Source: an optimization exercise on an open RTL-to-GDS flow (aim: small area, a short achievable clock period and few clock cycles per item). Production flows keep margins and buffers that such runs may drop.
RTL that was checked went through simulation tests only; none was proved equivalent to the original.
Some runs may be left out. An edit can pass the tests and still lose a function that they never use.
No functional check of the RTL was part of run 3.

## flow/design.v in outline (module list and top-level ports)
// module multiplierIEEE754_verilog: 246 lines
// module pnd: 5 lines
// module pnr: 5 lines
// module pan: 5 lines
// module mul24: 1597 lines
// module mul24_add: 136 lines
// module fa: 6 lines
// module ha: 6 lines
// module hai: 6 lines
module multiplierIEEE754_verilog(
    op1,
    op2,
    in_rdy,
    res,
    res_rdy,
    clk,
    rst
    );
  // ...
==> flow/flow/run.sh <==
#!/bin/bash
# The standard layout (standard.sh, all of ORFS from synthesis to
# finish), except that the input and output ports are buffered with buf_2
# cells instead of the cell buffer_ports picks by itself.
set -euo pipefail
bash standard.sh "BUFFER_PORTS_ARGS=-buffer_cell sky130_fd_sc_hd__buf_2" finish > standard_flow.log 2>&1
==> flow/standard.sh <==
#!/bin/bash
# synth_recipe.tcl (not shown) runs the flow's synth.tcl, then flattens the netlist and writes it again
# the make line also repeats each setting of config.mk as NAME=value (left out here)
make -C /OpenROAD-flow-scripts/flow DESIGN_CONFIG=/design/flow/config.mk WORK_HOME=/design/flow/orfs CLKGATE_MAP_FILE= SYNTH_SCRIPT=/design/flow/synth_recipe.tcl "${@:-finish}"
==> flow/config.mk <==
export PLATFORM = sky130hd
export DESIGN_NAME = multiplierIEEE754_verilog
export DESIGN_NICKNAME = multiplierIEEE754_verilog
export VERILOG_FILES = /design/flow/design.v
export SDC_FILE = /design/flow/constraint.sdc
export NUM_CORES = 4
export LEC_CHECK = 0
export ABC_AREA = 1
export CAP_MARGIN = 20
export CORE_MARGIN = 2
export CORE_UTILIZATION = 40
export SETUP_SLACK_MARGIN = 1
export SLEW_MARGIN = 20
export SYNTH_HIERARCHICAL = 1
==> flow/constraint.sdc <==
create_clock -name core_clock -period 12.0 [get_ports {clk}]
set_input_delay 2.4000 -clock core_clock [delete_from_list [all_inputs] [get_ports {clk}]]
set_output_delay 2.4000 -clock core_clock [all_outputs]
set_load 0.01 [all_outputs]
Run 1, signal routing as the flow saved it:
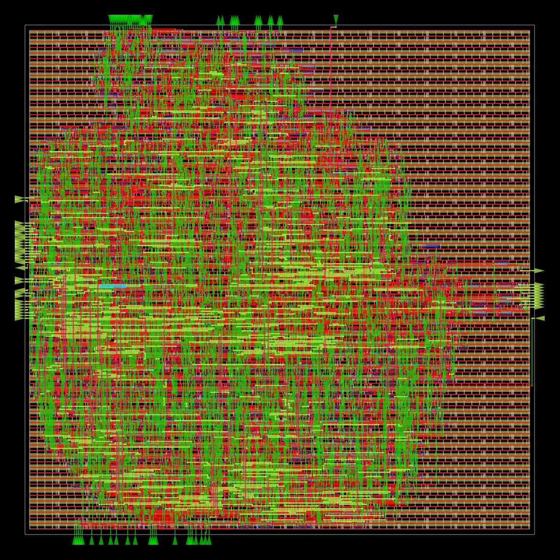
metal2 WL: 36600 um
GRT Resource Usage Total: 0.269
Vias: 20660

Run 1, cell classes on the final placement:
Drawn at 3 px/um. Fill, decap, tap and diode cells in grey.
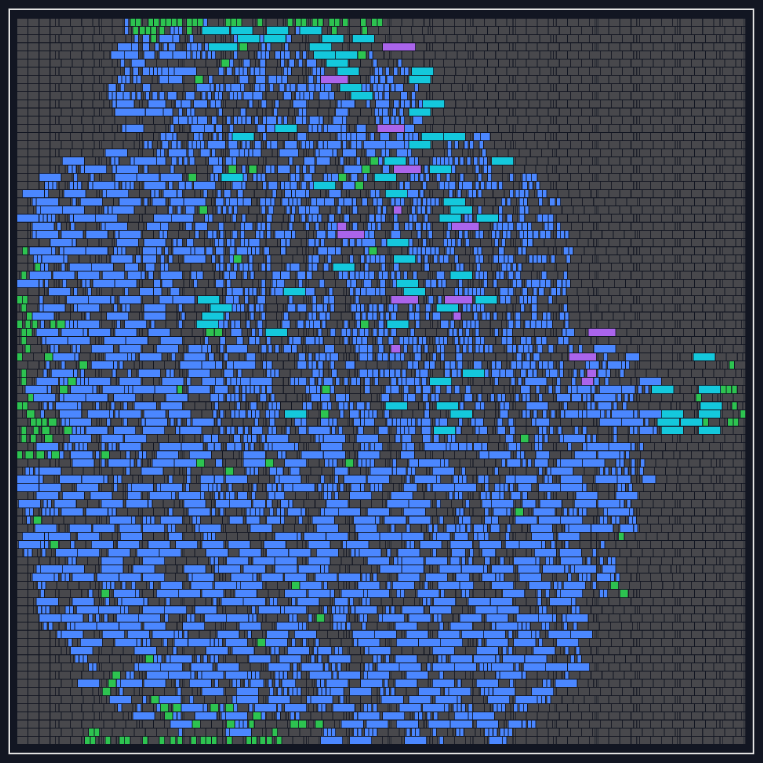
green -> remaining buffers and delay cells  # cells 162, share of their area 4.1%
purple -> clock drivers and dummy loads  # cells 16, share of their area 1.3%
blue -> remaining logic cells  # cells 2718, share of their area 89%
cyan -> registers  # cells 68, share of their area 5.8%

Run 1, where the registers sit:
Drawn at 2 px/um. Other sequential cells in the stronger grey, the rest of the logic in the fainter grey.
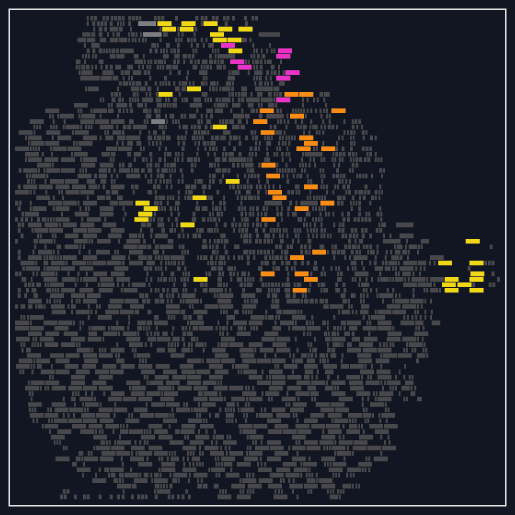
orange -> `qr_r`  # placed flops 25
yellow -> `res`  # placed flops 32
magenta -> `eb_r`  # placed flops 8, where north
not coloured = 3
Seq/total area: 0.0560
fin util: 0.417
Storage cell area: 1370 sq um

==> run notes, run 1 <==
* Post-Synth Adder-Cell Area at 0.476
* CTS tree: built
* Most frequent standard cell in the layout excluding fill and tap cells: sky130_fd_sc_hd__nand2_1
* Met1 Routed Length at 33400 um
* Largest net degree at the start of global routing at 64
* Number of antenna violations at the first check in global routing at 1
* Multi-input gates at 2450
* Post-route clock skew at 0.0125 ns
* Total length of routed wires at 79700 um
* Total length of routed met3 wires at 7450 um
* Ratio of cells with drive above 1 in the final layout at 0.0908
* IO buf count at 99
* Met2 global-route usage at 0.432
* Category of the worst setup path capture point: flip-flop
* Length in cells of the worst reg-to-reg path at 16
* Sort of element at the start of the critical path: input pin
* Dominant combinational cell family by area after synthesis: adder cells
* Cell depth of the worst hold path at 2
* Data arrival time of the critical path at 10.76 ns
* Worst path max stage delay at 0.58 ns
* Max reg flops at 32
* Hold Crit Class: flip-flop to flip-flop
* Top sig layer: met5
* CTS Buf Count at 9
* Insertion delay of the later-clocked pin in the worst-skew pair at 0.36 ns
* Synth top area share at 0.430
* Post-route cell area at 24500 sq um
* Number of search-and-repair iterations in the first detailed-routing pass at 6
* Chip height at 248 um
* Sequential-to-total area share from yosys stat at 0.0578
* Post-layout nets at 3622
* Share of the synthesized area in compound gates (AO/OA/AOI/OAI) at 0.0676
* Number of antenna repair diodes at 0
* Multi-input gate share of total cell area at 0.811
* Clock network area share at 0.0126
* Yosys cell types at 61
* Die W at 248 um
* Highest clock frequency the design can meet at 95.6 MHz
* Number of clock-tree buffers in the layout at 9
* Overflow after GRT at 0
* Grt met1 use at 0.369
* DRC violation total after the first TritonRoute iteration at 1772
* Global placer's final weighted congestion at 0.916
* Slack of the worst reg-to-reg path at 8.39 ns
* Biggest cell category by area in the final layout: multi-input combinational cells
* Critical path's slowest cell: sky130_fd_sc_hd__fa_1
* Maximum level of the CTS H-tree at 3
* # IOs at 100
* Number of synthesized flops with an enable pin at 0
* Final Cycle Share at 0.872
* Clock sinks at 68
* Final HPWL DP at 60200 um
* Unrepaired setup endpoints after global routing: true
* Post-synthesis xor/xnor area fraction at 0.0301
* Area inside the core boundary at 58800 sq um
* CTS Buffer Depth at 2
* Synthesized flop and latch total at 68
* Global-route met3 utilization at 0.0523
* Top post-synthesis cells by count: sky130_fd_sc_hd__nand2_1 (1136), sky130_fd_sc_hd__fa_1 (510), sky130_fd_sc_hd__inv_1 (257)
* Post-synthesis share of cell area spent on and, or, nand and nor gates at 0.262
* Via count of the first global-routing pass at 21674
* Max-cap violations at 0
* Seq_cells at 68
* Final setup vio count at 0
* Routing layer with the top usage in global route: met2
* Class of the most critical setup path: input pin to flip-flop
* CTS clock-pin slew for the worst setup and hold paths at 0.07 ns
* Overall die area at 61300 sq um
* Area leader, netlist: sky130_fd_sc_hd__fa_1
* Number of non-clock inverters in the layout at 268
* Cell area after synthesis at 23700 sq um
* Run status: no timing/DRC/antenna violations
* Final-layout setup total negative slack at 0 ns
* DR vias/cell at 5.53
* Signal buf overhead at 0.0395
* Area occupied by multi-input gates at 19900 sq um
* Number of hold violations in the final report at 0
* Final-report max-slew violation count at 0
* Most instantiated library cell after synthesis: sky130_fd_sc_hd__nand2_1
* Non-clock buffer count at 162
* Synth async-reset ratio at 0.0294
* Routed wirelength normalized by instance count at 21.3 um
* First-pass GRT wire length at 126000 um
* Tap cell count at 773
* CP max FO at 11
* Starting density of the core at 0.404
* Number of instances in the synthesized netlist at 2952
* Prevailing post-synth register cell: sky130_fd_sc_hd__dfxtp_1
* Mean instance size in the synthesized netlist at 8.04 sq um
* Commonest cells after routing, fill and taps aside: sky130_fd_sc_hd__nand2_1 (1136), sky130_fd_sc_hd__fa_1 (510), sky130_fd_sc_hd__inv_1 (257)
* Placed instance area at 24200 sq um
* Final Critical Period at 10.47 ns
* Worst-case headroom to the max-slew limit at 0.345
* Final ANT Viol Nets at 0
* Area growth, synth to finish at 3.36%
* Row count at 89
* Fill cell instance count of the final layout at 6078
* Worst path required time at 12.29 ns
* Worst-Margin Slew at 0.981 ns
* CTS root buf: sky130_fd_sc_hd__clkbuf_16
* Syn. warnings at 7
* Multiplexer share of the synthesized area at 0.00211
* Synth area leaders: sky130_fd_sc_hd__fa_1 (43%), sky130_fd_sc_hd__nand2_1 (18%), sky130_fd_sc_hd__dfxtp_1 (5.6%)
* DRC violations left at 0
Testbench counts for the RTL of run 1, summed over its fixed seeds: cycles 6,488, items 3,200.
==> run 1: per-stage QoR <==
| step | worst slack [ns] | std cells | hold WS [ns] | utilization |
|---|---|---|---|---|
| after global placement | 1.08 | 3721 | 0.590 | 0.412 |
| after global routing | 0.994 | 3737 | 0.597 | 0.417 |
| after detailed placement | 0.987 | 3721 | 0.593 | 0.412 |
| final | 1.53 | 3737 | 0.613 | 0.417 |
| after floorplan | 2.31 | 2954 | 0.433 | - |
| after CTS | 1.34 | 3737 | 0.610 | 0.417 |
==> run 1: what timing repair did <==
item,CTS,global route
setup buffers,0,0
gates resized for setup,0,3
hold buffers,0,0
endpoints found under the setup margin,0,33
==> run 1: worst max-delay path, delay by kind of cell <==
kind,cells,cell delay (ns)
fa+ha+maj,9,4.34
buf+inv,3,0.45
compound gates,4,0.82
simple gates,16,2.73
Run 1, the metal 1 layer:
Drawn at 2 px/um. Supply wires on this layer in grey.
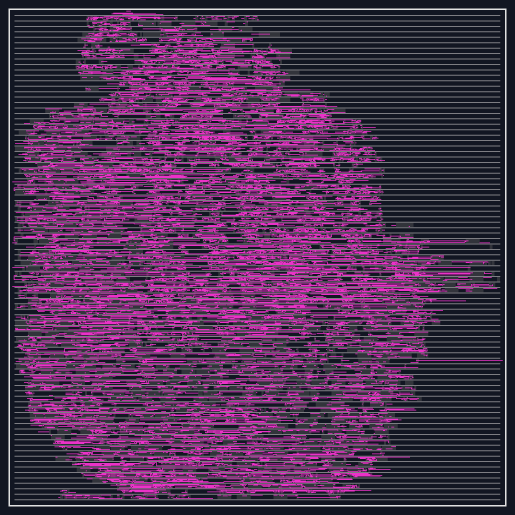

## Run 2: what changed since run 1
==> flow/flow/run.sh (replaced) <==
#!/bin/bash
# The standard layout (standard.sh, all of ORFS from synthesis to
# finish), except that the input and output ports are buffered with buf_4
# cells instead of the cell buffer_ports picks by itself.
set -euo pipefail
bash standard.sh "BUFFER_PORTS_ARGS=-buffer_cell sky130_fd_sc_hd__buf_4" finish > standard_flow.log 2>&1
Run 2, the metal 1 layer:
Drawn at 2 px/um. Supply wires on this layer in grey.
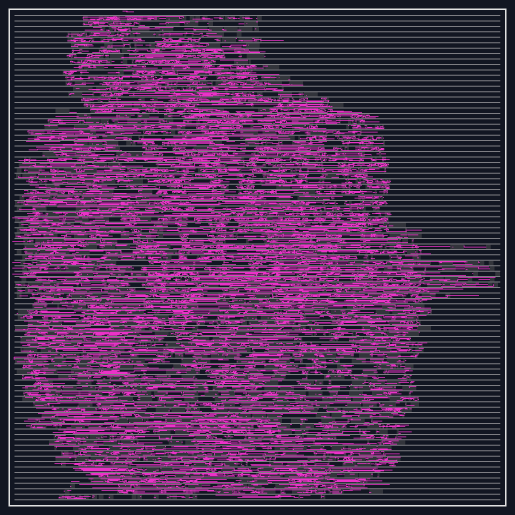
main direction = horizontal
longest straight run = 62.1 um
share of all routed wire = 43%
wire length on this layer = 33.9 mm
nets with wire on the layer = 3286
total length of routed wires: 79100 um
Vias: 20495
grt met1 use: 0.368

Run 2, where the registers sit:
Drawn at 2 px/um. Other sequential cells in the stronger grey, the rest of the logic in the fainter grey.
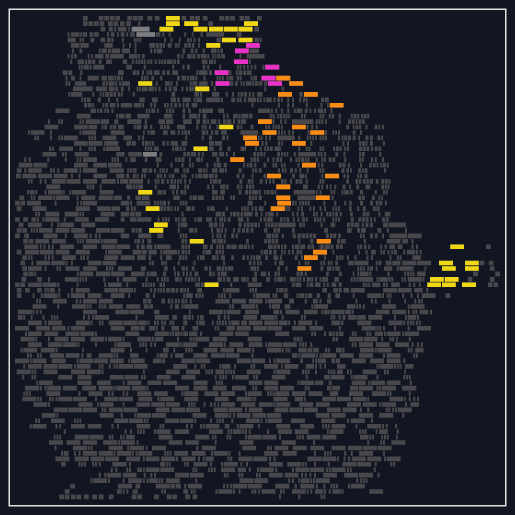
magenta -> `eb_r`  # placed flops 8, where north
yellow -> `res`  # placed flops 32
orange -> `qr_r`  # placed flops 25
not coloured = 3

==> run 2 against run 1 <==
Net effect: first-iteration DRC count fell by 0.79%; worst hold slack barely moved; design area barely moved; sequential share of layout area barely moved; clock-buffer cell count rose by 1; final cell count fell by 0.94%.
==> run notes, run 2 <==
* Routing layer with the top usage in global route: met2
* Worst-Margin Slew at 0.910 ns (-0.0710 ns)
* Max-cap violations at 0 (unchanged)
* Final-layout setup total negative slack at 0 ns (unchanged)
* Most instantiated library cell after synthesis: sky130_fd_sc_hd__nand2_1
* Top post-synthesis cells by count: sky130_fd_sc_hd__nand2_1 (1136), sky130_fd_sc_hd__fa_1 (510), sky130_fd_sc_hd__inv_1 (257)
* Fin util at 0.417 (about the same)
* Sequential-to-total area share from yosys stat at 0.0578 (unchanged)
* Area growth, synth to finish at 3.35% (about the same)
* Critical path's slowest cell: sky130_fd_sc_hd__fa_1
* CTS clock-pin slew for the worst setup and hold paths at 0.06 ns (about the same)
* Number of antenna repair diodes at 0 (unchanged)
* Ratio of cells with drive above 1 in the final layout at 0.0795 (-0.0112)
* Hold Crit Class: flip-flop to flip-flop
* DR vias/cell at 5.54 (+0.14%)
* Sort of element at the start of the critical path: input pin
* Final cell count without fillers at 3702 (-0.94%)
* Cell depth of the worst hold path at 2 (unchanged)
* Row count at 89 (unchanged)
* Number of instances in the synthesized netlist at 2952 (unchanged)
* Synthesized flop and latch total at 68 (unchanged)
* Metal2 WL at 36400 um (-0.70%)
* Final HPWL DP at 56600 um (-5.9%)
* Cell mode on critical path: sky130_fd_sc_hd__fa_1
* Largest net degree at the start of global routing at 64 (unchanged)
* DRC violations left at 0 (unchanged)
* Syn. warnings at 7 (unchanged)
* Synth async-reset ratio at 0.0294 (unchanged)
* Synth area leaders: sky130_fd_sc_hd__fa_1 (43%), sky130_fd_sc_hd__nand2_1 (18%), sky130_fd_sc_hd__dfxtp_1 (5.6%)
* Unrepaired setup endpoints after global routing: false
* Placed instance area at 24200 sq um (about the same)
* Final Critical Period at 10.34 ns (-0.121 ns)
* Routed wirelength normalized by instance count at 21.4 um (+0.19%)
* Area inside the core boundary at 58800 sq um (unchanged)
* Highest clock frequency the design can meet at 96.7 MHz (+1.2%)
* Data arrival time of the critical path at 10.63 ns (-0.13 ns)
* Dpl cells at 3686 (-0.94%)
* Post-layout nets at 3587 (-0.97%)
* Commonest cells after routing, fill and taps aside: sky130_fd_sc_hd__nand2_1 (1135), sky130_fd_sc_hd__fa_1 (510), sky130_fd_sc_hd__inv_1 (257)
* Overall die area at 61300 sq um (unchanged)
* Most frequent standard cell in the layout excluding fill and tap cells: sky130_fd_sc_hd__nand2_1
* CTS Buffer Depth at 2 (unchanged)
* CTS root buf: sky130_fd_sc_hd__clkbuf_16
* Worst path max stage delay at 0.58 ns (about the same)
* Max reg flops at 32 (unchanged)
* Final Cycle Share at 0.862 (-0.0101)
* Top sig layer: met4
* Chip height at 248 um (unchanged)
* Yosys cell types at 61 (unchanged)
* Worst path required time at 12.29 ns (about the same)
* Worst slack, placed at 1.00 ns (+0.0161 ns)
* Final-report max-slew violation count at 0 (unchanged)
* Number of synthesized flops with an enable pin at 0 (unchanged)
* Post-route clock skew at 0.0107 ns (-0.00182 ns)
* CP max FO at 11 (unchanged)
* Category of the worst setup path capture point: flip-flop
* CTS Buf Count at 9 (unchanged)
* DRC violation total after the first TritonRoute iteration at 1758 (-0.79%)
* GRT Resource Usage Total at 0.263 (-0.00526)
* Fin Hold WS at 0.612 ns (-0.000334 ns)
* Synth top area share at 0.430 (unchanged)
* Setup slack after layout at 1.66 ns (+0.121 ns)
* Area leader, netlist: sky130_fd_sc_hd__fa_1
* Clock sinks at 68 (unchanged)
* Insertion delay of the later-clocked pin in the worst-skew pair at 0.35 ns (about the same)
* Slack of the worst reg-to-reg path at 8.34 ns (-0.05 ns)
* Maximum level of the CTS H-tree at 3 (unchanged)
* Global-route met3 utilization at 0.0403 (-0.0120)
* Mean instance size in the synthesized netlist at 8.04 sq um (unchanged)
* Class of the most critical setup path: input pin to flip-flop
* Via count of the first global-routing pass at 21125 (-2.5%)
* # IOs at 100 (unchanged)
* First-pass GRT wire length at 124000 um (-1.7%)
* IO buf count at 99 (unchanged)
* Overflow after GRT at 0 (unchanged)
* Starting density of the core at 0.404 (unchanged)
* Post-route cell area at 24500 sq um (about the same)
* Prevailing post-synth register cell: sky130_fd_sc_hd__dfxtp_1
* Number of antenna violations at the first check in global routing at 0 (-1)
* Run status: no timing/DRC/antenna violations
* CTS tree: built
* Number of hold violations in the final report at 0 (unchanged)
* Final ANT Viol Nets at 0 (unchanged)
* Total length of routed met3 wires at 7000 um (-6.1%)
* Global placer's final weighted congestion at 0.920 (+0.41%)
* Worst-case headroom to the max-slew limit at 0.392 (+0.0475)
* Met1 Routed Length at 33900 um (+1.3%)
* Final setup vio count at 0 (unchanged)
* Die W at 248 um (unchanged)
* Cell area after synthesis at 23700 sq um (unchanged)
* Length in cells of the worst reg-to-reg path at 16 (unchanged)
* Number of search-and-repair iterations in the first detailed-routing pass at 6 (unchanged)
* Met2 global-route usage at 0.429 (-0.00361)
[run 2: cell counts after synthesis]
No cell type changed its count.
[run 2: repair_timing]
action                     in CTS  in global routing
hold buffers                    0                  0
hold endpoints to repair        0                  0
resized for setup               0                  2
setup buffers                   0                  0
setup endpoints to repair       0                  9
[run 2: cells by family after synthesis]
family,Yosys count,synth area share
fa+ha+maj,596,0.476
mux,5,0.00211
flops,68,0.0578
simple gates,1513,0.262
compound gates,258,0.0676
other cells,1,0.000158
xor+xnor,75,0.0301
buf+inv,436,0.105
[run 2: cell type report]
class,count,area [sq um]
Sequential cell,68,1370
Clock buffer,10,239
Tap cell,773,967
Inverter,268,1010
Multi-Input combinational cell,2450,19900
Timing Repair Buffer,127,953
Fill cell,5992,34300
Clock inverter,6,95.1
[run 2: critical path, delay by kind of cell]
kind	cells	cell delay (ns)
fa+ha+maj	9	4.23
simple gates	16	2.82
compound gates	3	0.60
buf+inv	4	0.53
==> run 3: too many edits to list; what changed since run 2 <==
flow/design.v: 2013 -> 2013 lines; modules unchanged: 8
  mul24: edited, 1597 -> 1597 lines
Run 3, clock distribution:
Drawn at 2 px/um.
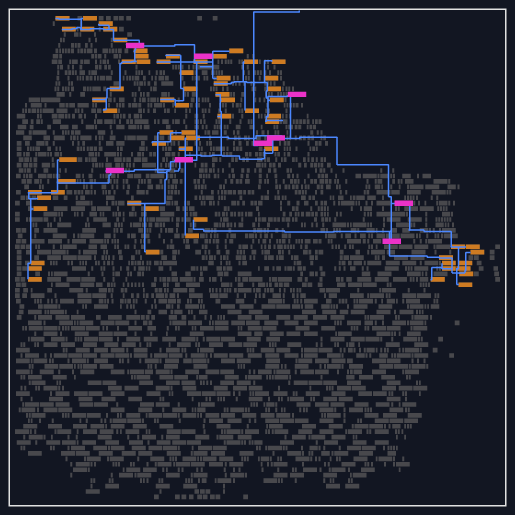
orange -> flip-flops  # count 68
magenta -> clock-net drivers  # count 9
blue -> clock wires  # length 1450 um
routed clock nets = 10

Run 3, final layout:
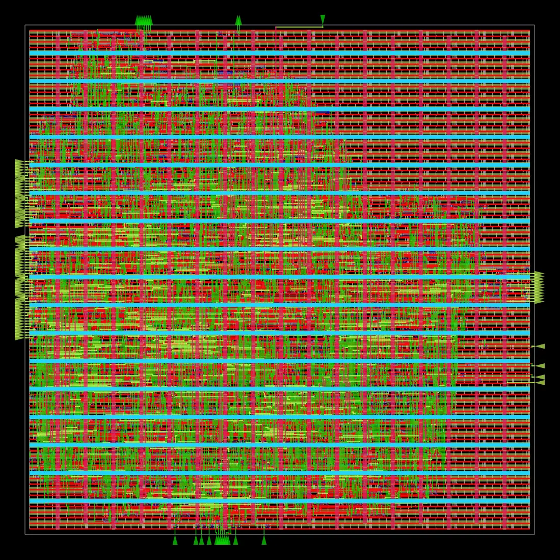
post-route cell area: 24400 sq um
final cell count without fillers: 3689

==> run 3 against run 2 <==
Net effect: register-to-register slack improved by 0.13 ns; synthesized cell count did not move; area after synthesis did not move; routed wire length up 0.48%; worst hold slack got worse by 0.10 ns; global-route usage rose by 0.42 points; first-iteration DRC count up 21%; sequential cell count is the same; critical endpoint unchanged; highest routed layer unchanged.
==> run notes, run 3 <==
* Max reg flops at 32 (unchanged)
* DRC violation total after the first TritonRoute iteration at 2120 (+21%)
* Synth area leaders: sky130_fd_sc_hd__fa_1 (43%), sky130_fd_sc_hd__nand2_1 (18%), sky130_fd_sc_hd__dfxtp_1 (5.6%)
* Yosys cell types at 61 (unchanged)
* Ratio of cells with drive above 1 in the final layout at 0.0754 (-0.00410)
* CTS Buffer Depth at 2 (unchanged)
* Global placer's final weighted congestion at 0.929 (+0.98%)
* IO buf count at 99 (unchanged)
* Area leader, netlist: sky130_fd_sc_hd__fa_1
* Sort of element at the start of the critical path: input pin
* Syn. warnings at 7 (unchanged)
* Row count at 89 (unchanged)
* Dominant combinational cell family by area after synthesis: adder cells
* Overall die area at 61300 sq um (unchanged)
* Delay-heaviest family, CP: adder cells
* Final HPWL DP at 56300 um (-0.48%)
* Cell mode on critical path: sky130_fd_sc_hd__nand2_1
* Number of hold violations in the final report at 0 (unchanged)
* CP max FO at 11 (unchanged)
* CTS Buf Count at 9 (unchanged)
* Share of the synthesized area in compound gates (AO/OA/AOI/OAI) at 0.0676 (unchanged)
* Final setup vio count at 0 (unchanged)
* First-pass GRT wire length at 125000 um (+0.78%)
* Final ANT Viol Nets at 0 (unchanged)
* Metal2 WL at 35800 um (-1.7%)
* DR vias/cell at 5.54 (about the same)
* Final Cycle Share at 0.870 (+0.00797)
* CTS tree: built
* Cell area after synthesis at 23700 sq um (unchanged)
* Max-cap violations at 0 (unchanged)
* DRC violations left at 0 (unchanged)
* Number of stages on the worst setup path at 39 (+22%)
* Number of antenna violations at the first check in global routing at 1 (+1)
* Dpl cells at 3673 (-0.35%)
* Placed instance area at 24100 sq um (-0.40%)
* Commonest cells after routing, fill and taps aside: sky130_fd_sc_hd__nand2_1 (1136), sky130_fd_sc_hd__fa_1 (510), sky130_fd_sc_hd__inv_1 (257)
* Setup slack after layout at 1.56 ns (-0.0957 ns)
* Number of antenna repair diodes at 0 (unchanged)
* Top post-synthesis cells by count: sky130_fd_sc_hd__nand2_1 (1136), sky130_fd_sc_hd__fa_1 (510), sky130_fd_sc_hd__inv_1 (257)
* Sequential-to-total area share from yosys stat at 0.0578 (unchanged)
* Routed wirelength normalized by instance count at 21.6 um (+0.83%)
* Slack of the worst reg-to-reg path at 8.47 ns (+0.13 ns)
* Chip height at 248 um (unchanged)
* Area occupied by multi-input gates at 19900 sq um (about the same)
* Category of the worst setup path capture point: flip-flop
* Highest clock frequency the design can meet at 95.8 MHz (-0.92%)
* Prevailing post-synth register cell: sky130_fd_sc_hd__dfxtp_1
* Worst slack, placed at 1.17 ns (+0.171 ns)
* Worst-Margin Slew at 0.858 ns (-0.0518 ns)
* Total length of routed wires at 79500 um (+0.48%)
* Post-cts hold buffer count at 0 (unchanged)
* Via count of the first global-routing pass at 21339 (+1.0%)
* Post-Synth Adder-Cell Area at 0.476 (unchanged)
* Worst path buffer plus inverter count at 4 (unchanged)
* Number of setup buffers added after CTS at 0 (unchanged)
* Worst path max stage delay at 0.61 ns (+0.03 ns)
* Area inside the core boundary at 58800 sq um (unchanged)
* Number of cells upsized or downsized after cts at 0 (unchanged)
* Most frequent standard cell in the layout excluding fill and tap cells: sky130_fd_sc_hd__nand2_1
* Data arrival time of the critical path at 10.74 ns (+0.11 ns)
* Post-synthesis share of cell area spent on and, or, nand and nor gates at 0.262 (unchanged)
* Length in cells of the worst reg-to-reg path at 14 (-2)
* Die W at 248 um (unchanged)
* GRT Resource Usage Total at 0.267 (+0.00416)
* Mean instance size in the synthesized netlist at 8.04 sq um (unchanged)
* Number of instances in the synthesized netlist at 2952 (unchanged)
* Most instantiated library cell after synthesis: sky130_fd_sc_hd__nand2_1
* Critical path's slowest cell: sky130_fd_sc_hd__fa_1
* Maximum level of the CTS H-tree at 3 (unchanged)
* CTS root buf: sky130_fd_sc_hd__clkbuf_16
* Final Critical Period at 10.44 ns (+0.0957 ns)
* Storage cell area at 1370 sq um (unchanged)
* Number of search-and-repair iterations in the first detailed-routing pass at 6 (unchanged)
* Largest net degree at the start of global routing at 63 (-1.6%)
* Synth top area share at 0.430 (unchanged)
* Final-layout setup total negative slack at 0 ns (unchanged)
* Worst path required time at 12.30 ns (about the same)
* Run status: no timing/DRC/antenna violations
* Top sig layer: met4
* Worst-case headroom to the max-slew limit at 0.423 (+0.0307)
* Post-route clock skew at 0.0193 ns (+0.00861 ns)
* CTS clock-pin slew for the worst setup and hold paths at 0.06 ns (about the same)
* Met1 Routed Length at 33400 um (-1.4%)
* Total length of routed met3 wires at 7260 um (+3.7%)
* Starting density of the core at 0.404 (unchanged)
* Synthesized flop and latch total at 68 (unchanged)
* Post-layout nets at 3574 (-0.36%)
* Number of synthesized flops with an enable pin at 0 (unchanged)
* Post-synthesis xor/xnor area fraction at 0.0301 (unchanged)
* Cell depth of the worst hold path at 2 (unchanged)
* Synth async-reset ratio at 0.0294 (unchanged)
* Hold Crit Class: flip-flop to flip-flop
* Insertion delay of the later-clocked pin in the worst-skew pair at 0.37 ns (+0.02 ns)
* Overflow after GRT at 0 (unchanged)
* Area growth, synth to finish at 2.85%
* Fill cell instance count of the final layout at 6067 (+1.3%)
* Clock sinks at 68 (unchanged)
* # IOs at 100 (unchanged)
* Final-report max-slew violation count at 0 (unchanged)
* Unrepaired setup endpoints after global routing: false
* Vias at 20439 (-0.27%)
* Class of the most critical setup path: input pin to flip-flop
* Multiplexer share of the synthesized area at 0.00211 (unchanged)
-- run 3: cell types whose count changed in the layout (fill, tap and decap cells not counted), moves of 2 or more --
cell / change
sky130_fd_sc_hd__buf_4: -13
sky130_fd_sc_hd__clkinv_4: -3
sky130_fd_sc_hd__clkinvlp_4: +2
sky130_fd_sc_hd__inv_6: +2
-- run 3: layout make-up --
| type | instances | area share |
|---|---|---|
| well taps | 773 | 0.0396 |
| clock inverters | 7 | 0.00338 |
| clock buffers | 9 | 0.00923 |
| inverters | 268 | 0.0414 |
| repair buffers | 114 | 0.0351 |
| multi-input cells | 2450 | 0.815 |
| flip-flops and latches | 68 | 0.0562 |
-- run 3: metrics by stage --
step | utilization | hold slack (ns)
after floorplan | - | 0.433
after global placement | 0.410 | 0.475
after detailed placement | 0.410 | 0.480
after CTS | 0.415 | 0.511
after global routing | 0.415 | 0.552
final | 0.415 | 0.513
-- run 3: per-layer routing --
metal	up-vias	global-route usage
met1	10129	0.367
met4	0	0.100
met5	-	0
met3	174	0.0480
li1	9050	-
met2	1086	0.423
## Run 4: what changed since run 3
--- a/flow/design.v
+++ b/flow/design.v
@@ -1204,7 +1204,7 @@
     wire t361, t362;
     fa u_t361 (.a(t143), .b(t136), .c(t145), .s(t361), .co(t362));
     wire t363, t364;
-    fa u_t363 (.a(t138), .b(rn), .c(t147), .s(t363), .co(t364));
+    fa u_t363 (.a(t138), .b(t147), .c(t149), .s(t363), .co(t364));
     wire t365, t366;
     fa u_t365 (.a(t140), .b(t142), .c(t144), .s(t365), .co(t366));
     wire t367, t368;
@@ -1414,15 +1414,15 @@
     wire t571, t572;
     fa u_t571 (.a(t350), .b(t352), .c(t354), .s(t571), .co(t572));
     wire t573, t574;
-    fa u_t573 (.a(t357), .b(t359), .c(t149), .s(t573), .co(t574));
+    fa u_t573 (.a(t357), .b(t359), .c(t356), .s(t573), .co(t574));
     wire t575, t576;
-    fa u_t575 (.a(t356), .b(t361), .c(t363), .s(t575), .co(t576));
+    fa u_t575 (.a(t361), .b(t363), .c(rn), .s(t575), .co(t576));
     wire t577, t578;
     fa u_t577 (.a(t358), .b(t360), .c(t365), .s(t577), .co(t578));
     wire t579, t580;
     fa u_t579 (.a(t367), .b(t161), .c(t362), .s(t579), .co(t580));
     wire t581, t582;
-    fa u_t581 (.a(t364), .b(t369), .c(t371), .s(t581), .co(t582));
+    fa u_t581 (.a(t369), .b(t364), .c(t371), .s(t581), .co(t582));
     wire t583, t584;
     fa u_t583 (.a(t366), .b(t368), .c(t373), .s(t583), .co(t584));
     wire t585, t586;
@@ -1598,11 +1598,11 @@
     wire t755, t756;
     fa u_t755 (.a(t566), .b(t568), .c(t571), .s(t755), .co(t756));
     wire t757, t758;
-    fa u_t757 (.a(t573), .b(t570), .c(t575), .s(t757), .co(t758));
+    fa u_t757 (.a(t570), .b(t573), .c(t575), .s(t757), .co(t758));
     wire t759, t760;
-    fa u_t759 (.a(t572), .b(t574), .c(t577), .s(t759), .co(t760));
+    fa u_t759 (.a(t572), .b(t577), .c(t574), .s(t759), .co(t760));
     wire t761, t762;
-    fa u_t761 (.a(t579), .b(t576), .c(t581), .s(t761), .co(t762));
+    fa u_t761 (.a(t579), .b(t581), .c(t576), .s(t761), .co(t762));
     wire t763, t764;
     fa u_t763 (.a(t578), .b(t580), .c(t583), .s(t763), .co(t764));
     wire t765, t766;
@@ -1724,7 +1724,7 @@
     wire t881, t882;
     fa u_t881 (.a(t756), .b(t759), .c(t758), .s(t881), .co(t882));
     wire t883, t884;
-    fa u_t883 (.a(t760), .b(t763), .c(t762), .s(t883), .co(t884));
+    fa u_t883 (.a(t760), .b(t763), .c(t765), .s(t883), .co(t884));
     wire t885, t886;
     fa u_t885 (.a(t764), .b(t767), .c(t766), .s(t885), .co(t886));
     wire t887, t888;
@@ -1806,11 +1806,11 @@
     wire t963, t964;
     fa u_t963 (.a(t753), .b(t876), .c(t877), .s(t963), .co(t964));
     wire t965, t966;
-    fa u_t965 (.a(t878), .b(t757), .c(t879), .s(t965), .co(t966));
+    fa u_t965 (.a(t878), .b(t879), .c(t757), .s(t965), .co(t966));
     wire t967, t968;
     fa u_t967 (.a(t880), .b(t761), .c(t881), .s(t967), .co(t968));
     wire t969, t970;
-    fa u_t969 (.a(t765), .b(t882), .c(t883), .s(t969), .co(t970));
+    fa u_t969 (.a(t883), .b(t762), .c(t882), .s(t969), .co(t970));
     wire t971, t972;
     fa u_t971 (.a(t769), .b(t884), .c(t885), .s(t971), .co(t972));
     wire t973, t974;
Run 4, signal routing as the flow saved it:
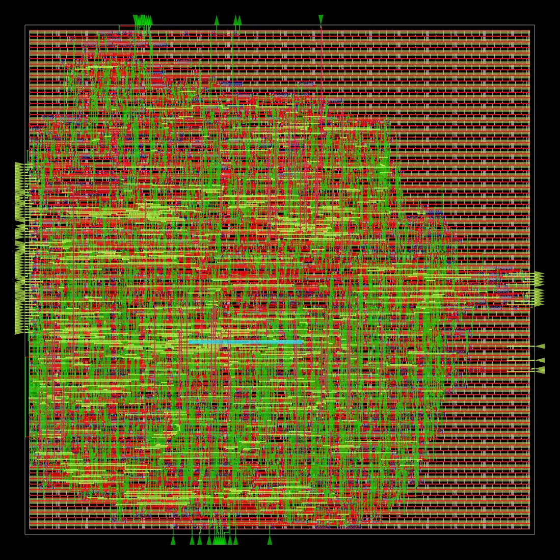
total length of routed met3 wires: 7540 um
total length of routed wires: 78500 um
Met1 Routed Length: 32900 um

==> run 4 against run 3 <==
Net effect: still clean on timing, DRC and antenna; sequential share of layout area about the same; worst hold slack lost 0.0097 ns; clock-buffer cell count did not move; die area unchanged; synthesized cell count is the same; final cell count barely moved; first-iteration DRC count decreased by 19%; routed wire length fell by 1.3%.
==> run notes, run 4 <==
* Metal2 WL at 35800 um (+0.20%)
* Clock sinks at 68 (unchanged)
* Worst path required time at 12.30 ns (about the same)
* Final ANT Viol Nets at 0 (unchanged)
* Top sig layer: met5
* # IOs at 100 (unchanged)
* Global-route met3 utilization at 0.0590 (+0.0110)
* Number of antenna repair diodes at 0 (unchanged)
* CTS Buf Count at 9 (unchanged)
* Routing layer with the top usage in global route: met2
* Unrepaired setup endpoints after global routing: false
* Top post-synthesis cells by count: sky130_fd_sc_hd__nand2_1 (1136), sky130_fd_sc_hd__fa_1 (510), sky130_fd_sc_hd__inv_1 (257)
* Ratio of cells with drive above 1 in the final layout at 0.0754 (about the same)
* IO buf count at 99 (unchanged)
* Slack of the worst reg-to-reg path at 7.98 ns (-0.49 ns)
* Category of the worst setup path capture point: flip-flop
* Global placer's final weighted congestion at 0.898 (-3.3%)
* Post-route cell area at 24400 sq um (about the same)
* Worst path max stage delay at 0.61 ns (about the same)
* Chip height at 248 um (unchanged)
* Max reg flops at 32 (unchanged)
* Met2 global-route usage at 0.427 (+0.00386)
* Fin Hold WS at 0.503 ns (-0.00970 ns)
* Most instantiated library cell after synthesis: sky130_fd_sc_hd__nand2_1
* Cell area after synthesis at 23700 sq um (unchanged)
* Overall die area at 61300 sq um (unchanged)
* First-pass GRT wire length at 123000 um (-1.2%)
* Number of search-and-repair iterations in the first detailed-routing pass at 6 (unchanged)
* DRC violations left at 0 (unchanged)
* Prevailing post-synth register cell: sky130_fd_sc_hd__dfxtp_1
* CTS tree: built
* Worst slack, placed at 1.49 ns (+0.319 ns)
* Largest net degree at the start of global routing at 64 (+1.6%)
* Placed instance area at 24100 sq um (about the same)
* Insertion delay of the later-clocked pin in the worst-skew pair at 0.37 ns (about the same)
* Sort of element at the start of the critical path: input pin
* Row count at 89 (unchanged)
* Max-cap violations at 0 (unchanged)
* Data arrival time of the critical path at 10.61 ns (-0.13 ns)
* Fill cell instance count of the final layout at 6028 (-0.64%)
* Synth area leaders: sky130_fd_sc_hd__fa_1 (43%), sky130_fd_sc_hd__nand2_1 (18%), sky130_fd_sc_hd__dfxtp_1 (5.6%)
* GRT Resource Usage Total at 0.264 (-0.00359)
* Area inside the core boundary at 58800 sq um (unchanged)
* Commonest cells after routing, fill and taps aside: sky130_fd_sc_hd__nand2_1 (1135), sky130_fd_sc_hd__fa_1 (510), sky130_fd_sc_hd__inv_1 (257)
* Number of instances in the synthesized netlist at 2952 (unchanged)
* Number of antenna violations at the first check in global routing at 0 (-1)
* Storage cell area at 1370 sq um (unchanged)
* Die W at 248 um (unchanged)
* Post-layout nets at 3575 (+0.028%)
* Area occupied by multi-input gates at 19900 sq um (about the same)
* Dpl cells at 3674 (+0.027%)
* Overflow after GRT at 0 (unchanged)
* Final HPWL DP at 56200 um (-0.23%)
* Length in cells of the worst reg-to-reg path at 16 (+2)
* CP max FO at 11 (unchanged)
* Final-layout setup total negative slack at 0 ns (unchanged)
* DRC violation total after the first TritonRoute iteration at 1713 (-19%)
* Critical path's slowest cell: sky130_fd_sc_hd__xor2_1
* Highest clock frequency the design can meet at 97.0 MHz (+1.3%)
* DR vias/cell at 5.49 (-0.92%)
* Via count of the first global-routing pass at 21092 (-1.2%)
* Number of hold violations in the final report at 0 (unchanged)
* Routed wirelength normalized by instance count at 21.3 um (-1.3%)
* Final Critical Period at 10.31 ns (-0.134 ns)
* Final cell count without fillers at 3690 (+0.027%)
* CTS root buf: sky130_fd_sc_hd__clkbuf_16
* Cell mode on critical path: sky130_fd_sc_hd__nand2_1
* Grt met1 use at 0.355 (-0.0116)
* Synthesized flop and latch total at 68 (unchanged)
* Vias at 20256 (-0.90%)
* Worst-Margin Slew at 0.875 ns (+0.0173 ns)
* Area leader, netlist: sky130_fd_sc_hd__fa_1
* Number of cells upsized or downsized after cts at 0 (unchanged)
* Final Cycle Share at 0.859 (-0.0112)
* Syn. warnings at 7 (unchanged)
* Mean instance size in the synthesized netlist at 8.04 sq um (unchanged)
* Maximum level of the CTS H-tree at 3 (unchanged)
* Synth top area share at 0.430 (unchanged)
* Sequential-to-total area share from yosys stat at 0.0578 (unchanged)
* Number of synthesized flops with an enable pin at 0 (unchanged)
* Worst-case headroom to the max-slew limit at 0.415 (-0.00767)
* Final-report max-slew violation count at 0 (unchanged)
* Most frequent standard cell in the layout excluding fill and tap cells: sky130_fd_sc_hd__nand2_1
* Cell depth of the worst hold path at 2 (unchanged)
* Yosys cell types at 61 (unchanged)
* Hold Crit Class: flip-flop to flip-flop
* Synth async-reset ratio at 0.0294 (unchanged)
* Area growth, synth to finish at 2.86% (about the same)
* Starting density of the core at 0.404 (unchanged)
* Post-cts hold buffer count at 0 (unchanged)
* Setup slack after layout at 1.69 ns (+0.134 ns)
* CTS Buffer Depth at 2 (unchanged)
* Class of the most critical setup path: input pin to flip-flop
* Final setup vio count at 0 (unchanged)
* CTS clock-pin slew for the worst setup and hold paths at 0.07 ns (about the same)
* Number of setup buffers added after CTS at 0 (unchanged)
* Post-route clock skew at 0.0135 ns (-0.00583 ns)
* Run status: no timing/DRC/antenna violations
Testbench counts for the RTL of run 4, summed over its fixed seeds: cycles 6,488, items 3,200.
Run 4, where the registers sit:
Drawn at 2 px/um. Other sequential cells in the stronger grey, the rest of the logic in the fainter grey.
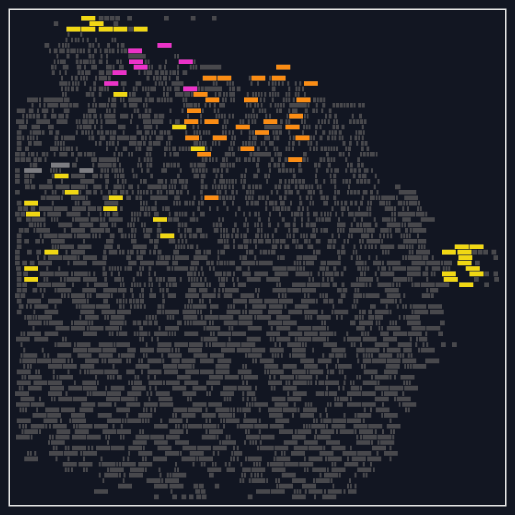
orange -> `qr_r`  # placed flops 25, where north
magenta -> `eb_r`  # placed flops 8, where north-west
yellow -> `res`  # placed flops 32
not coloured = 3
Seq/total area: 0.0562
fin util: 0.415

-- run 4: cell count changes in the layout (fill, tap and decap cells not counted), sizes merged --
cell      before  now
inv          270  269
clkinv         2    4
buf          114  115
clkinvlp       2    1
-- run 4: layout make-up --
type                            count  area share
Multi-Input combinational cell   2450       0.815
Sequential cell                    68      0.0562
Inverter                          268      0.0414
Tap cell                          773      0.0396
Timing Repair Buffer              115      0.0354
Clock buffer                        9     0.00923
Clock inverter                      7     0.00344
-- run 4: kinds of logic after synthesis --
logic type                 count (synthesis)  share of synthesized area
AOI/OAI and AO/OA                        258                     0.0676
xor gates and xnor gates                  75                     0.0301
adders and majority gates                596                      0.476
buffers and inverters                    436                      0.105
DFF                                       68                     0.0578
muxes                                      5                    0.00211
other                                      1                   0.000158
and+or+nand+nor                         1513                      0.262
-- run 4: worst max-delay path: cells and delay by family --
kind / cells / cell delay (ns)
compound gates: 6 / 1.06
xor+xnor: 2 / 0.99
fa+ha+maj: 9 / 3.49
buf+inv: 4 / 0.56
simple gates: 15 / 2.08
Run 4, final layout:
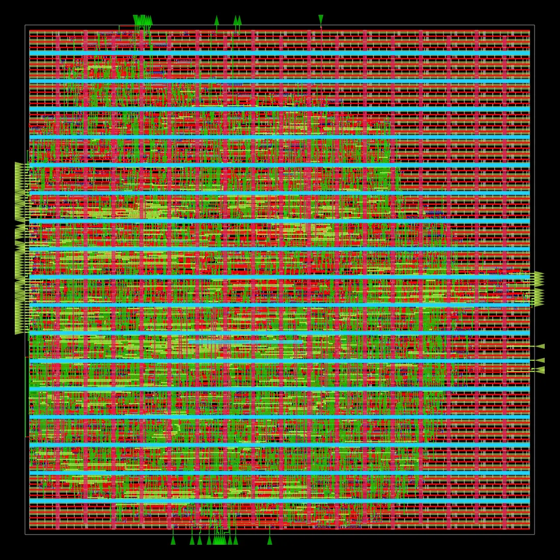

## Run 5: what changed since run 4
--- a/flow/config.mk
+++ b/flow/config.mk
@@ -9,6 +9,6 @@
 export CAP_MARGIN = 20
 export CORE_MARGIN = 2
 export CORE_UTILIZATION = 40
-export SETUP_SLACK_MARGIN = 1
+export SETUP_SLACK_MARGIN = 1.5
 export SLEW_MARGIN = 20
 export SYNTH_HIERARCHICAL = 1
Run 5, final layout:
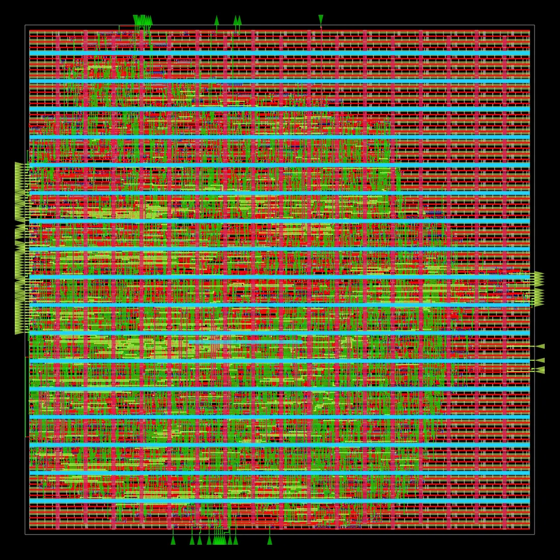
fin util: 0.415
total length of routed wires: 78600 um

==> run 5 against run 4 <==
Net effect: clock skew decreased by 0.0011 ns; die area stayed put; critical path depth is 3 lower; utilization about the same; area after synthesis did not move; routed wire length about the same; via count down 0.23%; worst hold slack about the same; sequential share of layout area about the same; global-route usage did not move; sequential cell count is the same; highest routed layer unchanged.
==> run notes, run 5 <==
* Maximum level of the CTS H-tree at 3 (unchanged)
* Number of setup buffers added after CTS at 0 (unchanged)
* Number of synthesized flops with an enable pin at 0 (unchanged)
* Post-layout nets at 3575 (unchanged)
* Number of hold violations in the final report at 0 (unchanged)
* Final ANT Viol Nets at 0 (unchanged)
* Number of non-clock inverters in the layout at 268 (unchanged)
* Dpl cells at 3674 (unchanged)
* Largest net degree at the start of global routing at 64 (unchanged)
* Yosys cell types at 61 (unchanged)
* CP max FO at 30 (+19)
* Mean instance size in the synthesized netlist at 8.04 sq um (unchanged)
* Synth area leaders: sky130_fd_sc_hd__fa_1 (43%), sky130_fd_sc_hd__nand2_1 (18%), sky130_fd_sc_hd__dfxtp_1 (5.6%)
* Final Cycle Share at 0.826 (-0.0325)
* Starting density of the core at 0.404 (unchanged)
* Number of cells upsized or downsized after cts at 0 (unchanged)
* Global placer's final weighted congestion at 0.898 (unchanged)
* Top post-synthesis cells by count: sky130_fd_sc_hd__nand2_1 (1136), sky130_fd_sc_hd__fa_1 (510), sky130_fd_sc_hd__inv_1 (257)
* Class of the most critical setup path: input pin to flip-flop
* Max-cap violations at 0 (unchanged)
* Number of antenna violations at the first check in global routing at 0 (unchanged)
* Seq/total area at 0.0562 (about the same)
* Most instantiated library cell after synthesis: sky130_fd_sc_hd__nand2_1
* Biggest cell category by area in the final layout: multi-input combinational cells
* Worst-case headroom to the max-slew limit at 0.420 (+0.00540)
* Overflow after GRT at 0 (unchanged)
* Sequential-to-total area share from yosys stat at 0.0578 (unchanged)
* Area inside the core boundary at 58800 sq um (unchanged)
* Number of instances in the synthesized netlist at 2952 (unchanged)
* Worst path max stage delay at 0.54 ns (-0.07 ns)
* Area occupied by multi-input gates at 19900 sq um (+0.10%)
* Via count of the first global-routing pass at 21092 (unchanged)
* CTS root buf: sky130_fd_sc_hd__clkbuf_16
* Multi-input gates at 2450 (unchanged)
* IO buf count at 99 (unchanged)
* GRT Resource Usage Total at 0.264 (unchanged)
* Setup slack after layout at 2.08 ns (+0.390 ns)
* Storage cell area at 1370 sq um (unchanged)
* Die W at 248 um (unchanged)
* Most frequent standard cell in the layout excluding fill and tap cells: sky130_fd_sc_hd__nand2_1
* Post-cts hold buffer count at 0 (unchanged)
* Worst slack, placed at 1.49 ns (unchanged)
* Chip height at 248 um (unchanged)
* Clock sinks at 68 (unchanged)
* Final Critical Period at 9.92 ns (-0.390 ns)
* Signal buf overhead at 0.0353 (about the same)
* Synth async-reset ratio at 0.0294 (unchanged)
* Prevailing post-synth register cell: sky130_fd_sc_hd__dfxtp_1
* Overall die area at 61300 sq um (unchanged)
* DRC violations left at 0 (unchanged)
* Ratio of cells with drive above 1 in the final layout at 0.0768 (+0.00137)
* Area leader, netlist: sky130_fd_sc_hd__fa_1
* Synth top area share at 0.430 (unchanged)
* Commonest cells after routing, fill and taps aside: sky130_fd_sc_hd__nand2_1 (1133), sky130_fd_sc_hd__fa_1 (510), sky130_fd_sc_hd__inv_1 (257)
* CTS Buffer Depth at 2 (unchanged)
* Data arrival time of the critical path at 10.22 ns (-0.39 ns)
* Sort of element at the start of the critical path: input pin
* Tap cell count at 773 (unchanged)
* Highest clock frequency the design can meet at 101 MHz (+3.9%)
* Routed wirelength normalized by instance count at 21.3 um (about the same)
* Post-route cell area at 24400 sq um (about the same)
* Number of antenna repair diodes at 0 (unchanged)
* Final-report max-slew violation count at 0 (unchanged)
* Number of clock-tree buffers in the layout at 9 (unchanged)
* Vias at 20209 (-0.23%)
* DR vias/cell at 5.48 (-0.23%)
* Synthesized flop and latch total at 68 (unchanged)
* Cell area after synthesis at 23700 sq um (unchanged)
* Multi-input gate share of total cell area at 0.815 (about the same)
* Area growth, synth to finish at 2.94% (about the same)
* Critical path's slowest cell: sky130_fd_sc_hd__fa_1
* Final HPWL DP at 56200 um (unchanged)
* Category of the worst setup path capture point: flip-flop
* Slack of the worst reg-to-reg path at 8.24 ns (+0.26 ns)
* Final setup vio count at 0 (unchanged)
* Worst-Margin Slew at 0.867 ns (-0.00808 ns)
* CTS Buf Count at 9 (unchanged)
* Hold Crit Class: flip-flop to flip-flop
* Clock network area share at 0.0127 (about the same)
* Final-layout setup total negative slack at 0 ns (unchanged)
* Max reg flops at 32 (unchanged)
* CTS clock-pin slew for the worst setup and hold paths at 0.07 ns (about the same)
* DRC violation total after the first TritonRoute iteration at 1703 (-0.58%)
* Cell depth of the worst hold path at 2 (unchanged)
* Worst path required time at 12.30 ns (about the same)
* Fin Hold WS at 0.503 ns (-0.0000760 ns)
* CTS tree: built
* Seq_cells at 68 (unchanged)
* Syn. warnings at 7 (unchanged)
* Unrepaired setup endpoints after global routing: false
* Non-clock buffer count at 115 (unchanged)
* Final cell count without fillers at 3690 (unchanged)
* Run status: no timing/DRC/antenna violations
* Post-route clock skew at 0.0124 ns (-0.00107 ns)
* Placed instance area at 24100 sq um (unchanged)
* First-pass GRT wire length at 123000 um (unchanged)
* Insertion delay of the later-clocked pin in the worst-skew pair at 0.37 ns (about the same)
* Number of search-and-repair iterations in the first detailed-routing pass at 6 (unchanged)
* # IOs at 100 (unchanged)
* Fill cell instance count of the final layout at 6025 (-0.050%)
* Length in cells of the worst reg-to-reg path at 17 (+1)
* Row count at 89 (unchanged)
Run 5, where the registers sit:
Drawn at 2 px/um. Other sequential cells in the stronger grey, the rest of the logic in the fainter grey.
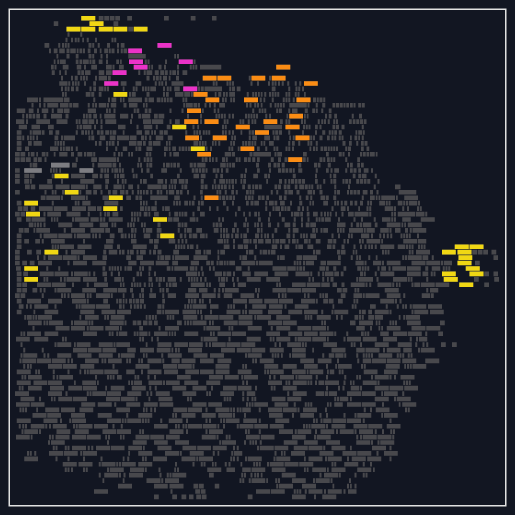
magenta -> `eb_r`  # placed flops 8, where north-west
yellow -> `res`  # placed flops 32
orange -> `qr_r`  # placed flops 25, where north
not coloured = 3

==> run 5: cell counts after synthesis <==
Identical to the previous run, type by type.
==> run 5: critical path: cells and delay by family <==
family          cells  cell delay (ns)
xor+xnor            1             0.38
buf+inv             4             1.23
fa+ha+maj           9             3.87
simple gates       16             1.86
compound gates      3             0.45
==> run 5: kinds of logic after synthesis <==
kind of cell / after synthesis / synth area share
AO/OA/AOI/OAI: 258 / 0.0676
other: 1 / 0.000158
adder cells (fa/ha/maj): 596 / 0.476
multiplexers: 5 / 0.00211
flip-flops: 68 / 0.0578
AND/OR/NAND/NOR: 1513 / 0.262
XOR/XNOR: 75 / 0.0301
buffers and inverters: 436 / 0.105
==> run 5: layer usage <==
metal	global-route usage	part of all wire	vias to the layer above
met4	0.0743	0.026	2
met5	0.00636	0.00067	-
li1	-	-	9050
met2	0.427	0.46	978
met1	0.355	0.42	10042
met3	0.0590	0.092	137
Run 5, cell classes on the final placement:
Drawn at 3 px/um. Fill, decap, tap and diode cells in grey.
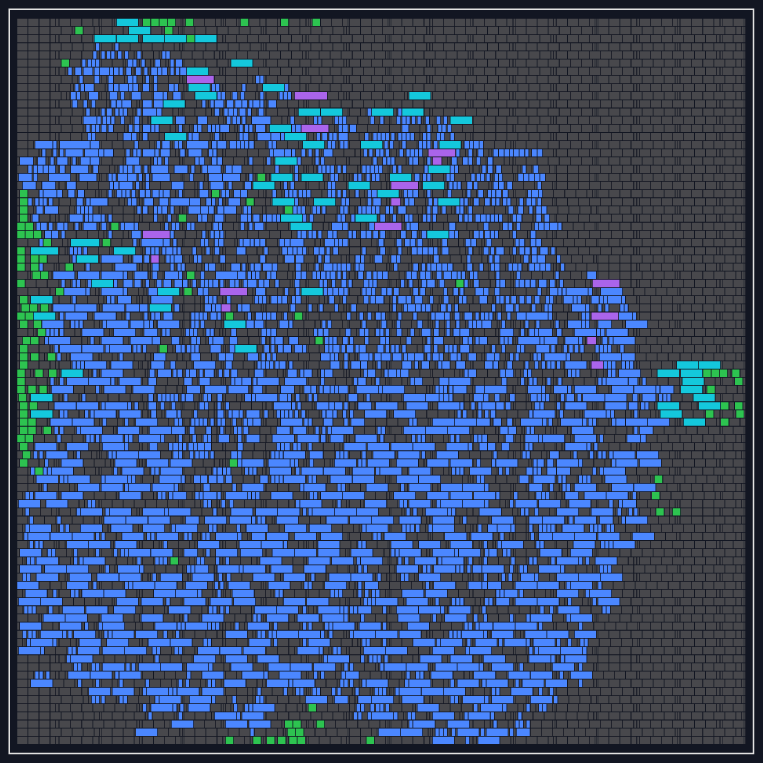

## Run 6: what changed since run 5
--- a/flow/config.mk
+++ b/flow/config.mk
@@ -9,6 +9,6 @@
 export CAP_MARGIN = 20
 export CORE_MARGIN = 2
 export CORE_UTILIZATION = 40
-export SETUP_SLACK_MARGIN = 1.5
+export SETUP_SLACK_MARGIN = 2
 export SLEW_MARGIN = 20
 export SYNTH_HIERARCHICAL = 1
Run 6, cell classes on the final placement:
Drawn at 3 px/um. Fill, decap, tap and diode cells in grey.
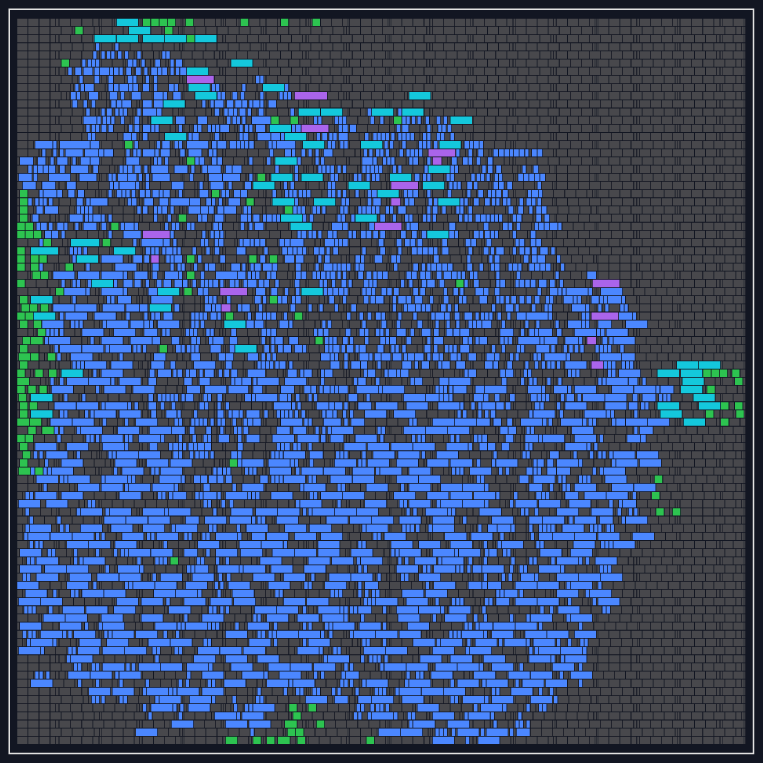
green -> remaining buffers and delay cells  # cells 124, share of their area 4.1%
purple -> clock drivers and dummy loads  # cells 16, share of their area 1.3%
cyan -> registers  # cells 68, share of their area 5.8%
blue -> remaining logic cells  # cells 2719, share of their area 89%

==> run 6 against run 5 <==
Net effect: still clean; utilization up 0.27 points; final cell count up 0.27%; non-clock buffer count up 9; routed wire length up 0.19%; register-to-register slack better by 0.15 ns; die area unchanged; sequential cell count unchanged; design area up 0.65%; global-route usage about the same; clock-buffer cell count unchanged; critical path type unchanged.
==> run notes, run 6 <==
* Number of setup buffers added after CTS at 0 (unchanged)
* Worst-Margin Slew at 0.874 ns (+0.00668 ns)
* Ratio of cells with drive above 1 in the final layout at 0.0830 (+0.00623)
* Overflow after GRT at 0 (unchanged)
* Yosys cell types at 61 (unchanged)
* Critical path's slowest cell: sky130_fd_sc_hd__fa_1
* Placed instance area at 24100 sq um (unchanged)
* Most instantiated library cell after synthesis: sky130_fd_sc_hd__nand2_1
* Slack of the worst reg-to-reg path at 8.39 ns (+0.15 ns)
* Final-report max-slew violation count at 0 (unchanged)
* Number of instances in the synthesized netlist at 2952 (unchanged)
* Vias at 20402 (+0.96%)
* CP max FO at 27 (-10%)
* Delay-heaviest family, CP: adder cells
* Largest net degree at the start of global routing at 64 (unchanged)
* Mean instance size in the synthesized netlist at 8.04 sq um (unchanged)
* DRC violation total after the first TritonRoute iteration at 1633 (-4.1%)
* Synth async-reset ratio at 0.0294 (unchanged)
* Worst path max stage delay at 0.53 ns (about the same)
* Worst path buffer plus inverter count at 3 (-1)
* Final ANT Viol Nets at 0 (unchanged)
* Dominant combinational cell family by area after synthesis: adder cells
* Final Cycle Share at 0.802 (-0.0246)
* Fill cell instance count of the final layout at 6019 (-0.10%)
* Class of the most critical setup path: input pin to flip-flop
* Clock sinks at 68 (unchanged)
* CTS clock-pin slew for the worst setup and hold paths at 0.06 ns (about the same)
* Met1 Routed Length at 33100 um (-0.27%)
* DRC violations left at 0 (unchanged)
* DR vias/cell at 5.51 (+0.68%)
* Area leader, netlist: sky130_fd_sc_hd__fa_1
* Final Critical Period at 9.62 ns (-0.295 ns)
* Area occupied by multi-input gates at 20000 sq um (+0.27%)
* Starting density of the core at 0.404 (unchanged)
* CTS tree: built
* Area growth, synth to finish at 3.61%
* First-pass GRT wire length at 123000 um (about the same)
* Synth area leaders: sky130_fd_sc_hd__fa_1 (43%), sky130_fd_sc_hd__nand2_1 (18%), sky130_fd_sc_hd__dfxtp_1 (5.6%)
* Final-layout setup total negative slack at 0 ns (unchanged)
* Prevailing post-synth register cell: sky130_fd_sc_hd__dfxtp_1
* Number of stages on the worst setup path at 30 (-9.1%)
* Top sig layer: met5
* Dpl cells at 3674 (unchanged)
* Syn. warnings at 7 (unchanged)
* Worst path required time at 12.26 ns (-0.04 ns)
* Cell area after synthesis at 23700 sq um (unchanged)
* Routed wirelength normalized by instance count at 21.3 um (about the same)
* Metal2 WL at 35900 um (-0.29%)
* Number of cells upsized or downsized after cts at 6 (+6)
* Number of antenna repair diodes at 0 (unchanged)
* Row count at 89 (unchanged)
* Setup slack after layout at 2.38 ns (+0.295 ns)
* Post-Synth Adder-Cell Area at 0.476 (unchanged)
* Run status: no timing/DRC/antenna violations
* Worst slack, placed at 1.49 ns (unchanged)
* Synth top area share at 0.430 (unchanged)
* Post-route cell area at 24600 sq um (+0.65%)
* Most frequent standard cell in the layout excluding fill and tap cells: sky130_fd_sc_hd__nand2_1
* Total length of routed met3 wires at 7460 um (+2.8%)
* Number of hold violations in the final report at 0 (unchanged)
* Post-cts hold buffer count at 0 (unchanged)
* Data arrival time of the critical path at 9.88 ns (-0.34 ns)
* Total length of routed wires at 78700 um (+0.19%)
* Unrepaired setup endpoints after global routing: true
* Length in cells of the worst reg-to-reg path at 17 (unchanged)
* Fin Hold WS at 0.502 ns (-0.000825 ns)
* Number of synthesized flops with an enable pin at 0 (unchanged)
* IO buf count at 99 (unchanged)
* Top post-synthesis cells by count: sky130_fd_sc_hd__nand2_1 (1136), sky130_fd_sc_hd__fa_1 (510), sky130_fd_sc_hd__inv_1 (257)
* Commonest cells after routing, fill and taps aside: sky130_fd_sc_hd__nand2_1 (1133), sky130_fd_sc_hd__fa_1 (510), sky130_fd_sc_hd__inv_1 (256)
* Number of antenna violations at the first check in global routing at 0 (unchanged)
* Storage cell area at 1370 sq um (unchanged)
* CTS root buf: sky130_fd_sc_hd__clkbuf_16
* Sequential-to-total area share from yosys stat at 0.0578 (unchanged)
* Multiplexer share of the synthesized area at 0.00211 (unchanged)
* CTS Buf Count at 9 (unchanged)
* Category of the worst setup path capture point: flip-flop
* Overall die area at 61300 sq um (unchanged)
* Via count of the first global-routing pass at 21109 (+0.081%)
* Fin util at 0.418 (+0.00270)
* Final setup vio count at 0 (unchanged)
* Area inside the core boundary at 58800 sq um (unchanged)
* Cell depth of the worst hold path at 2 (unchanged)
* Highest clock frequency the design can meet at 104 MHz (+3.1%)
* Post-synthesis xor/xnor area fraction at 0.0301 (unchanged)
* Synthesized flop and latch total at 68 (unchanged)
* Chip height at 248 um (unchanged)
* Hold Crit Class: flip-flop to flip-flop
* Worst-case headroom to the max-slew limit at 0.416 (-0.00446)
* Max-cap violations at 0 (unchanged)
* Post-layout nets at 3585 (+0.28%)
* Global placer's final weighted congestion at 0.898 (unchanged)
* Final cell count without fillers at 3700 (+0.27%)
* Sort of element at the start of the critical path: input pin
* Max reg flops at 32 (unchanged)
* Final HPWL DP at 56200 um (unchanged)
* CTS Buffer Depth at 2 (unchanged)
* # IOs at 100 (unchanged)
* Post-route clock skew at 0.0124 ns (-0.0000616 ns)
* Die W at 248 um (unchanged)
* Maximum level of the CTS H-tree at 3 (unchanged)
* Insertion delay of the later-clocked pin in the worst-skew pair at 0.37 ns (about the same)
* Share of the synthesized area in compound gates (AO/OA/AOI/OAI) at 0.0676 (unchanged)
* GRT Resource Usage Total at 0.264 (about the same)
* Number of search-and-repair iterations in the first detailed-routing pass at 5 (-1)
* Post-synthesis share of cell area spent on and, or, nand and nor gates at 0.262 (unchanged)
Run 6, the metal 1 layer:
Drawn at 2 px/um. Supply wires on this layer in grey.
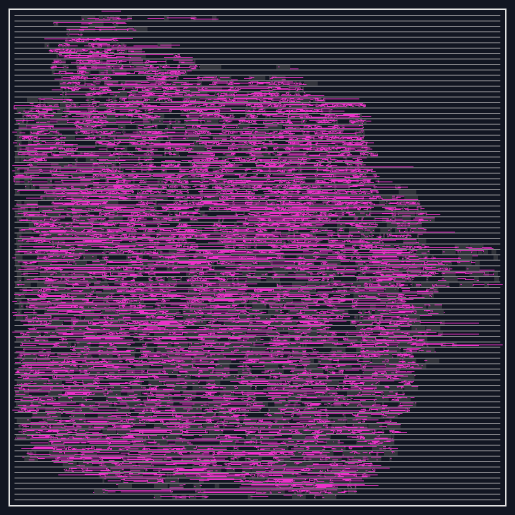
wire length on this layer = 33.1 mm
nets with wire on the layer = 3239

-- run 6: per-layer routing --
layer / global-route usage / vias to the layer above
li1: - / 9072
met3: 0.0588 / 145
met2: 0.427 / 1007
met1: 0.355 / 10176
met5: 0.00636 / -
met4: 0.0745 / 2
-- run 6: cell families (layout without fill, tap and decap cells) --
kind of cell,count (synthesis),in the layout
mux,5,5
flops,68,68
xor+xnor,75,75
other cells,1,3
compound gates,258,258
buf+inv,436,408
fa+ha+maj,596,596
simple gates,1513,1514
-- run 6: cell type report --
| class | instances | area share |
|---|---|---|
| clock buffer | 9 | 0.00916 |
| clock inverter | 7 | 0.00341 |
| sequential | 68 | 0.0558 |
| tap | 773 | 0.0393 |
| multi-input combinational | 2451 | 0.812 |
| inverter | 268 | 0.0411 |
| timing repair buffer | 124 | 0.0394 |
-- run 6: tightest hold or removal path, cell delays in order, from the launching register on --
cell and delay, ns:
sky130_fd_sc_hd__dfxtp_1 0.31, sky130_fd_sc_hd__nand2_1 0.05, sky130_fd_sc_hd__o311ai_0 0.11
## Run 7: what changed since run 6
--- a/flow/config.mk
+++ b/flow/config.mk
@@ -9,6 +9,6 @@
 export CAP_MARGIN = 20
 export CORE_MARGIN = 2
 export CORE_UTILIZATION = 40
-export SETUP_SLACK_MARGIN = 2
+export SETUP_SLACK_MARGIN = 3
 export SLEW_MARGIN = 20
 export SYNTH_HIERARCHICAL = 1
==> run 7 against run 6 <==
Net effect: non-clock buffer count is 107 higher; via count rose by 8.8%; die area unchanged; area after synthesis unchanged; critical endpoint is now qr_r[12]$_DFF_P_; utilization increased by 5.1 points; global-route usage is 2.5 points higher; design area rose by 12%; final cell count is 3.0% higher.
==> run notes, run 7 <==
* Run status: no timing/DRC/antenna violations
* Insertion delay of the later-clocked pin in the worst-skew pair at 0.37 ns (about the same)
* Syn. warnings at 7 (unchanged)
* Fill cell instance count of the final layout at 5679 (-5.6%)
* Final HPWL DP at 59700 um (+6.2%)
* Ratio of cells with drive above 1 in the final layout at 0.175 (+0.0922)
* CP max FO at 12 (-56%)
* DRC violations left at 0 (unchanged)
* Post-layout nets at 3696 (+3.1%)
* Number of instances in the synthesized netlist at 2952 (unchanged)
* CTS Buffer Depth at 2 (unchanged)
* Row count at 89 (unchanged)
* Overflow after GRT at 0 (unchanged)
* Clock sinks at 68 (unchanged)
* Worst path required time at 12.30 ns (+0.04 ns)
* Final-report max-slew violation count at 0 (unchanged)
* Maximum level of the CTS H-tree at 3 (unchanged)
* Unrepaired setup endpoints after global routing: true
* Synth top area share at 0.430 (unchanged)
* Area inside the core boundary at 58800 sq um (unchanged)
* Max reg flops at 32 (unchanged)
* Setup slack after layout at 2.91 ns (+0.533 ns)
* DRC violation total after the first TritonRoute iteration at 2348 (+44%)
* Highest clock frequency the design can meet at 110 MHz (+5.9%)
* Critical path's slowest cell: sky130_fd_sc_hd__fa_2
* Most instantiated library cell after synthesis: sky130_fd_sc_hd__nand2_1
* Final ANT Viol Nets at 0 (unchanged)
* Final cell count without fillers at 3811 (+3.0%)
* Cell area after synthesis at 23700 sq um (unchanged)
* Seq_cells at 68 (unchanged)
* CTS root buf: sky130_fd_sc_hd__clkbuf_16
* Via count of the first global-routing pass at 22684 (+7.5%)
* Sort of element at the start of the critical path: input pin
* # IOs at 100 (unchanged)
* Class of the most critical setup path: input pin to flip-flop
* Fin util at 0.470 (+0.0515)
* Non-clock buffer count at 231 (+86%)
* Prevailing post-synth register cell: sky130_fd_sc_hd__dfxtp_1
* IO buf count at 99 (unchanged)
* Number of search-and-repair iterations in the first detailed-routing pass at 6 (+1)
* Final Critical Period at 9.09 ns (-0.533 ns)
* Area growth, synth to finish at 16.4%
* Cell depth of the worst hold path at 2 (unchanged)
* CTS tree: built
* Mean instance size in the synthesized netlist at 8.04 sq um (unchanged)
* Hold Crit Class: flip-flop to flip-flop
* Synth async-reset ratio at 0.0294 (unchanged)
* Worst-case headroom to the max-slew limit at 0.138 (-0.278)
* Most frequent standard cell in the layout excluding fill and tap cells: sky130_fd_sc_hd__nand2_1
* Number of clock-tree buffers in the layout at 9 (unchanged)
* Biggest cell category by area in the final layout: multi-input combinational cells
* Top post-synthesis cells by count: sky130_fd_sc_hd__nand2_1 (1136), sky130_fd_sc_hd__fa_1 (510), sky130_fd_sc_hd__inv_1 (257)
* Number of antenna violations at the first check in global routing at 3 (+3)
* CTS Buf Count at 9 (unchanged)
* Post-route clock skew at 0.0160 ns (+0.00361 ns)
* Worst slack, placed at 1.39 ns (-0.101 ns)
* Area leader, netlist: sky130_fd_sc_hd__fa_1
* CTS clock-pin slew for the worst setup and hold paths at 0.07 ns (about the same)
* Final setup vio count at 0 (unchanged)
* Largest net degree at the start of global routing at 64 (unchanged)
* Length in cells of the worst reg-to-reg path at 17 (unchanged)
* DR vias/cell at 5.82 (+5.6%)
* Vias at 22198 (+8.8%)
* GRT Resource Usage Total at 0.289 (+0.0249)
* Number of hold violations in the final report at 0 (unchanged)
* Placed instance area at 24100 sq um (+0.20%)
* Post-route cell area at 27600 sq um (+12%)
* First-pass GRT wire length at 133000 um (+8.0%)
* Slack of the worst reg-to-reg path at 8.41 ns (+0.02 ns)
* Storage cell area at 1370 sq um (unchanged)
* Worst-Margin Slew at 1.29 ns (+0.416 ns)
## run 7: critical path: cells and delay by family
| family | cells | cell delay, ns |
|---|---|---|
| fa+ha+maj | 9 | 4.59 |
| simple gates | 15 | 1.48 |
| buf+inv | 6 | 0.65 |
| compound gates | 2 | 0.25 |
## run 7: layer usage
layer | GRT usage | up-vias | share of wire
li1 | - | 9343 | -
met1 | 0.370 | 11100 | 0.38
met2 | 0.465 | 1448 | 0.46
met3 | 0.0692 | 303 | 0.11
met4 | 0.128 | 4 | 0.050
met5 | 0 | - | 0.00030
## run 7: cell families after synthesis
kind of cell             synth area share
AND/OR/NAND/NOR                     0.262
adder cells (fa/ha/maj)             0.476
buffers and inverters               0.105
AO/OA/AOI/OAI                      0.0676
XOR/XNOR                           0.0301
flip-flops                         0.0578
multiplexers                      0.00211
other                            0.000158
## run 7: what timing repair did
action                                  in CTS  in global routing
endpoints found under the setup margin      64                 64
buffers inserted                            29                 56
pin swaps                                   26                 94
gates resized for setup                    210                240
cloned                                      15                 17
hold buffers                                 0                  0
Run 7, signal routing as the flow saved it:
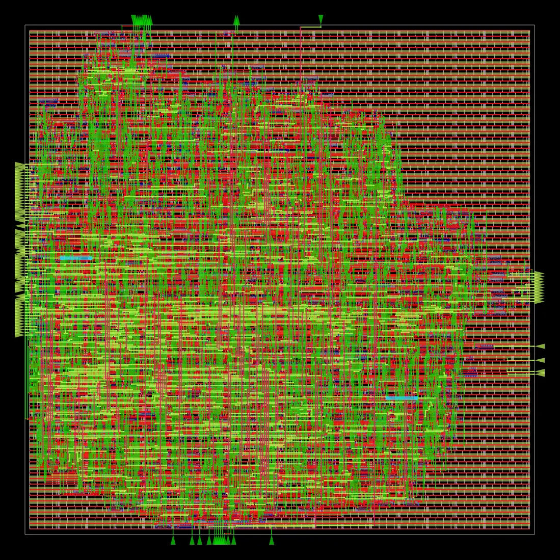
top sig layer: met5
total length of routed wires: 91300 um
routed wirelength normalized by instance count: 24.0 um
total length of routed met3 wires: 10300 um

Run 7, the metal 1 layer:
Drawn at 2 px/um. Supply wires on this layer in grey.
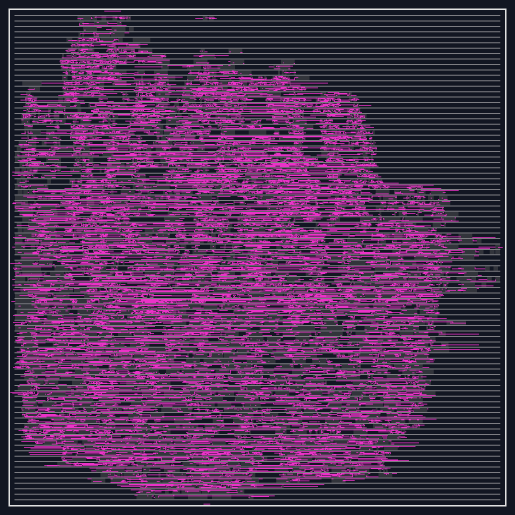
share of all routed wire = 38%
wire length on this layer = 34.6 mm
main direction = horizontal

Run 7, cell classes on the final placement:
Drawn at 3 px/um. Fill, decap, tap and diode cells in grey.
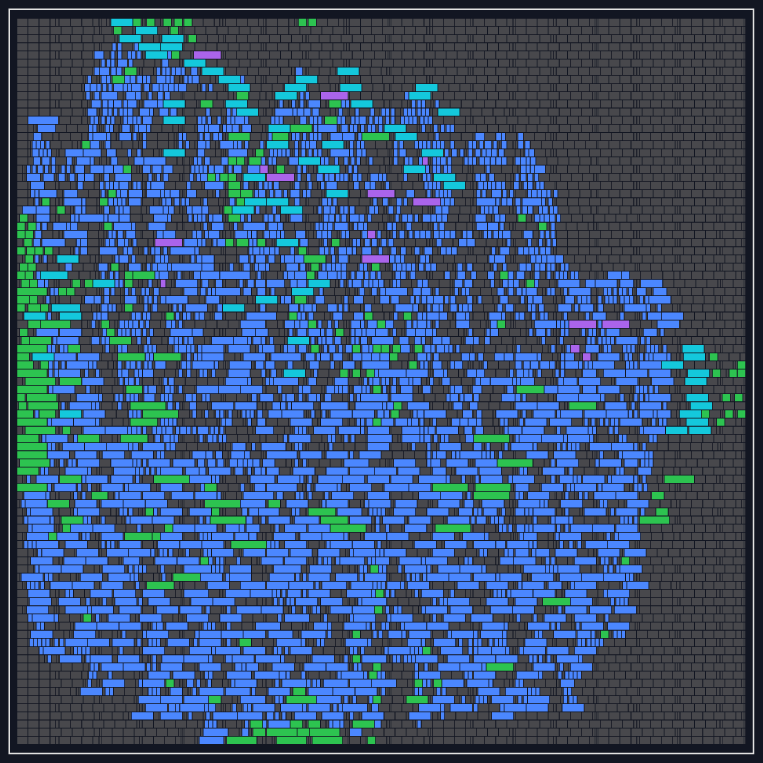

## Run 8: what changed since run 7
--- a/flow/config.mk
+++ b/flow/config.mk
@@ -8,7 +8,7 @@
 export ABC_AREA = 1
 export CAP_MARGIN = 20
 export CORE_MARGIN = 2
-export CORE_UTILIZATION = 40
-export SETUP_SLACK_MARGIN = 3
+export CORE_UTILIZATION = 55
+export SETUP_SLACK_MARGIN = 2.5
 export SLEW_MARGIN = 20
 export SYNTH_HIERARCHICAL = 1
Run 8, cell classes on the final placement:
Drawn at 4 px/um. Fill, decap, tap and diode cells in grey.
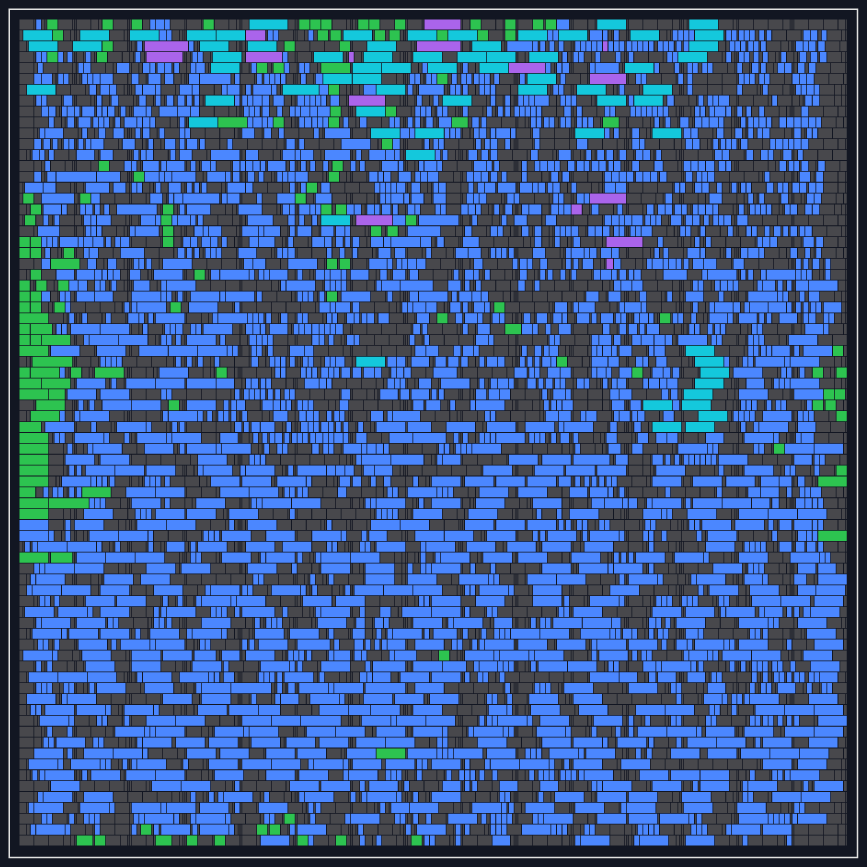
purple -> clock drivers and dummy loads  # cells 16, share of their area 1.3%
cyan -> registers  # cells 68, share of their area 5.6%
blue -> remaining logic cells  # cells 2725, share of their area 87%
green -> remaining buffers and delay cells  # cells 144, share of their area 6.0%

==> run 8 against run 7 <==
Net effect: critical path depth is 4 higher; worst hold slack better by 0.087 ns; synthesized cell count stayed put; sequential cell count stayed put; critical path type unchanged.
==> run notes, run 8 <==
* Fin util at 0.589 (+0.120)
* DRC violation total after the first TritonRoute iteration at 1845 (-21%)
* Top sig layer: met4
* CTS Buf Count at 9 (unchanged)
* Hold Crit Class: flip-flop to flip-flop
* Routing layer with the top usage in global route: met2
* Overflow after GRT at 0 (unchanged)
* Global placer's final weighted congestion at 0.932
* Most frequent standard cell in the layout excluding fill and tap cells: sky130_fd_sc_hd__nand2_1
* Number of synthesized flops with an enable pin at 0
* Cell mode on critical path: sky130_fd_sc_hd__fa_1
* Most instantiated library cell after synthesis: sky130_fd_sc_hd__nand2_1
* Worst path buffer plus inverter count at 7 (+1)
* Global-route met3 utilization at 0.0860 (+0.0168)
* Clock sinks at 68 (unchanged)
* Mean instance size in the synthesized netlist at 8.04 sq um (unchanged)
* Worst-case headroom to the max-slew limit at 0.424 (+0.287)
* CTS Buffer Depth at 2 (unchanged)
* Number of search-and-repair iterations in the first detailed-routing pass at 5 (-1)
* Placed instance area at 23800 sq um (-1.3%)
* Met1 Routed Length at 33800 um (-2.3%)
* Post-route cell area at 25200 sq um (-8.7%)
* Fin Hold WS at 0.579 ns
* CTS root buf: sky130_fd_sc_hd__clkbuf_16
* Commonest cells after routing, fill and taps aside: sky130_fd_sc_hd__nand2_1 (1124), sky130_fd_sc_hd__fa_1 (502), sky130_fd_sc_hd__inv_1 (251)
* Multiplexer share of the synthesized area at 0.00211 (unchanged)
* CTS tree: built
* Grt met1 use at 0.520 (+0.151)
* Prevailing post-synth register cell: sky130_fd_sc_hd__dfxtp_1
* Final setup vio count at 0 (unchanged)
* Data arrival time of the critical path at 9.55 ns
* Final cell count without fillers at 3499 (-8.2%)
* Unrepaired setup endpoints after global routing: true
* Ratio of cells with drive above 1 in the final layout at 0.109 (-0.0661)
* Number of antenna violations at the first check in global routing at 0 (-3)
* Setup slack after layout at 2.69 ns (-0.223 ns)
* Delay-heaviest family, CP: adder cells
* Maximum level of the CTS H-tree at 3 (unchanged)
* Synthesized flop and latch total at 68
* Worst-Margin Slew at 0.855 ns (-0.435 ns)
* Synth async-reset ratio at 0.0294 (unchanged)
* Max-cap violations at 0
* Number of stages on the worst setup path at 36 (+13%)
* Chip height at 212 um
* Synth area leaders: sky130_fd_sc_hd__fa_1 (43%), sky130_fd_sc_hd__nand2_1 (18%), sky130_fd_sc_hd__dfxtp_1 (5.6%)
* Row count at 76 (-15%)
* Final HPWL DP at 58200 um (-2.5%)
* Post-Synth Adder-Cell Area at 0.476 (unchanged)
* Final ANT Viol Nets at 0 (unchanged)
* Area leader, netlist: sky130_fd_sc_hd__fa_1
* Post-synthesis xor/xnor area fraction at 0.0301 (unchanged)
* Die W at 212 um
* Final Critical Period at 9.31 ns (+0.223 ns)
* Number of instances in the synthesized netlist at 2952 (unchanged)
* Area growth, synth to finish at 6.31%
* Fill cell instance count of the final layout at 3963 (-30%)
* Number of hold violations in the final report at 0 (unchanged)
* Number of setup buffers added after CTS at 8 (-72%)
* Post-synthesis share of cell area spent on and, or, nand and nor gates at 0.262 (unchanged)
* Cell depth of the worst hold path at 2 (unchanged)
* Syn. warnings at 7 (unchanged)
* Sort of element at the start of the critical path: input pin
* Total length of routed wires at 83000 um (-9.2%)
* CTS clock-pin slew for the worst setup and hold paths at 0.06 ns (about the same)
* DR vias/cell at 6.01 (+3.3%)
* Final Cycle Share at 0.776
* Sequential-to-total area share from yosys stat at 0.0578
* Category of the worst setup path capture point: flip-flop
* GRT Resource Usage Total at 0.382 (+0.0928)
* Critical path's slowest cell: sky130_fd_sc_hd__fa_1
* Storage cell area at 1370 sq um (unchanged)
* Class of the most critical setup path: input pin to flip-flop
* Overall die area at 44800 sq um
* Largest net degree at the start of global routing at 64 (unchanged)
* Length in cells of the worst reg-to-reg path at 16 (-1)
* Dominant combinational cell family by area after synthesis: adder cells
* Slack of the worst reg-to-reg path at 8.81 ns (+0.40 ns)
* Routed wirelength normalized by instance count at 23.7 um (-1.1%)
* Worst slack, placed at 0.863 ns (-0.530 ns)
* Worst path required time at 12.24 ns (-0.06 ns)
* Vias at 21044 (-5.2%)
* Number of cells upsized or downsized after cts at 78 (-63%)
* CP max FO at 10 (-2)
* Final-report max-slew violation count at 0 (unchanged)
* # IOs at 100 (unchanged)
* Synth top area share at 0.430 (unchanged)
* Highest clock frequency the design can meet at 107 MHz (-2.4%)
* Share of the synthesized area in compound gates (AO/OA/AOI/OAI) at 0.0676 (unchanged)
* Final-layout setup total negative slack at 0 ns
* Run status: no timing/DRC/antenna violations
* Post-cts hold buffer count at 0 (unchanged)
* Yosys cell types at 61
* Starting density of the core at 0.554
* Post-layout nets at 3611 (-2.3%)
* Total length of routed met3 wires at 8390 um (-19%)
* First-pass GRT wire length at 128000 um (-3.7%)
* Via count of the first global-routing pass at 22012 (-3.0%)
* IO buf count at 99 (unchanged)
* Metal2 WL at 37300 um (-11%)
* Top post-synthesis cells by count: sky130_fd_sc_hd__nand2_1 (1136), sky130_fd_sc_hd__fa_1 (510), sky130_fd_sc_hd__inv_1 (257)
* Max reg flops at 32 (unchanged)
* Worst path max stage delay at 0.52 ns
* Met2 global-route usage at 0.599 (+0.133)
* Dpl cells at 3449
* DRC violations left at 0 (unchanged)
* Number of antenna repair diodes at 0
* Cell area after synthesis at 23700 sq um (unchanged)
* Area inside the core boundary at 42800 sq um (-27%)
* Area occupied by multi-input gates at 20300 sq um
Run 8, clock distribution:
Drawn at 3 px/um.
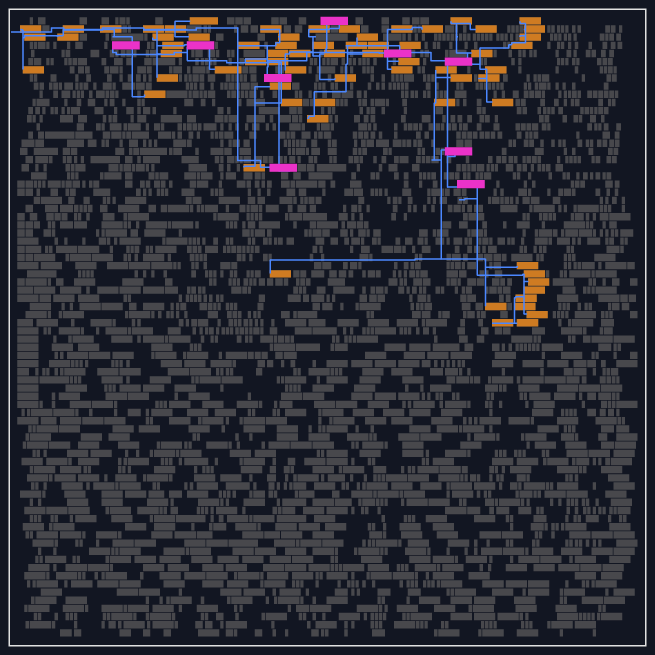
blue -> clock wires  # length 1160 um
magenta -> clock-net drivers  # count 9
orange -> flip-flops  # count 68
routed clock nets = 10
post-route clock skew: 0.0206 ns
insertion delay of the later-clocked pin in the worst-skew pair: 0.36 ns

-- run 8: cell count changes in the layout (fill, tap and decap cells not counted), moves of 12 or more --
cell,before,now
sky130_fd_sc_hd__buf_16,22,2
sky130_fd_sc_hd__buf_4,131,107
sky130_fd_sc_hd__buf_6,30,7
sky130_fd_sc_hd__bufbuf_16,13,0
sky130_fd_sc_hd__clkbuf_16,23,9
sky130_fd_sc_hd__fa_1,459,502
sky130_fd_sc_hd__fa_2,51,8
sky130_fd_sc_hd__nand2_1,1086,1124
sky130_fd_sc_hd__nand2_2,53,27
sky130_fd_sc_hd__nand2_4,17,5
sky130_fd_sc_hd__o21ai_0,52,68
sky130_fd_sc_hd__o21ai_2,34,21
-- run 8: cell type report --
| type | count | share of cell area |
|---|---|---|
| clock buffer | 12 | 0.00977 |
| clock inverter | 4 | 0.00288 |
| timing repair inverter | 2 | 0.000694 |
| timing repair buffer | 144 | 0.0586 |
| inverter | 268 | 0.0409 |
| sequential | 68 | 0.0544 |
| tap | 546 | 0.0271 |
| multi-input combinational | 2455 | 0.806 |
## Run 9: what changed since run 8
--- a/flow/config.mk
+++ b/flow/config.mk
@@ -5,10 +5,9 @@
 export SDC_FILE = /design/flow/constraint.sdc
 export NUM_CORES = 4
 export LEC_CHECK = 0
-export ABC_AREA = 1
 export CAP_MARGIN = 20
 export CORE_MARGIN = 2
-export CORE_UTILIZATION = 55
+export CORE_UTILIZATION = 40
 export SETUP_SLACK_MARGIN = 2.5
 export SLEW_MARGIN = 20
 export SYNTH_HIERARCHICAL = 1
Run 9, clock distribution:
Drawn at 2 px/um.
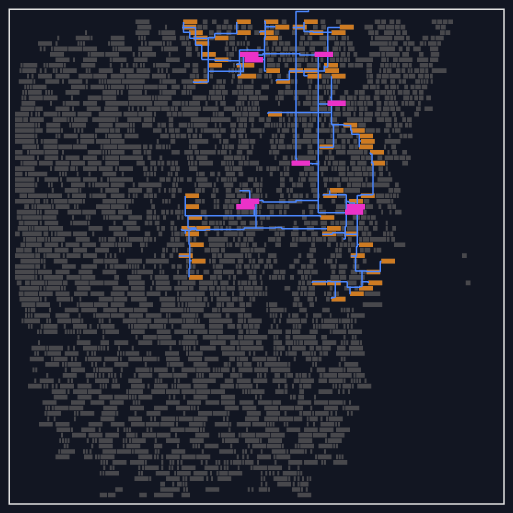
blue -> clock wires  # length 1130 um
magenta -> clock-net drivers  # count 9
orange -> flip-flops  # count 68
routed clock nets = 10
post-route clock skew: 0.00628 ns
insertion delay of the later-clocked pin in the worst-skew pair: 0.34 ns

==> run 9 against run 8 <==
Net effect: design area increased by 8.5%; maximum frequency decreased by 6.9%; worst hold slack got worse by 0.12 ns.
==> run notes, run 9 <==
* Total length of routed wires at 89700 um (+8.2%)
* DR vias/cell at 6.18 (+2.8%)
* Yosys cell types at 97 (+59%)
* Met2 global-route usage at 0.474 (-0.125)
* Placed instance area at 24200 sq um (+1.7%)
* Length in cells of the worst reg-to-reg path at 14 (-2)
* CTS tree: built
* Starting density of the core at 0.406 (-0.148)
* Commonest cells after routing, fill and taps aside: sky130_fd_sc_hd__nand2_1 (678), sky130_fd_sc_hd__fa_1 (486), sky130_fd_sc_hd__buf_4 (141)
* Number of cells upsized or downsized after cts at 225 (+190%)
* Synth async-reset ratio at 0.0294 (unchanged)
* Category of the worst setup path capture point: flip-flop
* Number of stages on the worst setup path at 37 (+2.8%)
* Data arrival time of the critical path at 10.18 ns (+0.63 ns)
* Routed wirelength normalized by instance count at 26.3 um (+11%)
* Hold Crit Class: flip-flop to flip-flop
* Synth top area share at 0.434 (+0.00345)
* Worst path required time at 12.18 ns (-0.06 ns)
* Area occupied by multi-input gates at 21300 sq um (+4.8%)
* Critical path's slowest cell: sky130_fd_sc_hd__fa_1
* CTS clock-pin slew for the worst setup and hold paths at 0.06 ns (about the same)
* Cell depth of the worst hold path at 2 (unchanged)
* Unrepaired setup endpoints after global routing: true
* Number of search-and-repair iterations in the first detailed-routing pass at 5 (unchanged)
* Vias at 21057 (+0.062%)
* Area leader, netlist: sky130_fd_sc_hd__fa_1
* Grt met1 use at 0.391 (-0.129)
* Final-layout setup total negative slack at 0 ns (unchanged)
* Worst path max stage delay at 0.56 ns (+0.04 ns)
* Post-Synth Adder-Cell Area at 0.479 (+0.00382)
* Worst-Margin Slew at 1.09 ns (+0.238 ns)
* Synthesized flop and latch total at 68 (unchanged)
* CTS root buf: sky130_fd_sc_hd__clkbuf_16
* Area growth, synth to finish at 16.2%
* GRT Resource Usage Total at 0.296 (-0.0858)
* Prevailing post-synth register cell: sky130_fd_sc_hd__dfxtp_1
* Chip height at 247 um (+16%)
* CP max FO at 7 (-3)
* IO buf count at 99 (unchanged)
* Final Cycle Share at 0.833 (+0.0574)
* Global-route met3 utilization at 0.0691 (-0.0170)
* Max reg flops at 32 (unchanged)
* Share of the synthesized area in compound gates (AO/OA/AOI/OAI) at 0.122 (+0.0549)
* DRC violations left at 0 (unchanged)
* Sequential-to-total area share from yosys stat at 0.0583 (+0.000464)
* Die W at 247 um (+16%)
* Dominant combinational cell family by area after synthesis: adder cells
* Post-synthesis xor/xnor area fraction at 0.0316 (+0.00157)
* Post-route cell area at 27400 sq um (+8.5%)
* Final HPWL DP at 57900 um (-0.49%)
* Number of instances in the synthesized netlist at 2562 (-13%)
* Max-cap violations at 0 (unchanged)
* Final cell count without fillers at 3406 (-2.7%)
* Class of the most critical setup path: input pin to flip-flop
* First-pass GRT wire length at 136000 um (+5.7%)
* Worst path buffer plus inverter count at 5 (-2)
* Sort of element at the start of the critical path: input pin
* Number of hold violations in the final report at 0 (unchanged)
* Dpl cells at 3288 (-4.7%)
* Fin Hold WS at 0.459 ns (-0.120 ns)
* Overflow after GRT at 0 (unchanged)
* Top post-synthesis cells by count: sky130_fd_sc_hd__nand2_1 (693), sky130_fd_sc_hd__fa_1 (510), sky130_fd_sc_hd__inv_1 (141)
* Synth area leaders: sky130_fd_sc_hd__fa_1 (43%), sky130_fd_sc_hd__nand2_1 (11%), sky130_fd_sc_hd__dfxtp_1 (5.6%)
* Run status: no timing/DRC/antenna violations
* Most instantiated library cell after synthesis: sky130_fd_sc_hd__nand2_1
* Mean instance size in the synthesized netlist at 9.19 sq um (+14%)
Run 9, the metal 1 layer:
Drawn at 2 px/um. Supply wires on this layer in grey.
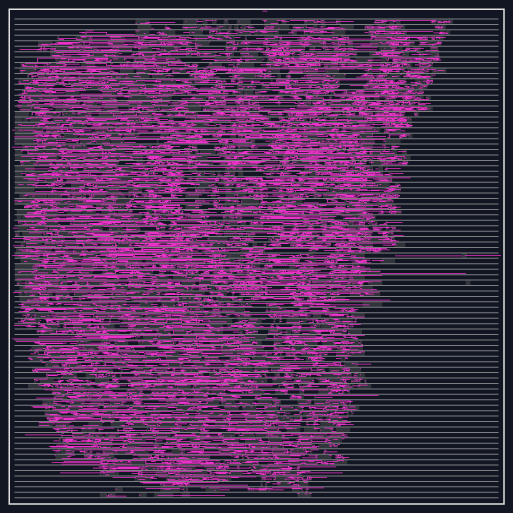
nets with wire on the layer = 3039
main direction = horizontal
share of all routed wire = 39%
wire length on this layer = 34.7 mm

[run 9: area by class of cell]
type / count / area share
Clock inverter: 5 / 0.00197
Inverter: 142 / 0.0196
Sequential cell: 68 / 0.0502
Timing Repair Buffer: 219 / 0.106
Clock buffer: 11 / 0.00851
Multi-Input combinational cell: 2196 / 0.778
Tap cell: 765 / 0.0350
[run 9: cell families (layout without fill, tap and decap cells)]
| logic type | Yosys count | in the layout |
|---|---|---|
| flops | 68 | 68 |
| other cells | 1 | 3 |
| simple gates | 999 | 1002 |
| compound gates | 422 | 422 |
| mux | 88 | 88 |
| xor+xnor | 85 | 85 |
| buf+inv | 303 | 377 |
| fa+ha+maj | 596 | 596 |
[run 9: layer usage]
metal | vias up | wire, um | part of all wire
li1 | 8656 | - | -
met1 | 10748 | 34700 | 0.39
met2 | 1360 | 41000 | 0.46
met3 | 293 | 10100 | 0.11
met4 | 0 | 3980 | 0.044
met5 | - | 0 | 0
## Run 10: what changed since run 9
--- a/flow/config.mk
+++ b/flow/config.mk
@@ -5,6 +5,7 @@
 export SDC_FILE = /design/flow/constraint.sdc
 export NUM_CORES = 4
 export LEC_CHECK = 0
+export ABC_AREA = 1
 export CAP_MARGIN = 20
 export CORE_MARGIN = 2
 export CORE_UTILIZATION = 40
Run 10, where the registers sit:
Drawn at 2 px/um. Other sequential cells in the stronger grey, the rest of the logic in the fainter grey.
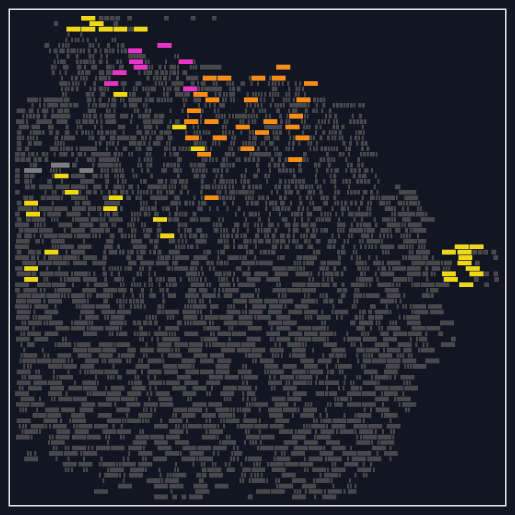
yellow -> `res`  # placed flops 32
orange -> `qr_r`  # placed flops 25, where north
magenta -> `eb_r`  # placed flops 8, where north-west

==> run 10 against run 9 <==
Net effect: critical endpoint is now qr_r[23]$_DFF_P_; highest routed layer is now met5; critical path type unchanged; critical path depth decreased by 6; worst hold slack improved by 0.043 ns; maximum frequency grew 8.4%; utilization decreased by 4.6 points; sequential share of layout area up 0.45 points; synthesized cell count up 15%; worst setup slack better by 0.77 ns; via count shrank 3.6%; first-iteration DRC count down 23%.
==> run notes, run 10 <==
* Post-cts hold buffer count at 0
* Overall die area at 61300 sq um
* Mean instance size in the synthesized netlist at 8.04 sq um (-13%)
* Sort of element at the start of the critical path: input pin
* Yosys cell types at 61 (-37%)
* Largest net degree at the start of global routing at 64
* Share of the synthesized area in compound gates (AO/OA/AOI/OAI) at 0.0676 (-0.0549)
* Metal2 WL at 36300 um (-11%)
* Row count at 89
* Multiplexer share of the synthesized area at 0.00211
* Final ANT Viol Nets at 0
* Area leader, netlist: sky130_fd_sc_hd__fa_1
* Die W at 248 um (+0.40%)
* CTS Buffer Depth at 2
* Worst path required time at 12.25 ns (+0.07 ns)
* Final HPWL DP at 56200 um (-2.9%)
* Category of the worst setup path capture point: flip-flop
* Insertion delay of the later-clocked pin in the worst-skew pair at 0.37 ns (+0.03 ns)
* CTS root buf: sky130_fd_sc_hd__clkbuf_16
* Cell mode on critical path: sky130_fd_sc_hd__fa_1
* First-pass GRT wire length at 124000 um (-8.8%)
* Critical path's slowest cell: sky130_fd_sc_hd__fa_1
* Met1 Routed Length at 33300 um (-3.9%)
* Area growth, synth to finish at 5.76%
* Synth async-reset ratio at 0.0294 (unchanged)
* CP max FO at 27 (+20)
* Number of search-and-repair iterations in the first detailed-routing pass at 8 (+3)
* Number of antenna repair diodes at 0
* Worst path buffer plus inverter count at 4 (-1)
* Total length of routed met3 wires at 7120 um (-30%)
* Post-synthesis xor/xnor area fraction at 0.0301 (-0.00157)
* Vias at 20293 (-3.6%)
* Number of instances in the synthesized netlist at 2952 (+15%)
* Number of hold violations in the final report at 0 (unchanged)
* Synth top area share at 0.430 (-0.00345)
* Final Cycle Share at 0.769 (-0.0643)
* Area inside the core boundary at 58800 sq um
* Worst path max stage delay at 0.53 ns (-0.03 ns)
* Sequential-to-total area share from yosys stat at 0.0578 (-0.000464)
* Unrepaired setup endpoints after global routing: true
* Maximum level of the CTS H-tree at 3
* Number of antenna violations at the first check in global routing at 0
* Hold Crit Class: flip-flop to flip-flop
* Delay-heaviest family, CP: adder cells
* Grt met1 use at 0.355 (-0.0361)
* CTS Buf Count at 9
* Commonest cells after routing, fill and taps aside: sky130_fd_sc_hd__nand2_1 (1128), sky130_fd_sc_hd__fa_1 (507), sky130_fd_sc_hd__inv_1 (254)
* IO buf count at 99 (unchanged)
* Final Critical Period at 9.23 ns
* Dpl cells at 3674 (+12%)
* Max reg flops at 32 (unchanged)
* Dominant combinational cell family by area after synthesis: adder cells
* GRT Resource Usage Total at 0.265 (-0.0312)
* Length in cells of the worst reg-to-reg path at 12 (-2)
* Most instantiated library cell after synthesis: sky130_fd_sc_hd__nand2_1
* Synth area leaders: sky130_fd_sc_hd__fa_1 (43%), sky130_fd_sc_hd__nand2_1 (18%), sky130_fd_sc_hd__dfxtp_1 (5.6%)
* Final cell count without fillers at 3700 (+8.6%)
* Post-Synth Adder-Cell Area at 0.476 (-0.00382)
* CTS tree: built
* Starting density of the core at 0.404 (-0.00288)
* Synthesized flop and latch total at 68 (unchanged)
* Global-route met3 utilization at 0.0609 (-0.00819)
* Top post-synthesis cells by count: sky130_fd_sc_hd__nand2_1 (1136), sky130_fd_sc_hd__fa_1 (510), sky130_fd_sc_hd__inv_1 (257)
* Class of the most critical setup path: input pin to flip-flop
* DRC violations left at 0 (unchanged)
* Routing layer with the top usage in global route: met2
* Met2 global-route usage at 0.428 (-0.0464)
* Routed wirelength normalized by instance count at 21.3 um (-19%)
* Data arrival time of the critical path at 9.48 ns (-0.70 ns)
* Post-route clock skew at 0.0117 ns (+0.00540 ns)
* Worst-Margin Slew at 0.913 ns (-0.181 ns)
* Most frequent standard cell in the layout excluding fill and tap cells: sky130_fd_sc_hd__nand2_1
* Max-cap violations at 0 (unchanged)
* Post-layout nets at 3585
* Cell depth of the worst hold path at 2 (unchanged)
* Top sig layer: met5
* Overflow after GRT at 0 (unchanged)
* DR vias/cell at 5.48 (-11%)
* Cell area after synthesis at 23700 sq um
* Number of stages on the worst setup path at 31 (-16%)
* Run status: no timing/DRC/antenna violations
* Final-layout setup total negative slack at 0 ns (unchanged)
* Prevailing post-synth register cell: sky130_fd_sc_hd__dfxtp_1
* CTS clock-pin slew for the worst setup and hold paths at 0.06 ns (about the same)
Run 10, final layout:
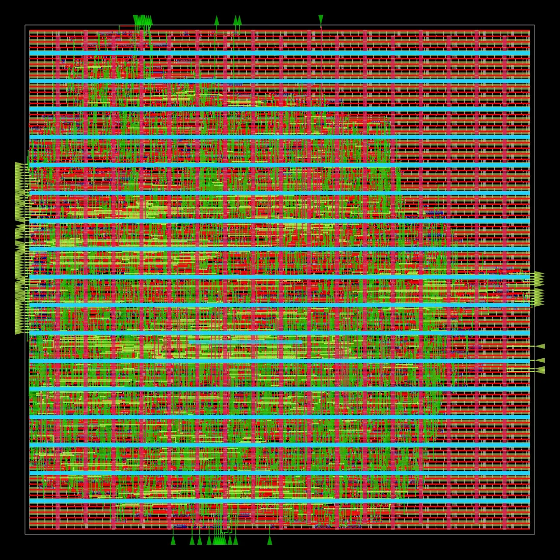
total length of routed wires: 78900 um
chip height: 248 um
# IOs: 100
fin util: 0.427

## run 10: worst reg2reg max path: cells and delay by family (launching register included)
| family | cells | cell delay (ns) |
|---|---|---|
| AND/OR/NAND/NOR | 4 | 0.57 |
| AO/OA/AOI/OAI | 3 | 0.96 |
| flip-flops | 1 | 0.34 |
| XOR/XNOR | 1 | 0.16 |
| buffers and inverters | 4 | 1.40 |
## run 10: repair_timing
action                                  CTS  global route
gates cloned                              1             1
endpoints found under the hold margin     0             0
endpoints found under the setup margin   57            64
gates resized for setup                  44           113
buffers inserted                          4             3
pin swaps                                 3             4
## run 10: final cells by class
class,count,area [sq um]
Timing Repair Buffer,123,1290
Multi-Input combinational cell,2452,20100
Sequential cell,68,1370
Inverter,268,1020
Clock buffer,9,225
Fill cell,5955,33700
Clock inverter,7,83.8
Tap cell,773,967
## run 10: per-stage QoR
stage | worst slack (ns) | hold WS (ns) | instance area, sq um
2_1_floorplan | 2.74 | 0.433 | 23700
3_3_place_gp | 1.54 | 0.530 | 24100
3_5_place_dp | 1.49 | 0.485 | 24100
4_1_cts | 2.50 | 0.511 | 24600
5_1_grt | 2.47 | 0.559 | 25100
6_report | 2.77 | 0.502 | 25100
## Run 11: what changed since run 10
--- a/flow/config.mk
+++ b/flow/config.mk
@@ -9,6 +9,6 @@
 export CAP_MARGIN = 20
 export CORE_MARGIN = 2
 export CORE_UTILIZATION = 40
-export SETUP_SLACK_MARGIN = 2.5
+export SETUP_SLACK_MARGIN = 2.75
 export SLEW_MARGIN = 20
 export SYNTH_HIERARCHICAL = 1
==> run 11 against run 10 <==
Net effect: still clean on timing, DRC and antenna; clock skew rose by 0.013 ns; global-route usage barely moved; worst setup slack better by 0.12 ns; design area rose by 5.4%; critical path type unchanged; critical endpoint is now res[20]$_DFF_P_.
==> run notes, run 11 <==
* Prevailing post-synth register cell: sky130_fd_sc_hd__dfxtp_1
* Starting density of the core at 0.404 (unchanged)
* Critical path's slowest cell: sky130_fd_sc_hd__fa_2
* Vias at 21065 (+3.8%)
* CTS Buffer Depth at 2 (unchanged)
* # IOs at 100 (unchanged)
* CTS Buf Count at 9 (unchanged)
* First-pass GRT wire length at 123000 um (-0.39%)
* Total length of routed wires at 86000 um (+8.9%)
* Top post-synthesis cells by count: sky130_fd_sc_hd__nand2_1 (1136), sky130_fd_sc_hd__fa_1 (510), sky130_fd_sc_hd__inv_1 (257)
* Synthesized flop and latch total at 68 (unchanged)
* Insertion delay of the later-clocked pin in the worst-skew pair at 0.38 ns (about the same)
* Seq_cells at 68 (unchanged)
* Number of hold violations in the final report at 0 (unchanged)
* Unrepaired setup endpoints after global routing: true
* Yosys cell types at 61 (unchanged)
* Clock network area share at 0.0117 (-0.000636)
* Worst slack, placed at 1.38 ns (-0.118 ns)
* Number of antenna violations at the first check in global routing at 0 (unchanged)
* Area leader, netlist: sky130_fd_sc_hd__fa_1
* CP max FO at 14 (-48%)
* Number of antenna repair diodes at 0 (unchanged)
* Non-clock buffer count at 177 (+44%)
* Area growth, synth to finish at 11.5%
* Final Critical Period at 9.11 ns (-0.116 ns)
* Worst path max stage delay at 0.61 ns (+0.08 ns)
* Most instantiated library cell after synthesis: sky130_fd_sc_hd__nand2_1
* Worst path required time at 12.27 ns (+0.02 ns)
* Die W at 248 um (unchanged)
* Chip height at 248 um (unchanged)
* Number of stages on the worst setup path at 29 (-6.5%)
* Category of the worst setup path capture point: flip-flop
* Mean instance size in the synthesized netlist at 8.04 sq um (unchanged)
* Number of non-clock inverters in the layout at 269 (+0.37%)
* Delay-heaviest family, CP: adder cells
* Synth area leaders: sky130_fd_sc_hd__fa_1 (43%), sky130_fd_sc_hd__nand2_1 (18%), sky130_fd_sc_hd__dfxtp_1 (5.6%)
* Multi-input gates at 2452 (unchanged)
* Worst-Margin Slew at 1.04 ns (+0.128 ns)
* Class of the most critical setup path: input pin to flip-flop
* Setup slack after layout at 2.89 ns (+0.116 ns)
* Max reg flops at 32 (unchanged)
* Final HPWL DP at 55800 um (-0.72%)
* Post-cts hold buffer count at 0 (unchanged)
* Final cell count without fillers at 3755 (+1.5%)
* CTS tree: built
* Dpl cells at 3672 (-0.054%)
* Synth top area share at 0.430 (unchanged)
* Synth async-reset ratio at 0.0294 (unchanged)
* Biggest cell category by area in the final layout: multi-input combinational cells
* Final-layout setup total negative slack at 0 ns (unchanged)
* Run status: no timing/DRC/antenna violations
* GRT Resource Usage Total at 0.265 (about the same)
* Number of instances in the synthesized netlist at 2952 (unchanged)
* DR vias/cell at 5.61 (+2.3%)
* Cell area after synthesis at 23700 sq um (unchanged)
* Tap cell count at 773 (unchanged)
* Placed instance area at 24100 sq um (about the same)
* Data arrival time of the critical path at 9.38 ns (-0.10 ns)
* Fin util at 0.450 (+0.0232)
* Post-layout nets at 3640 (+1.5%)
* Storage cell area at 1370 sq um (unchanged)
* CTS root buf: sky130_fd_sc_hd__clkbuf_16
* Number of search-and-repair iterations in the first detailed-routing pass at 6 (-2)
* Cell depth of the worst hold path at 2 (unchanged)
* Hold Crit Class: flip-flop to flip-flop
* Maximum level of the CTS H-tree at 3 (unchanged)
* Sequential-to-total area share from yosys stat at 0.0578 (unchanged)
* CTS clock-pin slew for the worst setup and hold paths at 0.07 ns (about the same)
* Overflow after GRT at 0 (unchanged)
* IO buf count at 99 (unchanged)
* Most frequent standard cell in the layout excluding fill and tap cells: sky130_fd_sc_hd__nand2_1
* Overall die area at 61300 sq um (unchanged)
* Signal buf overhead at 0.0894 (+0.0381)
* DRC violations left at 0 (unchanged)
* Seq/total area at 0.0519 (-0.00282)
* Fill cell instance count of the final layout at 5846 (-1.8%)
* Commonest cells after routing, fill and taps aside: sky130_fd_sc_hd__nand2_1 (1120), sky130_fd_sc_hd__fa_1 (487), sky130_fd_sc_hd__inv_1 (248)
* Max-cap violations at 0 (unchanged)
* Worst path buffer plus inverter count at 4 (unchanged)
* Number of clock-tree buffers in the layout at 9 (unchanged)
* Length in cells of the worst reg-to-reg path at 11 (-1)
* Routed wirelength normalized by instance count at 22.9 um (+7.3%)
[run 11: cell counts after synthesis]
Identical to the previous run, type by type.
[run 11: cells by family (layout without fill, tap and decap cells)]
group	Yosys count	count (layout)	share of synthesized area
compound gates	258	258	0.0676
xor+xnor	75	75	0.0301
other cells	1	3	0.000158
simple gates	1513	1515	0.262
buf+inv	436	462	0.105
fa+ha+maj	596	596	0.476
flops	68	68	0.0578
mux	5	5	0.00211
[run 11: metal layers]
layer  share of wire  track usage  up-vias
met1            0.39        0.360    10440
met2            0.45        0.428     1213
met4           0.037       0.0717        0
met3            0.12       0.0570      212
met5               0            0        -
li1                -            -     9200
[run 11: what timing repair did]
| action | 4_1_cts | 5_1_grt |
|---|---|---|
| resized for setup | 109 | 169 |
| pin swaps | 4 | 30 |
| gates cloned | 1 | 26 |
| setup endpoints to repair | 64 | 64 |
| hold endpoints to repair | 0 | 0 |
| setup buffers | 4 | 36 |
Run 11, cell classes on the final placement:
Drawn at 3 px/um. Fill, decap, tap and diode cells in grey.
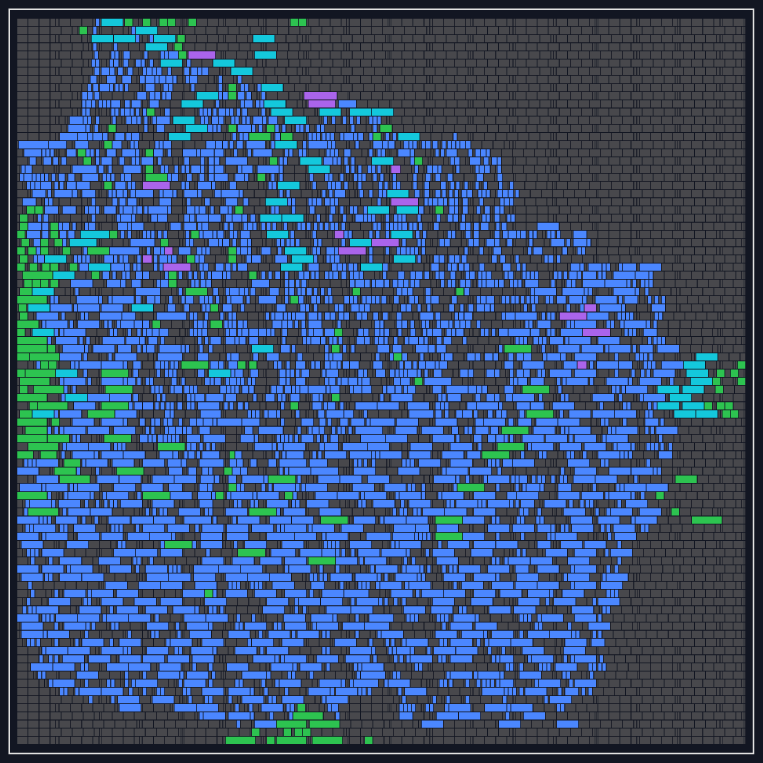
purple -> clock drivers and dummy loads  # cells 16, share of their area 1.2%
green -> remaining buffers and delay cells  # cells 177, share of their area 9.3%
cyan -> registers  # cells 68, share of their area 5.4%
blue -> remaining logic cells  # cells 2721, share of their area 84%
row count: 89
area inside the core boundary: 58800 sq um
post-route cell area: 26500 sq um

Run 11, where the registers sit:
Drawn at 2 px/um. Other sequential cells in the stronger grey, the rest of the logic in the fainter grey.
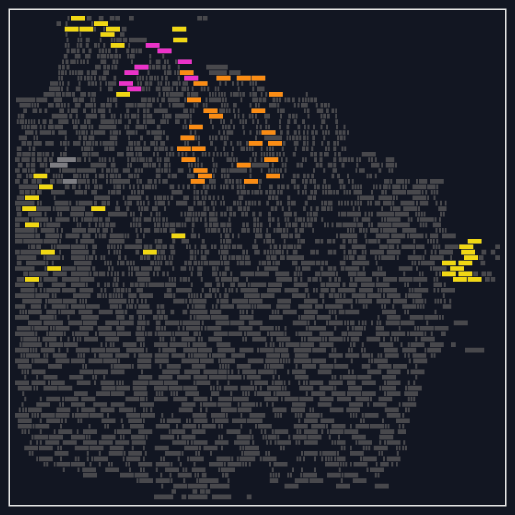
yellow -> `res`  # placed flops 32
orange -> `qr_r`  # placed flops 25, where north
magenta -> `eb_r`  # placed flops 8, where north-west
not coloured = 3

## Run 12: what changed since run 11
--- a/flow/config.mk
+++ b/flow/config.mk
@@ -9,6 +9,7 @@
 export CAP_MARGIN = 20
 export CORE_MARGIN = 2
 export CORE_UTILIZATION = 40
-export SETUP_SLACK_MARGIN = 2.75
+export CTS_BUF_LIST = sky130_fd_sc_hd__clkbuf_4 sky130_fd_sc_hd__clkbuf_8
+export SETUP_SLACK_MARGIN = 2.5
 export SLEW_MARGIN = 20
 export SYNTH_HIERARCHICAL = 1
Run 12, clock distribution:
Drawn at 2 px/um.
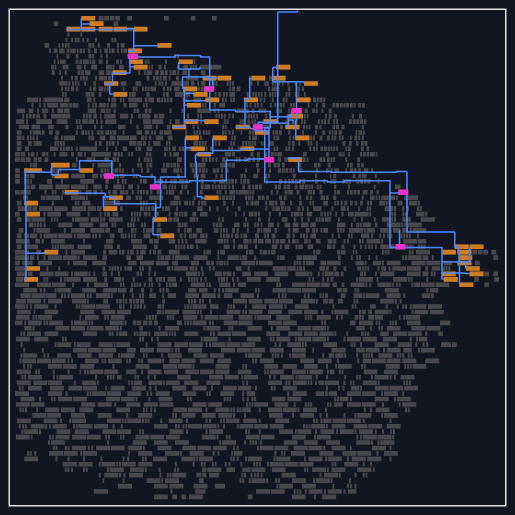
orange -> flip-flops  # count 68
blue -> clock wires  # length 1380 um
magenta -> clock-net drivers  # count 9
routed clock nets = 10
insertion delay of the later-clocked pin in the worst-skew pair: 0.42 ns

Run 12, cell classes on the final placement:
Drawn at 3 px/um. Fill, decap, tap and diode cells in grey.
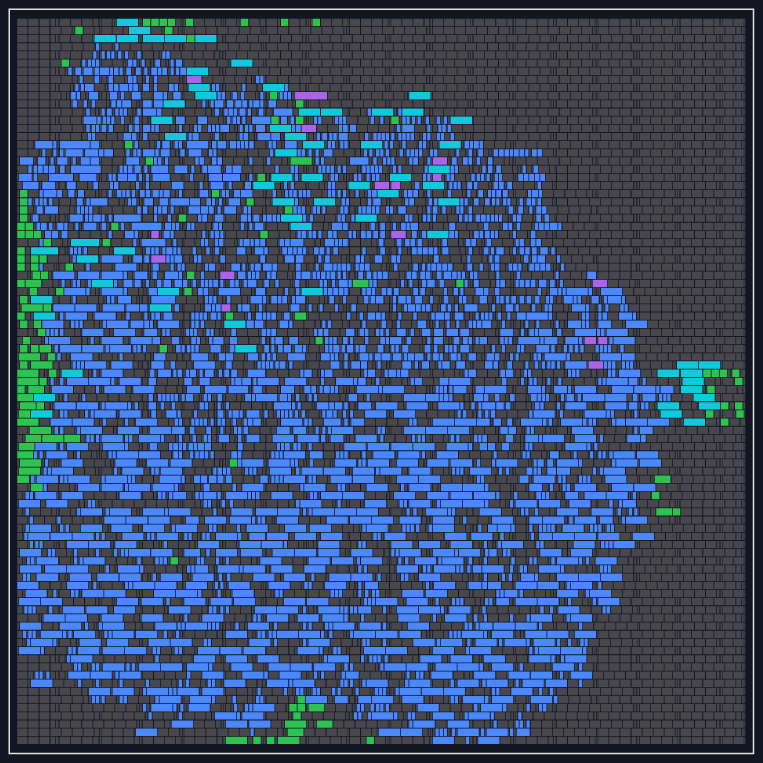
green -> remaining buffers and delay cells  # cells 125, share of their area 5.2%
cyan -> registers  # cells 68, share of their area 5.7%
blue -> remaining logic cells  # cells 2719, share of their area 88%
purple -> clock drivers and dummy loads  # cells 16, share of their area 0.87%

==> run 12 against run 11 <==
Net effect: register-to-register slack better by 0.09 ns; first-iteration DRC count down 22%; highest routed layer unchanged.
==> run notes, run 12 <==
* CTS tree: built
* Cell area after synthesis at 23700 sq um (unchanged)
* Synthesized flop and latch total at 68 (unchanged)
* CTS Buffer Depth at 2 (unchanged)
* Final Cycle Share at 0.768
* Final-report max-slew violation count at 0
* Final Critical Period at 9.21 ns (+0.101 ns)
* Area growth, synth to finish at 4.99%
* Hold Crit Class: flip-flop to flip-flop
* Global-route met3 utilization at 0.0649 (+0.00789)
* Prevailing post-synth register cell: sky130_fd_sc_hd__dfxtp_1
* Routed wirelength normalized by instance count at 21.3 um (-6.9%)
* Worst slack, placed at 1.49 ns (+0.118 ns)
* CTS clock-pin slew for the worst setup and hold paths at 0.09 ns (+0.02 ns)
* Synth top area share at 0.430 (unchanged)
* Fin util at 0.424 (-0.0263)
* Number of synthesized flops with an enable pin at 0
* Die W at 248 um (unchanged)
* Category of the worst setup path capture point: flip-flop
* Via count of the first global-routing pass at 21121
* Final HPWL DP at 56200 um (+0.72%)
* Area leader, netlist: sky130_fd_sc_hd__fa_1
* GRT Resource Usage Total at 0.264 (about the same)
* Synth area leaders: sky130_fd_sc_hd__fa_1 (43%), sky130_fd_sc_hd__nand2_1 (18%), sky130_fd_sc_hd__dfxtp_1 (5.6%)
* Run status: no timing/DRC/antenna violations
* Number of hold violations in the final report at 0 (unchanged)
* DR vias/cell at 5.51 (-1.7%)
* Final ANT Viol Nets at 0
* Setup slack after layout at 2.79 ns (-0.101 ns)
* Most frequent standard cell in the layout excluding fill and tap cells: sky130_fd_sc_hd__nand2_1
* Routing layer with the top usage in global route: met2
* Critical path's slowest cell: sky130_fd_sc_hd__fa_1
* Slack of the worst reg-to-reg path at 8.42 ns
* Global placer's final weighted congestion at 0.898
* Met2 global-route usage at 0.426 (-0.00123)
* Worst-Margin Slew at 0.918 ns (-0.123 ns)
* Worst path required time at 12.31 ns (+0.04 ns)
* DRC violations left at 0 (unchanged)
* Unrepaired setup endpoints after global routing: false
* Mean instance size in the synthesized netlist at 8.04 sq um (unchanged)
* Post-cts hold buffer count at 0 (unchanged)
* # IOs at 100 (unchanged)
* DRC violation total after the first TritonRoute iteration at 1756
* Post-route clock skew at 0.0181 ns
* Clock sinks at 68
* Highest clock frequency the design can meet at 109 MHz
* Max reg flops at 32 (unchanged)
* Worst path buffer plus inverter count at 4 (unchanged)
* Storage cell area at 1370 sq um (unchanged)
* Maximum level of the CTS H-tree at 3 (unchanged)
* Data arrival time of the critical path at 9.52 ns (+0.14 ns)
* Placed instance area at 24100 sq um (about the same)
* Fin Hold WS at 0.506 ns
* Class of the most critical setup path: input pin to flip-flop
* Number of instances in the synthesized netlist at 2952 (unchanged)
* Largest net degree at the start of global routing at 64
* Area inside the core boundary at 58800 sq um (unchanged)
* Yosys cell types at 61 (unchanged)
* Overall die area at 61300 sq um (unchanged)
* Dpl cells at 3674 (+0.054%)
* CTS root buf: sky130_fd_sc_hd__clkbuf_8
* Row count at 89 (unchanged)
* Worst-case headroom to the max-slew limit at 0.386
* Post-layout nets at 3586 (-1.5%)
* Final cell count without fillers at 3701 (-1.4%)
* Chip height at 248 um (unchanged)
* First-pass GRT wire length at 123000 um (+0.20%)
* Worst path max stage delay at 0.53 ns (-0.08 ns)
* Sequential-to-total area share from yosys stat at 0.0578 (unchanged)
* Max-cap violations at 0 (unchanged)
* Top post-synthesis cells by count: sky130_fd_sc_hd__nand2_1 (1136), sky130_fd_sc_hd__fa_1 (510), sky130_fd_sc_hd__inv_1 (257)
* Area occupied by multi-input gates at 20100 sq um
* Ratio of cells with drive above 1 in the final layout at 0.0915
* Post-route cell area at 24900 sq um (-5.9%)
* Starting density of the core at 0.404 (unchanged)
* Number of antenna repair diodes at 0 (unchanged)
* Number of search-and-repair iterations in the first detailed-routing pass at 8 (+2)
* Overflow after GRT at 0 (unchanged)
* Final setup vio count at 0
* Cell mode on critical path: sky130_fd_sc_hd__fa_1
* IO buf count at 99 (unchanged)
* Syn. warnings at 7
* Synth async-reset ratio at 0.0294 (unchanged)
* Total length of routed wires at 78900 um (-8.3%)
* Number of antenna violations at the first check in global routing at 0 (unchanged)
* CTS Buf Count at 9 (unchanged)
* Commonest cells after routing, fill and taps aside: sky130_fd_sc_hd__nand2_1 (1129), sky130_fd_sc_hd__fa_1 (507), sky130_fd_sc_hd__inv_1 (254)
* Grt met1 use at 0.354 (-0.00525)
* Vias at 20403 (-3.1%)
* Sort of element at the start of the critical path: input pin
* Delay-heaviest family, CP: adder cells
* CP max FO at 27 (+13)
* Most instantiated library cell after synthesis: sky130_fd_sc_hd__nand2_1
* Fill cell instance count of the final layout at 5978 (+2.3%)
* Final-layout setup total negative slack at 0 ns (unchanged)
* Length in cells of the worst reg-to-reg path at 12 (+1)
* Number of stages on the worst setup path at 31 (+6.9%)
* Cell depth of the worst hold path at 2 (unchanged)
## run 12: layout make-up
type | count | area share
clock buffer | 9 | 0.00497
clock inverter | 7 | 0.00337
inverter | 268 | 0.0409
multi-input combinational | 2451 | 0.807
sequential | 68 | 0.0551
tap | 773 | 0.0388
timing repair buffer | 125 | 0.0497
## run 12: routing by layer
metal	routed length [um]	part of all wire
met4	2040	0.026
met3	7880	0.10
met1	32800	0.42
met5	0	0
met2	36200	0.46
## run 12: logic make-up (layout without fill, tap and decap cells)
family	after synthesis	count (layout)	synth area share
AOI/OAI and AO/OA	258	258	0.0676
xor gates and xnor gates	75	75	0.0301
adders and majority gates	596	596	0.476
buffers and inverters	436	409	0.105
DFF	68	68	0.0578
muxes	5	5	0.00211
other	1	3	0.000158
and+or+nand+nor	1513	1514	0.262
## run 12: what timing repair did
| action | CTS | global route |
|---|---|---|
| cloned | 1 | 0 |
| setup endpoints to repair | 53 | 64 |
| resized for setup | 34 | 105 |
| pin swaps | 2 | 4 |
| buffers inserted | 4 | 5 |

==> layout pictures side by side <==
Cell classes on the final placement.
Drawn at 3 px/um. Fill, decap, tap and diode cells in grey.
image #1
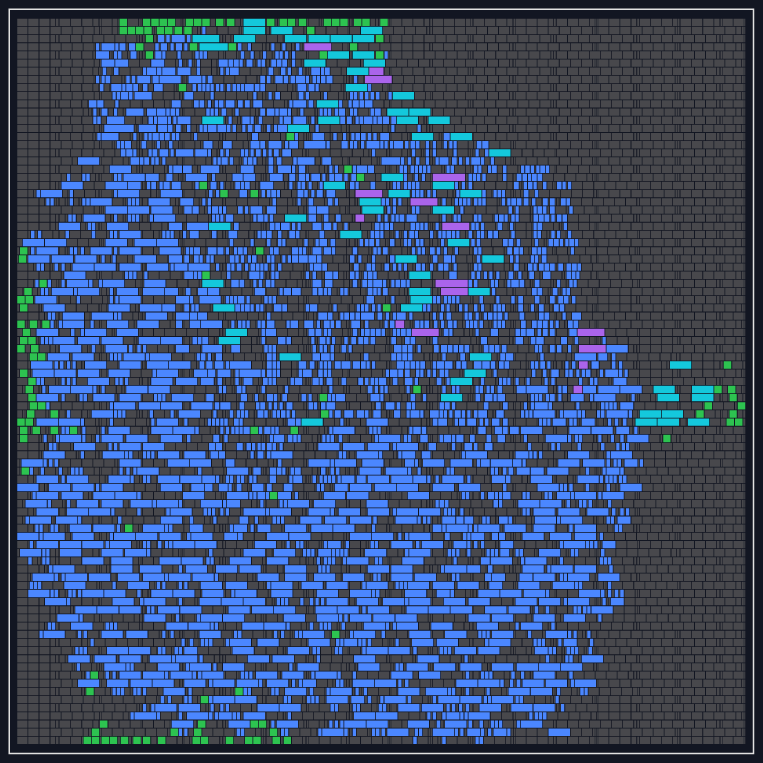
image #2
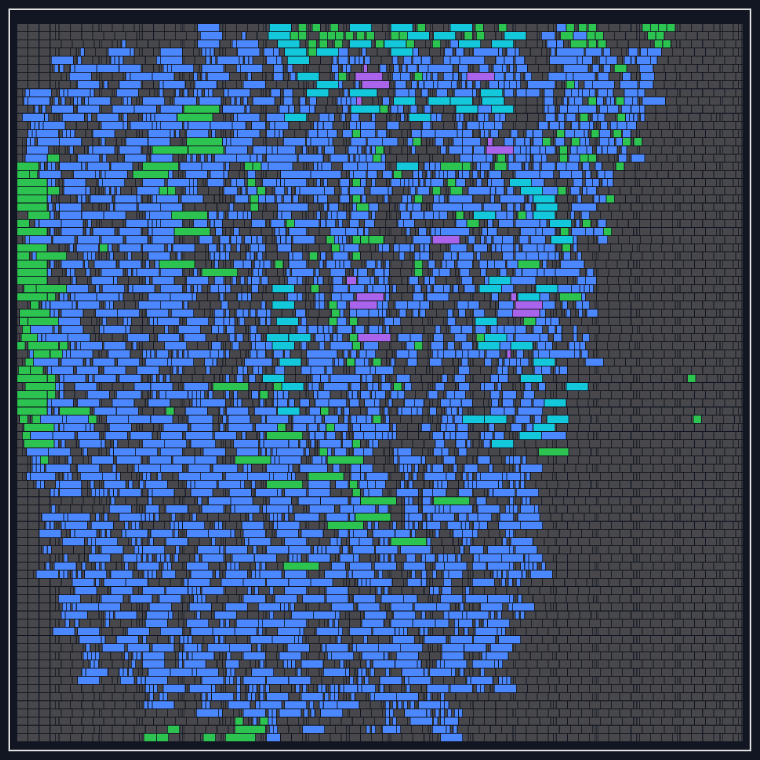
- run 2 = image #1
- run 9 = image #2

Key to image #2:
green -> remaining buffers and delay cells  # cells 219, share of their area 11%
cyan -> registers  # cells 68, share of their area 5.2%
blue -> remaining logic cells  # cells 2338, share of their area 83%
purple -> clock drivers and dummy loads  # cells 16, share of their area 1.1%


## Gallery

Where the registers sit.
Drawn at 2 px/um. Other sequential cells in the stronger grey, the rest of the logic in the fainter grey.
(a)
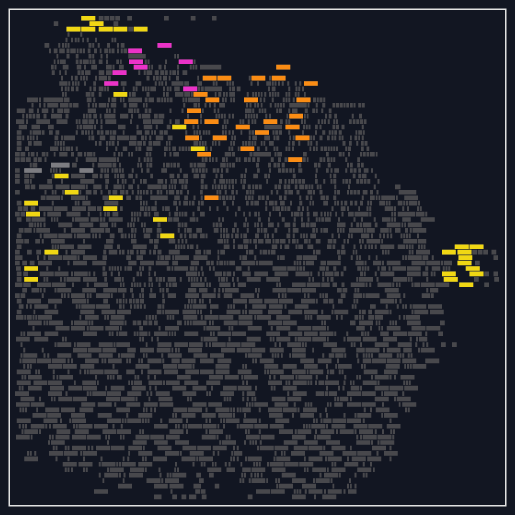
(b)
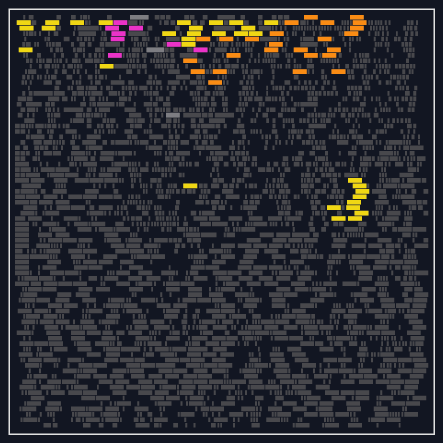
(c)
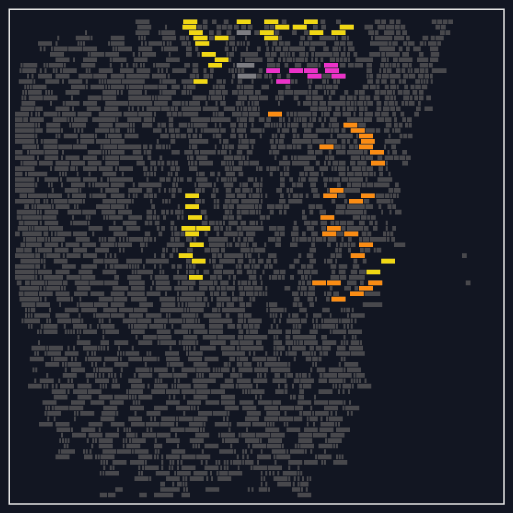
| picture | from |
|---|---|
| (a) | run 6 |
| (c) | run 9 |
| (b) | run 8 |
- smallest die: (b)

-- what the ideal ports hide --
Ports are ideal in the flow. The routed layouts listed here were re-timed in OpenROAD.
Step 1 sets driving cells, clkbuf_16 on the clock port and buf_2 on the other inputs (assumed; they add their load-dependent delay and slew).
Step 2 moves the port delays by t, midway between the first and last clock arrival at a register: inputs arrive t later, outputs are due t later. That takes back most of the time a late clock gives input paths.
a / b / c = ideal / step 1 / step 2; a / b = the first two.
run	t, ns	setup WS [ns]	hold slack, ns
run 1	0.384	1.535 / 1.547 / 1.163	0.613 / 0.613 / 0.613
run 2	0.380	1.656 / 1.659 / 1.279	0.612 / 0.612 / 0.612
run 3	0.398	1.560 / 1.572 / 1.174	0.513 / 0.513 / 0.513
run 4	0.402	1.694 / 1.709 / 1.306	0.503 / 0.503 / 0.503
run 5	0.402	2.085 / 2.097 / 1.695	0.503 / 0.503 / 0.503
run 6	0.400	2.380 / 2.395 / 1.995	0.502 / 0.502 / 0.502
run 7	0.396	2.913 / 2.705 / 2.309	0.492 / 0.492 / 0.492
run 8	0.396	2.690 / 2.668 / 2.272	0.579 / 0.579 / 0.579
run 9	0.374	2.001 / 1.921 / 1.547	0.459 / 0.459 / 0.459
run 10	0.401	2.773 / 2.746 / 2.345	0.502 / 0.502 / 0.502
run 11	0.405	2.889 / 2.698 / 2.293	0.523 / 0.523 / 0.523
run 12	0.442	2.788 / 2.747 / 2.305	0.506 / 0.506 / 0.506
After both steps setup and hold are still met in every run listed. The setup slack of run 7, which loses most, moves by -0.208 ns with the drivers and by -0.604 ns with both steps.
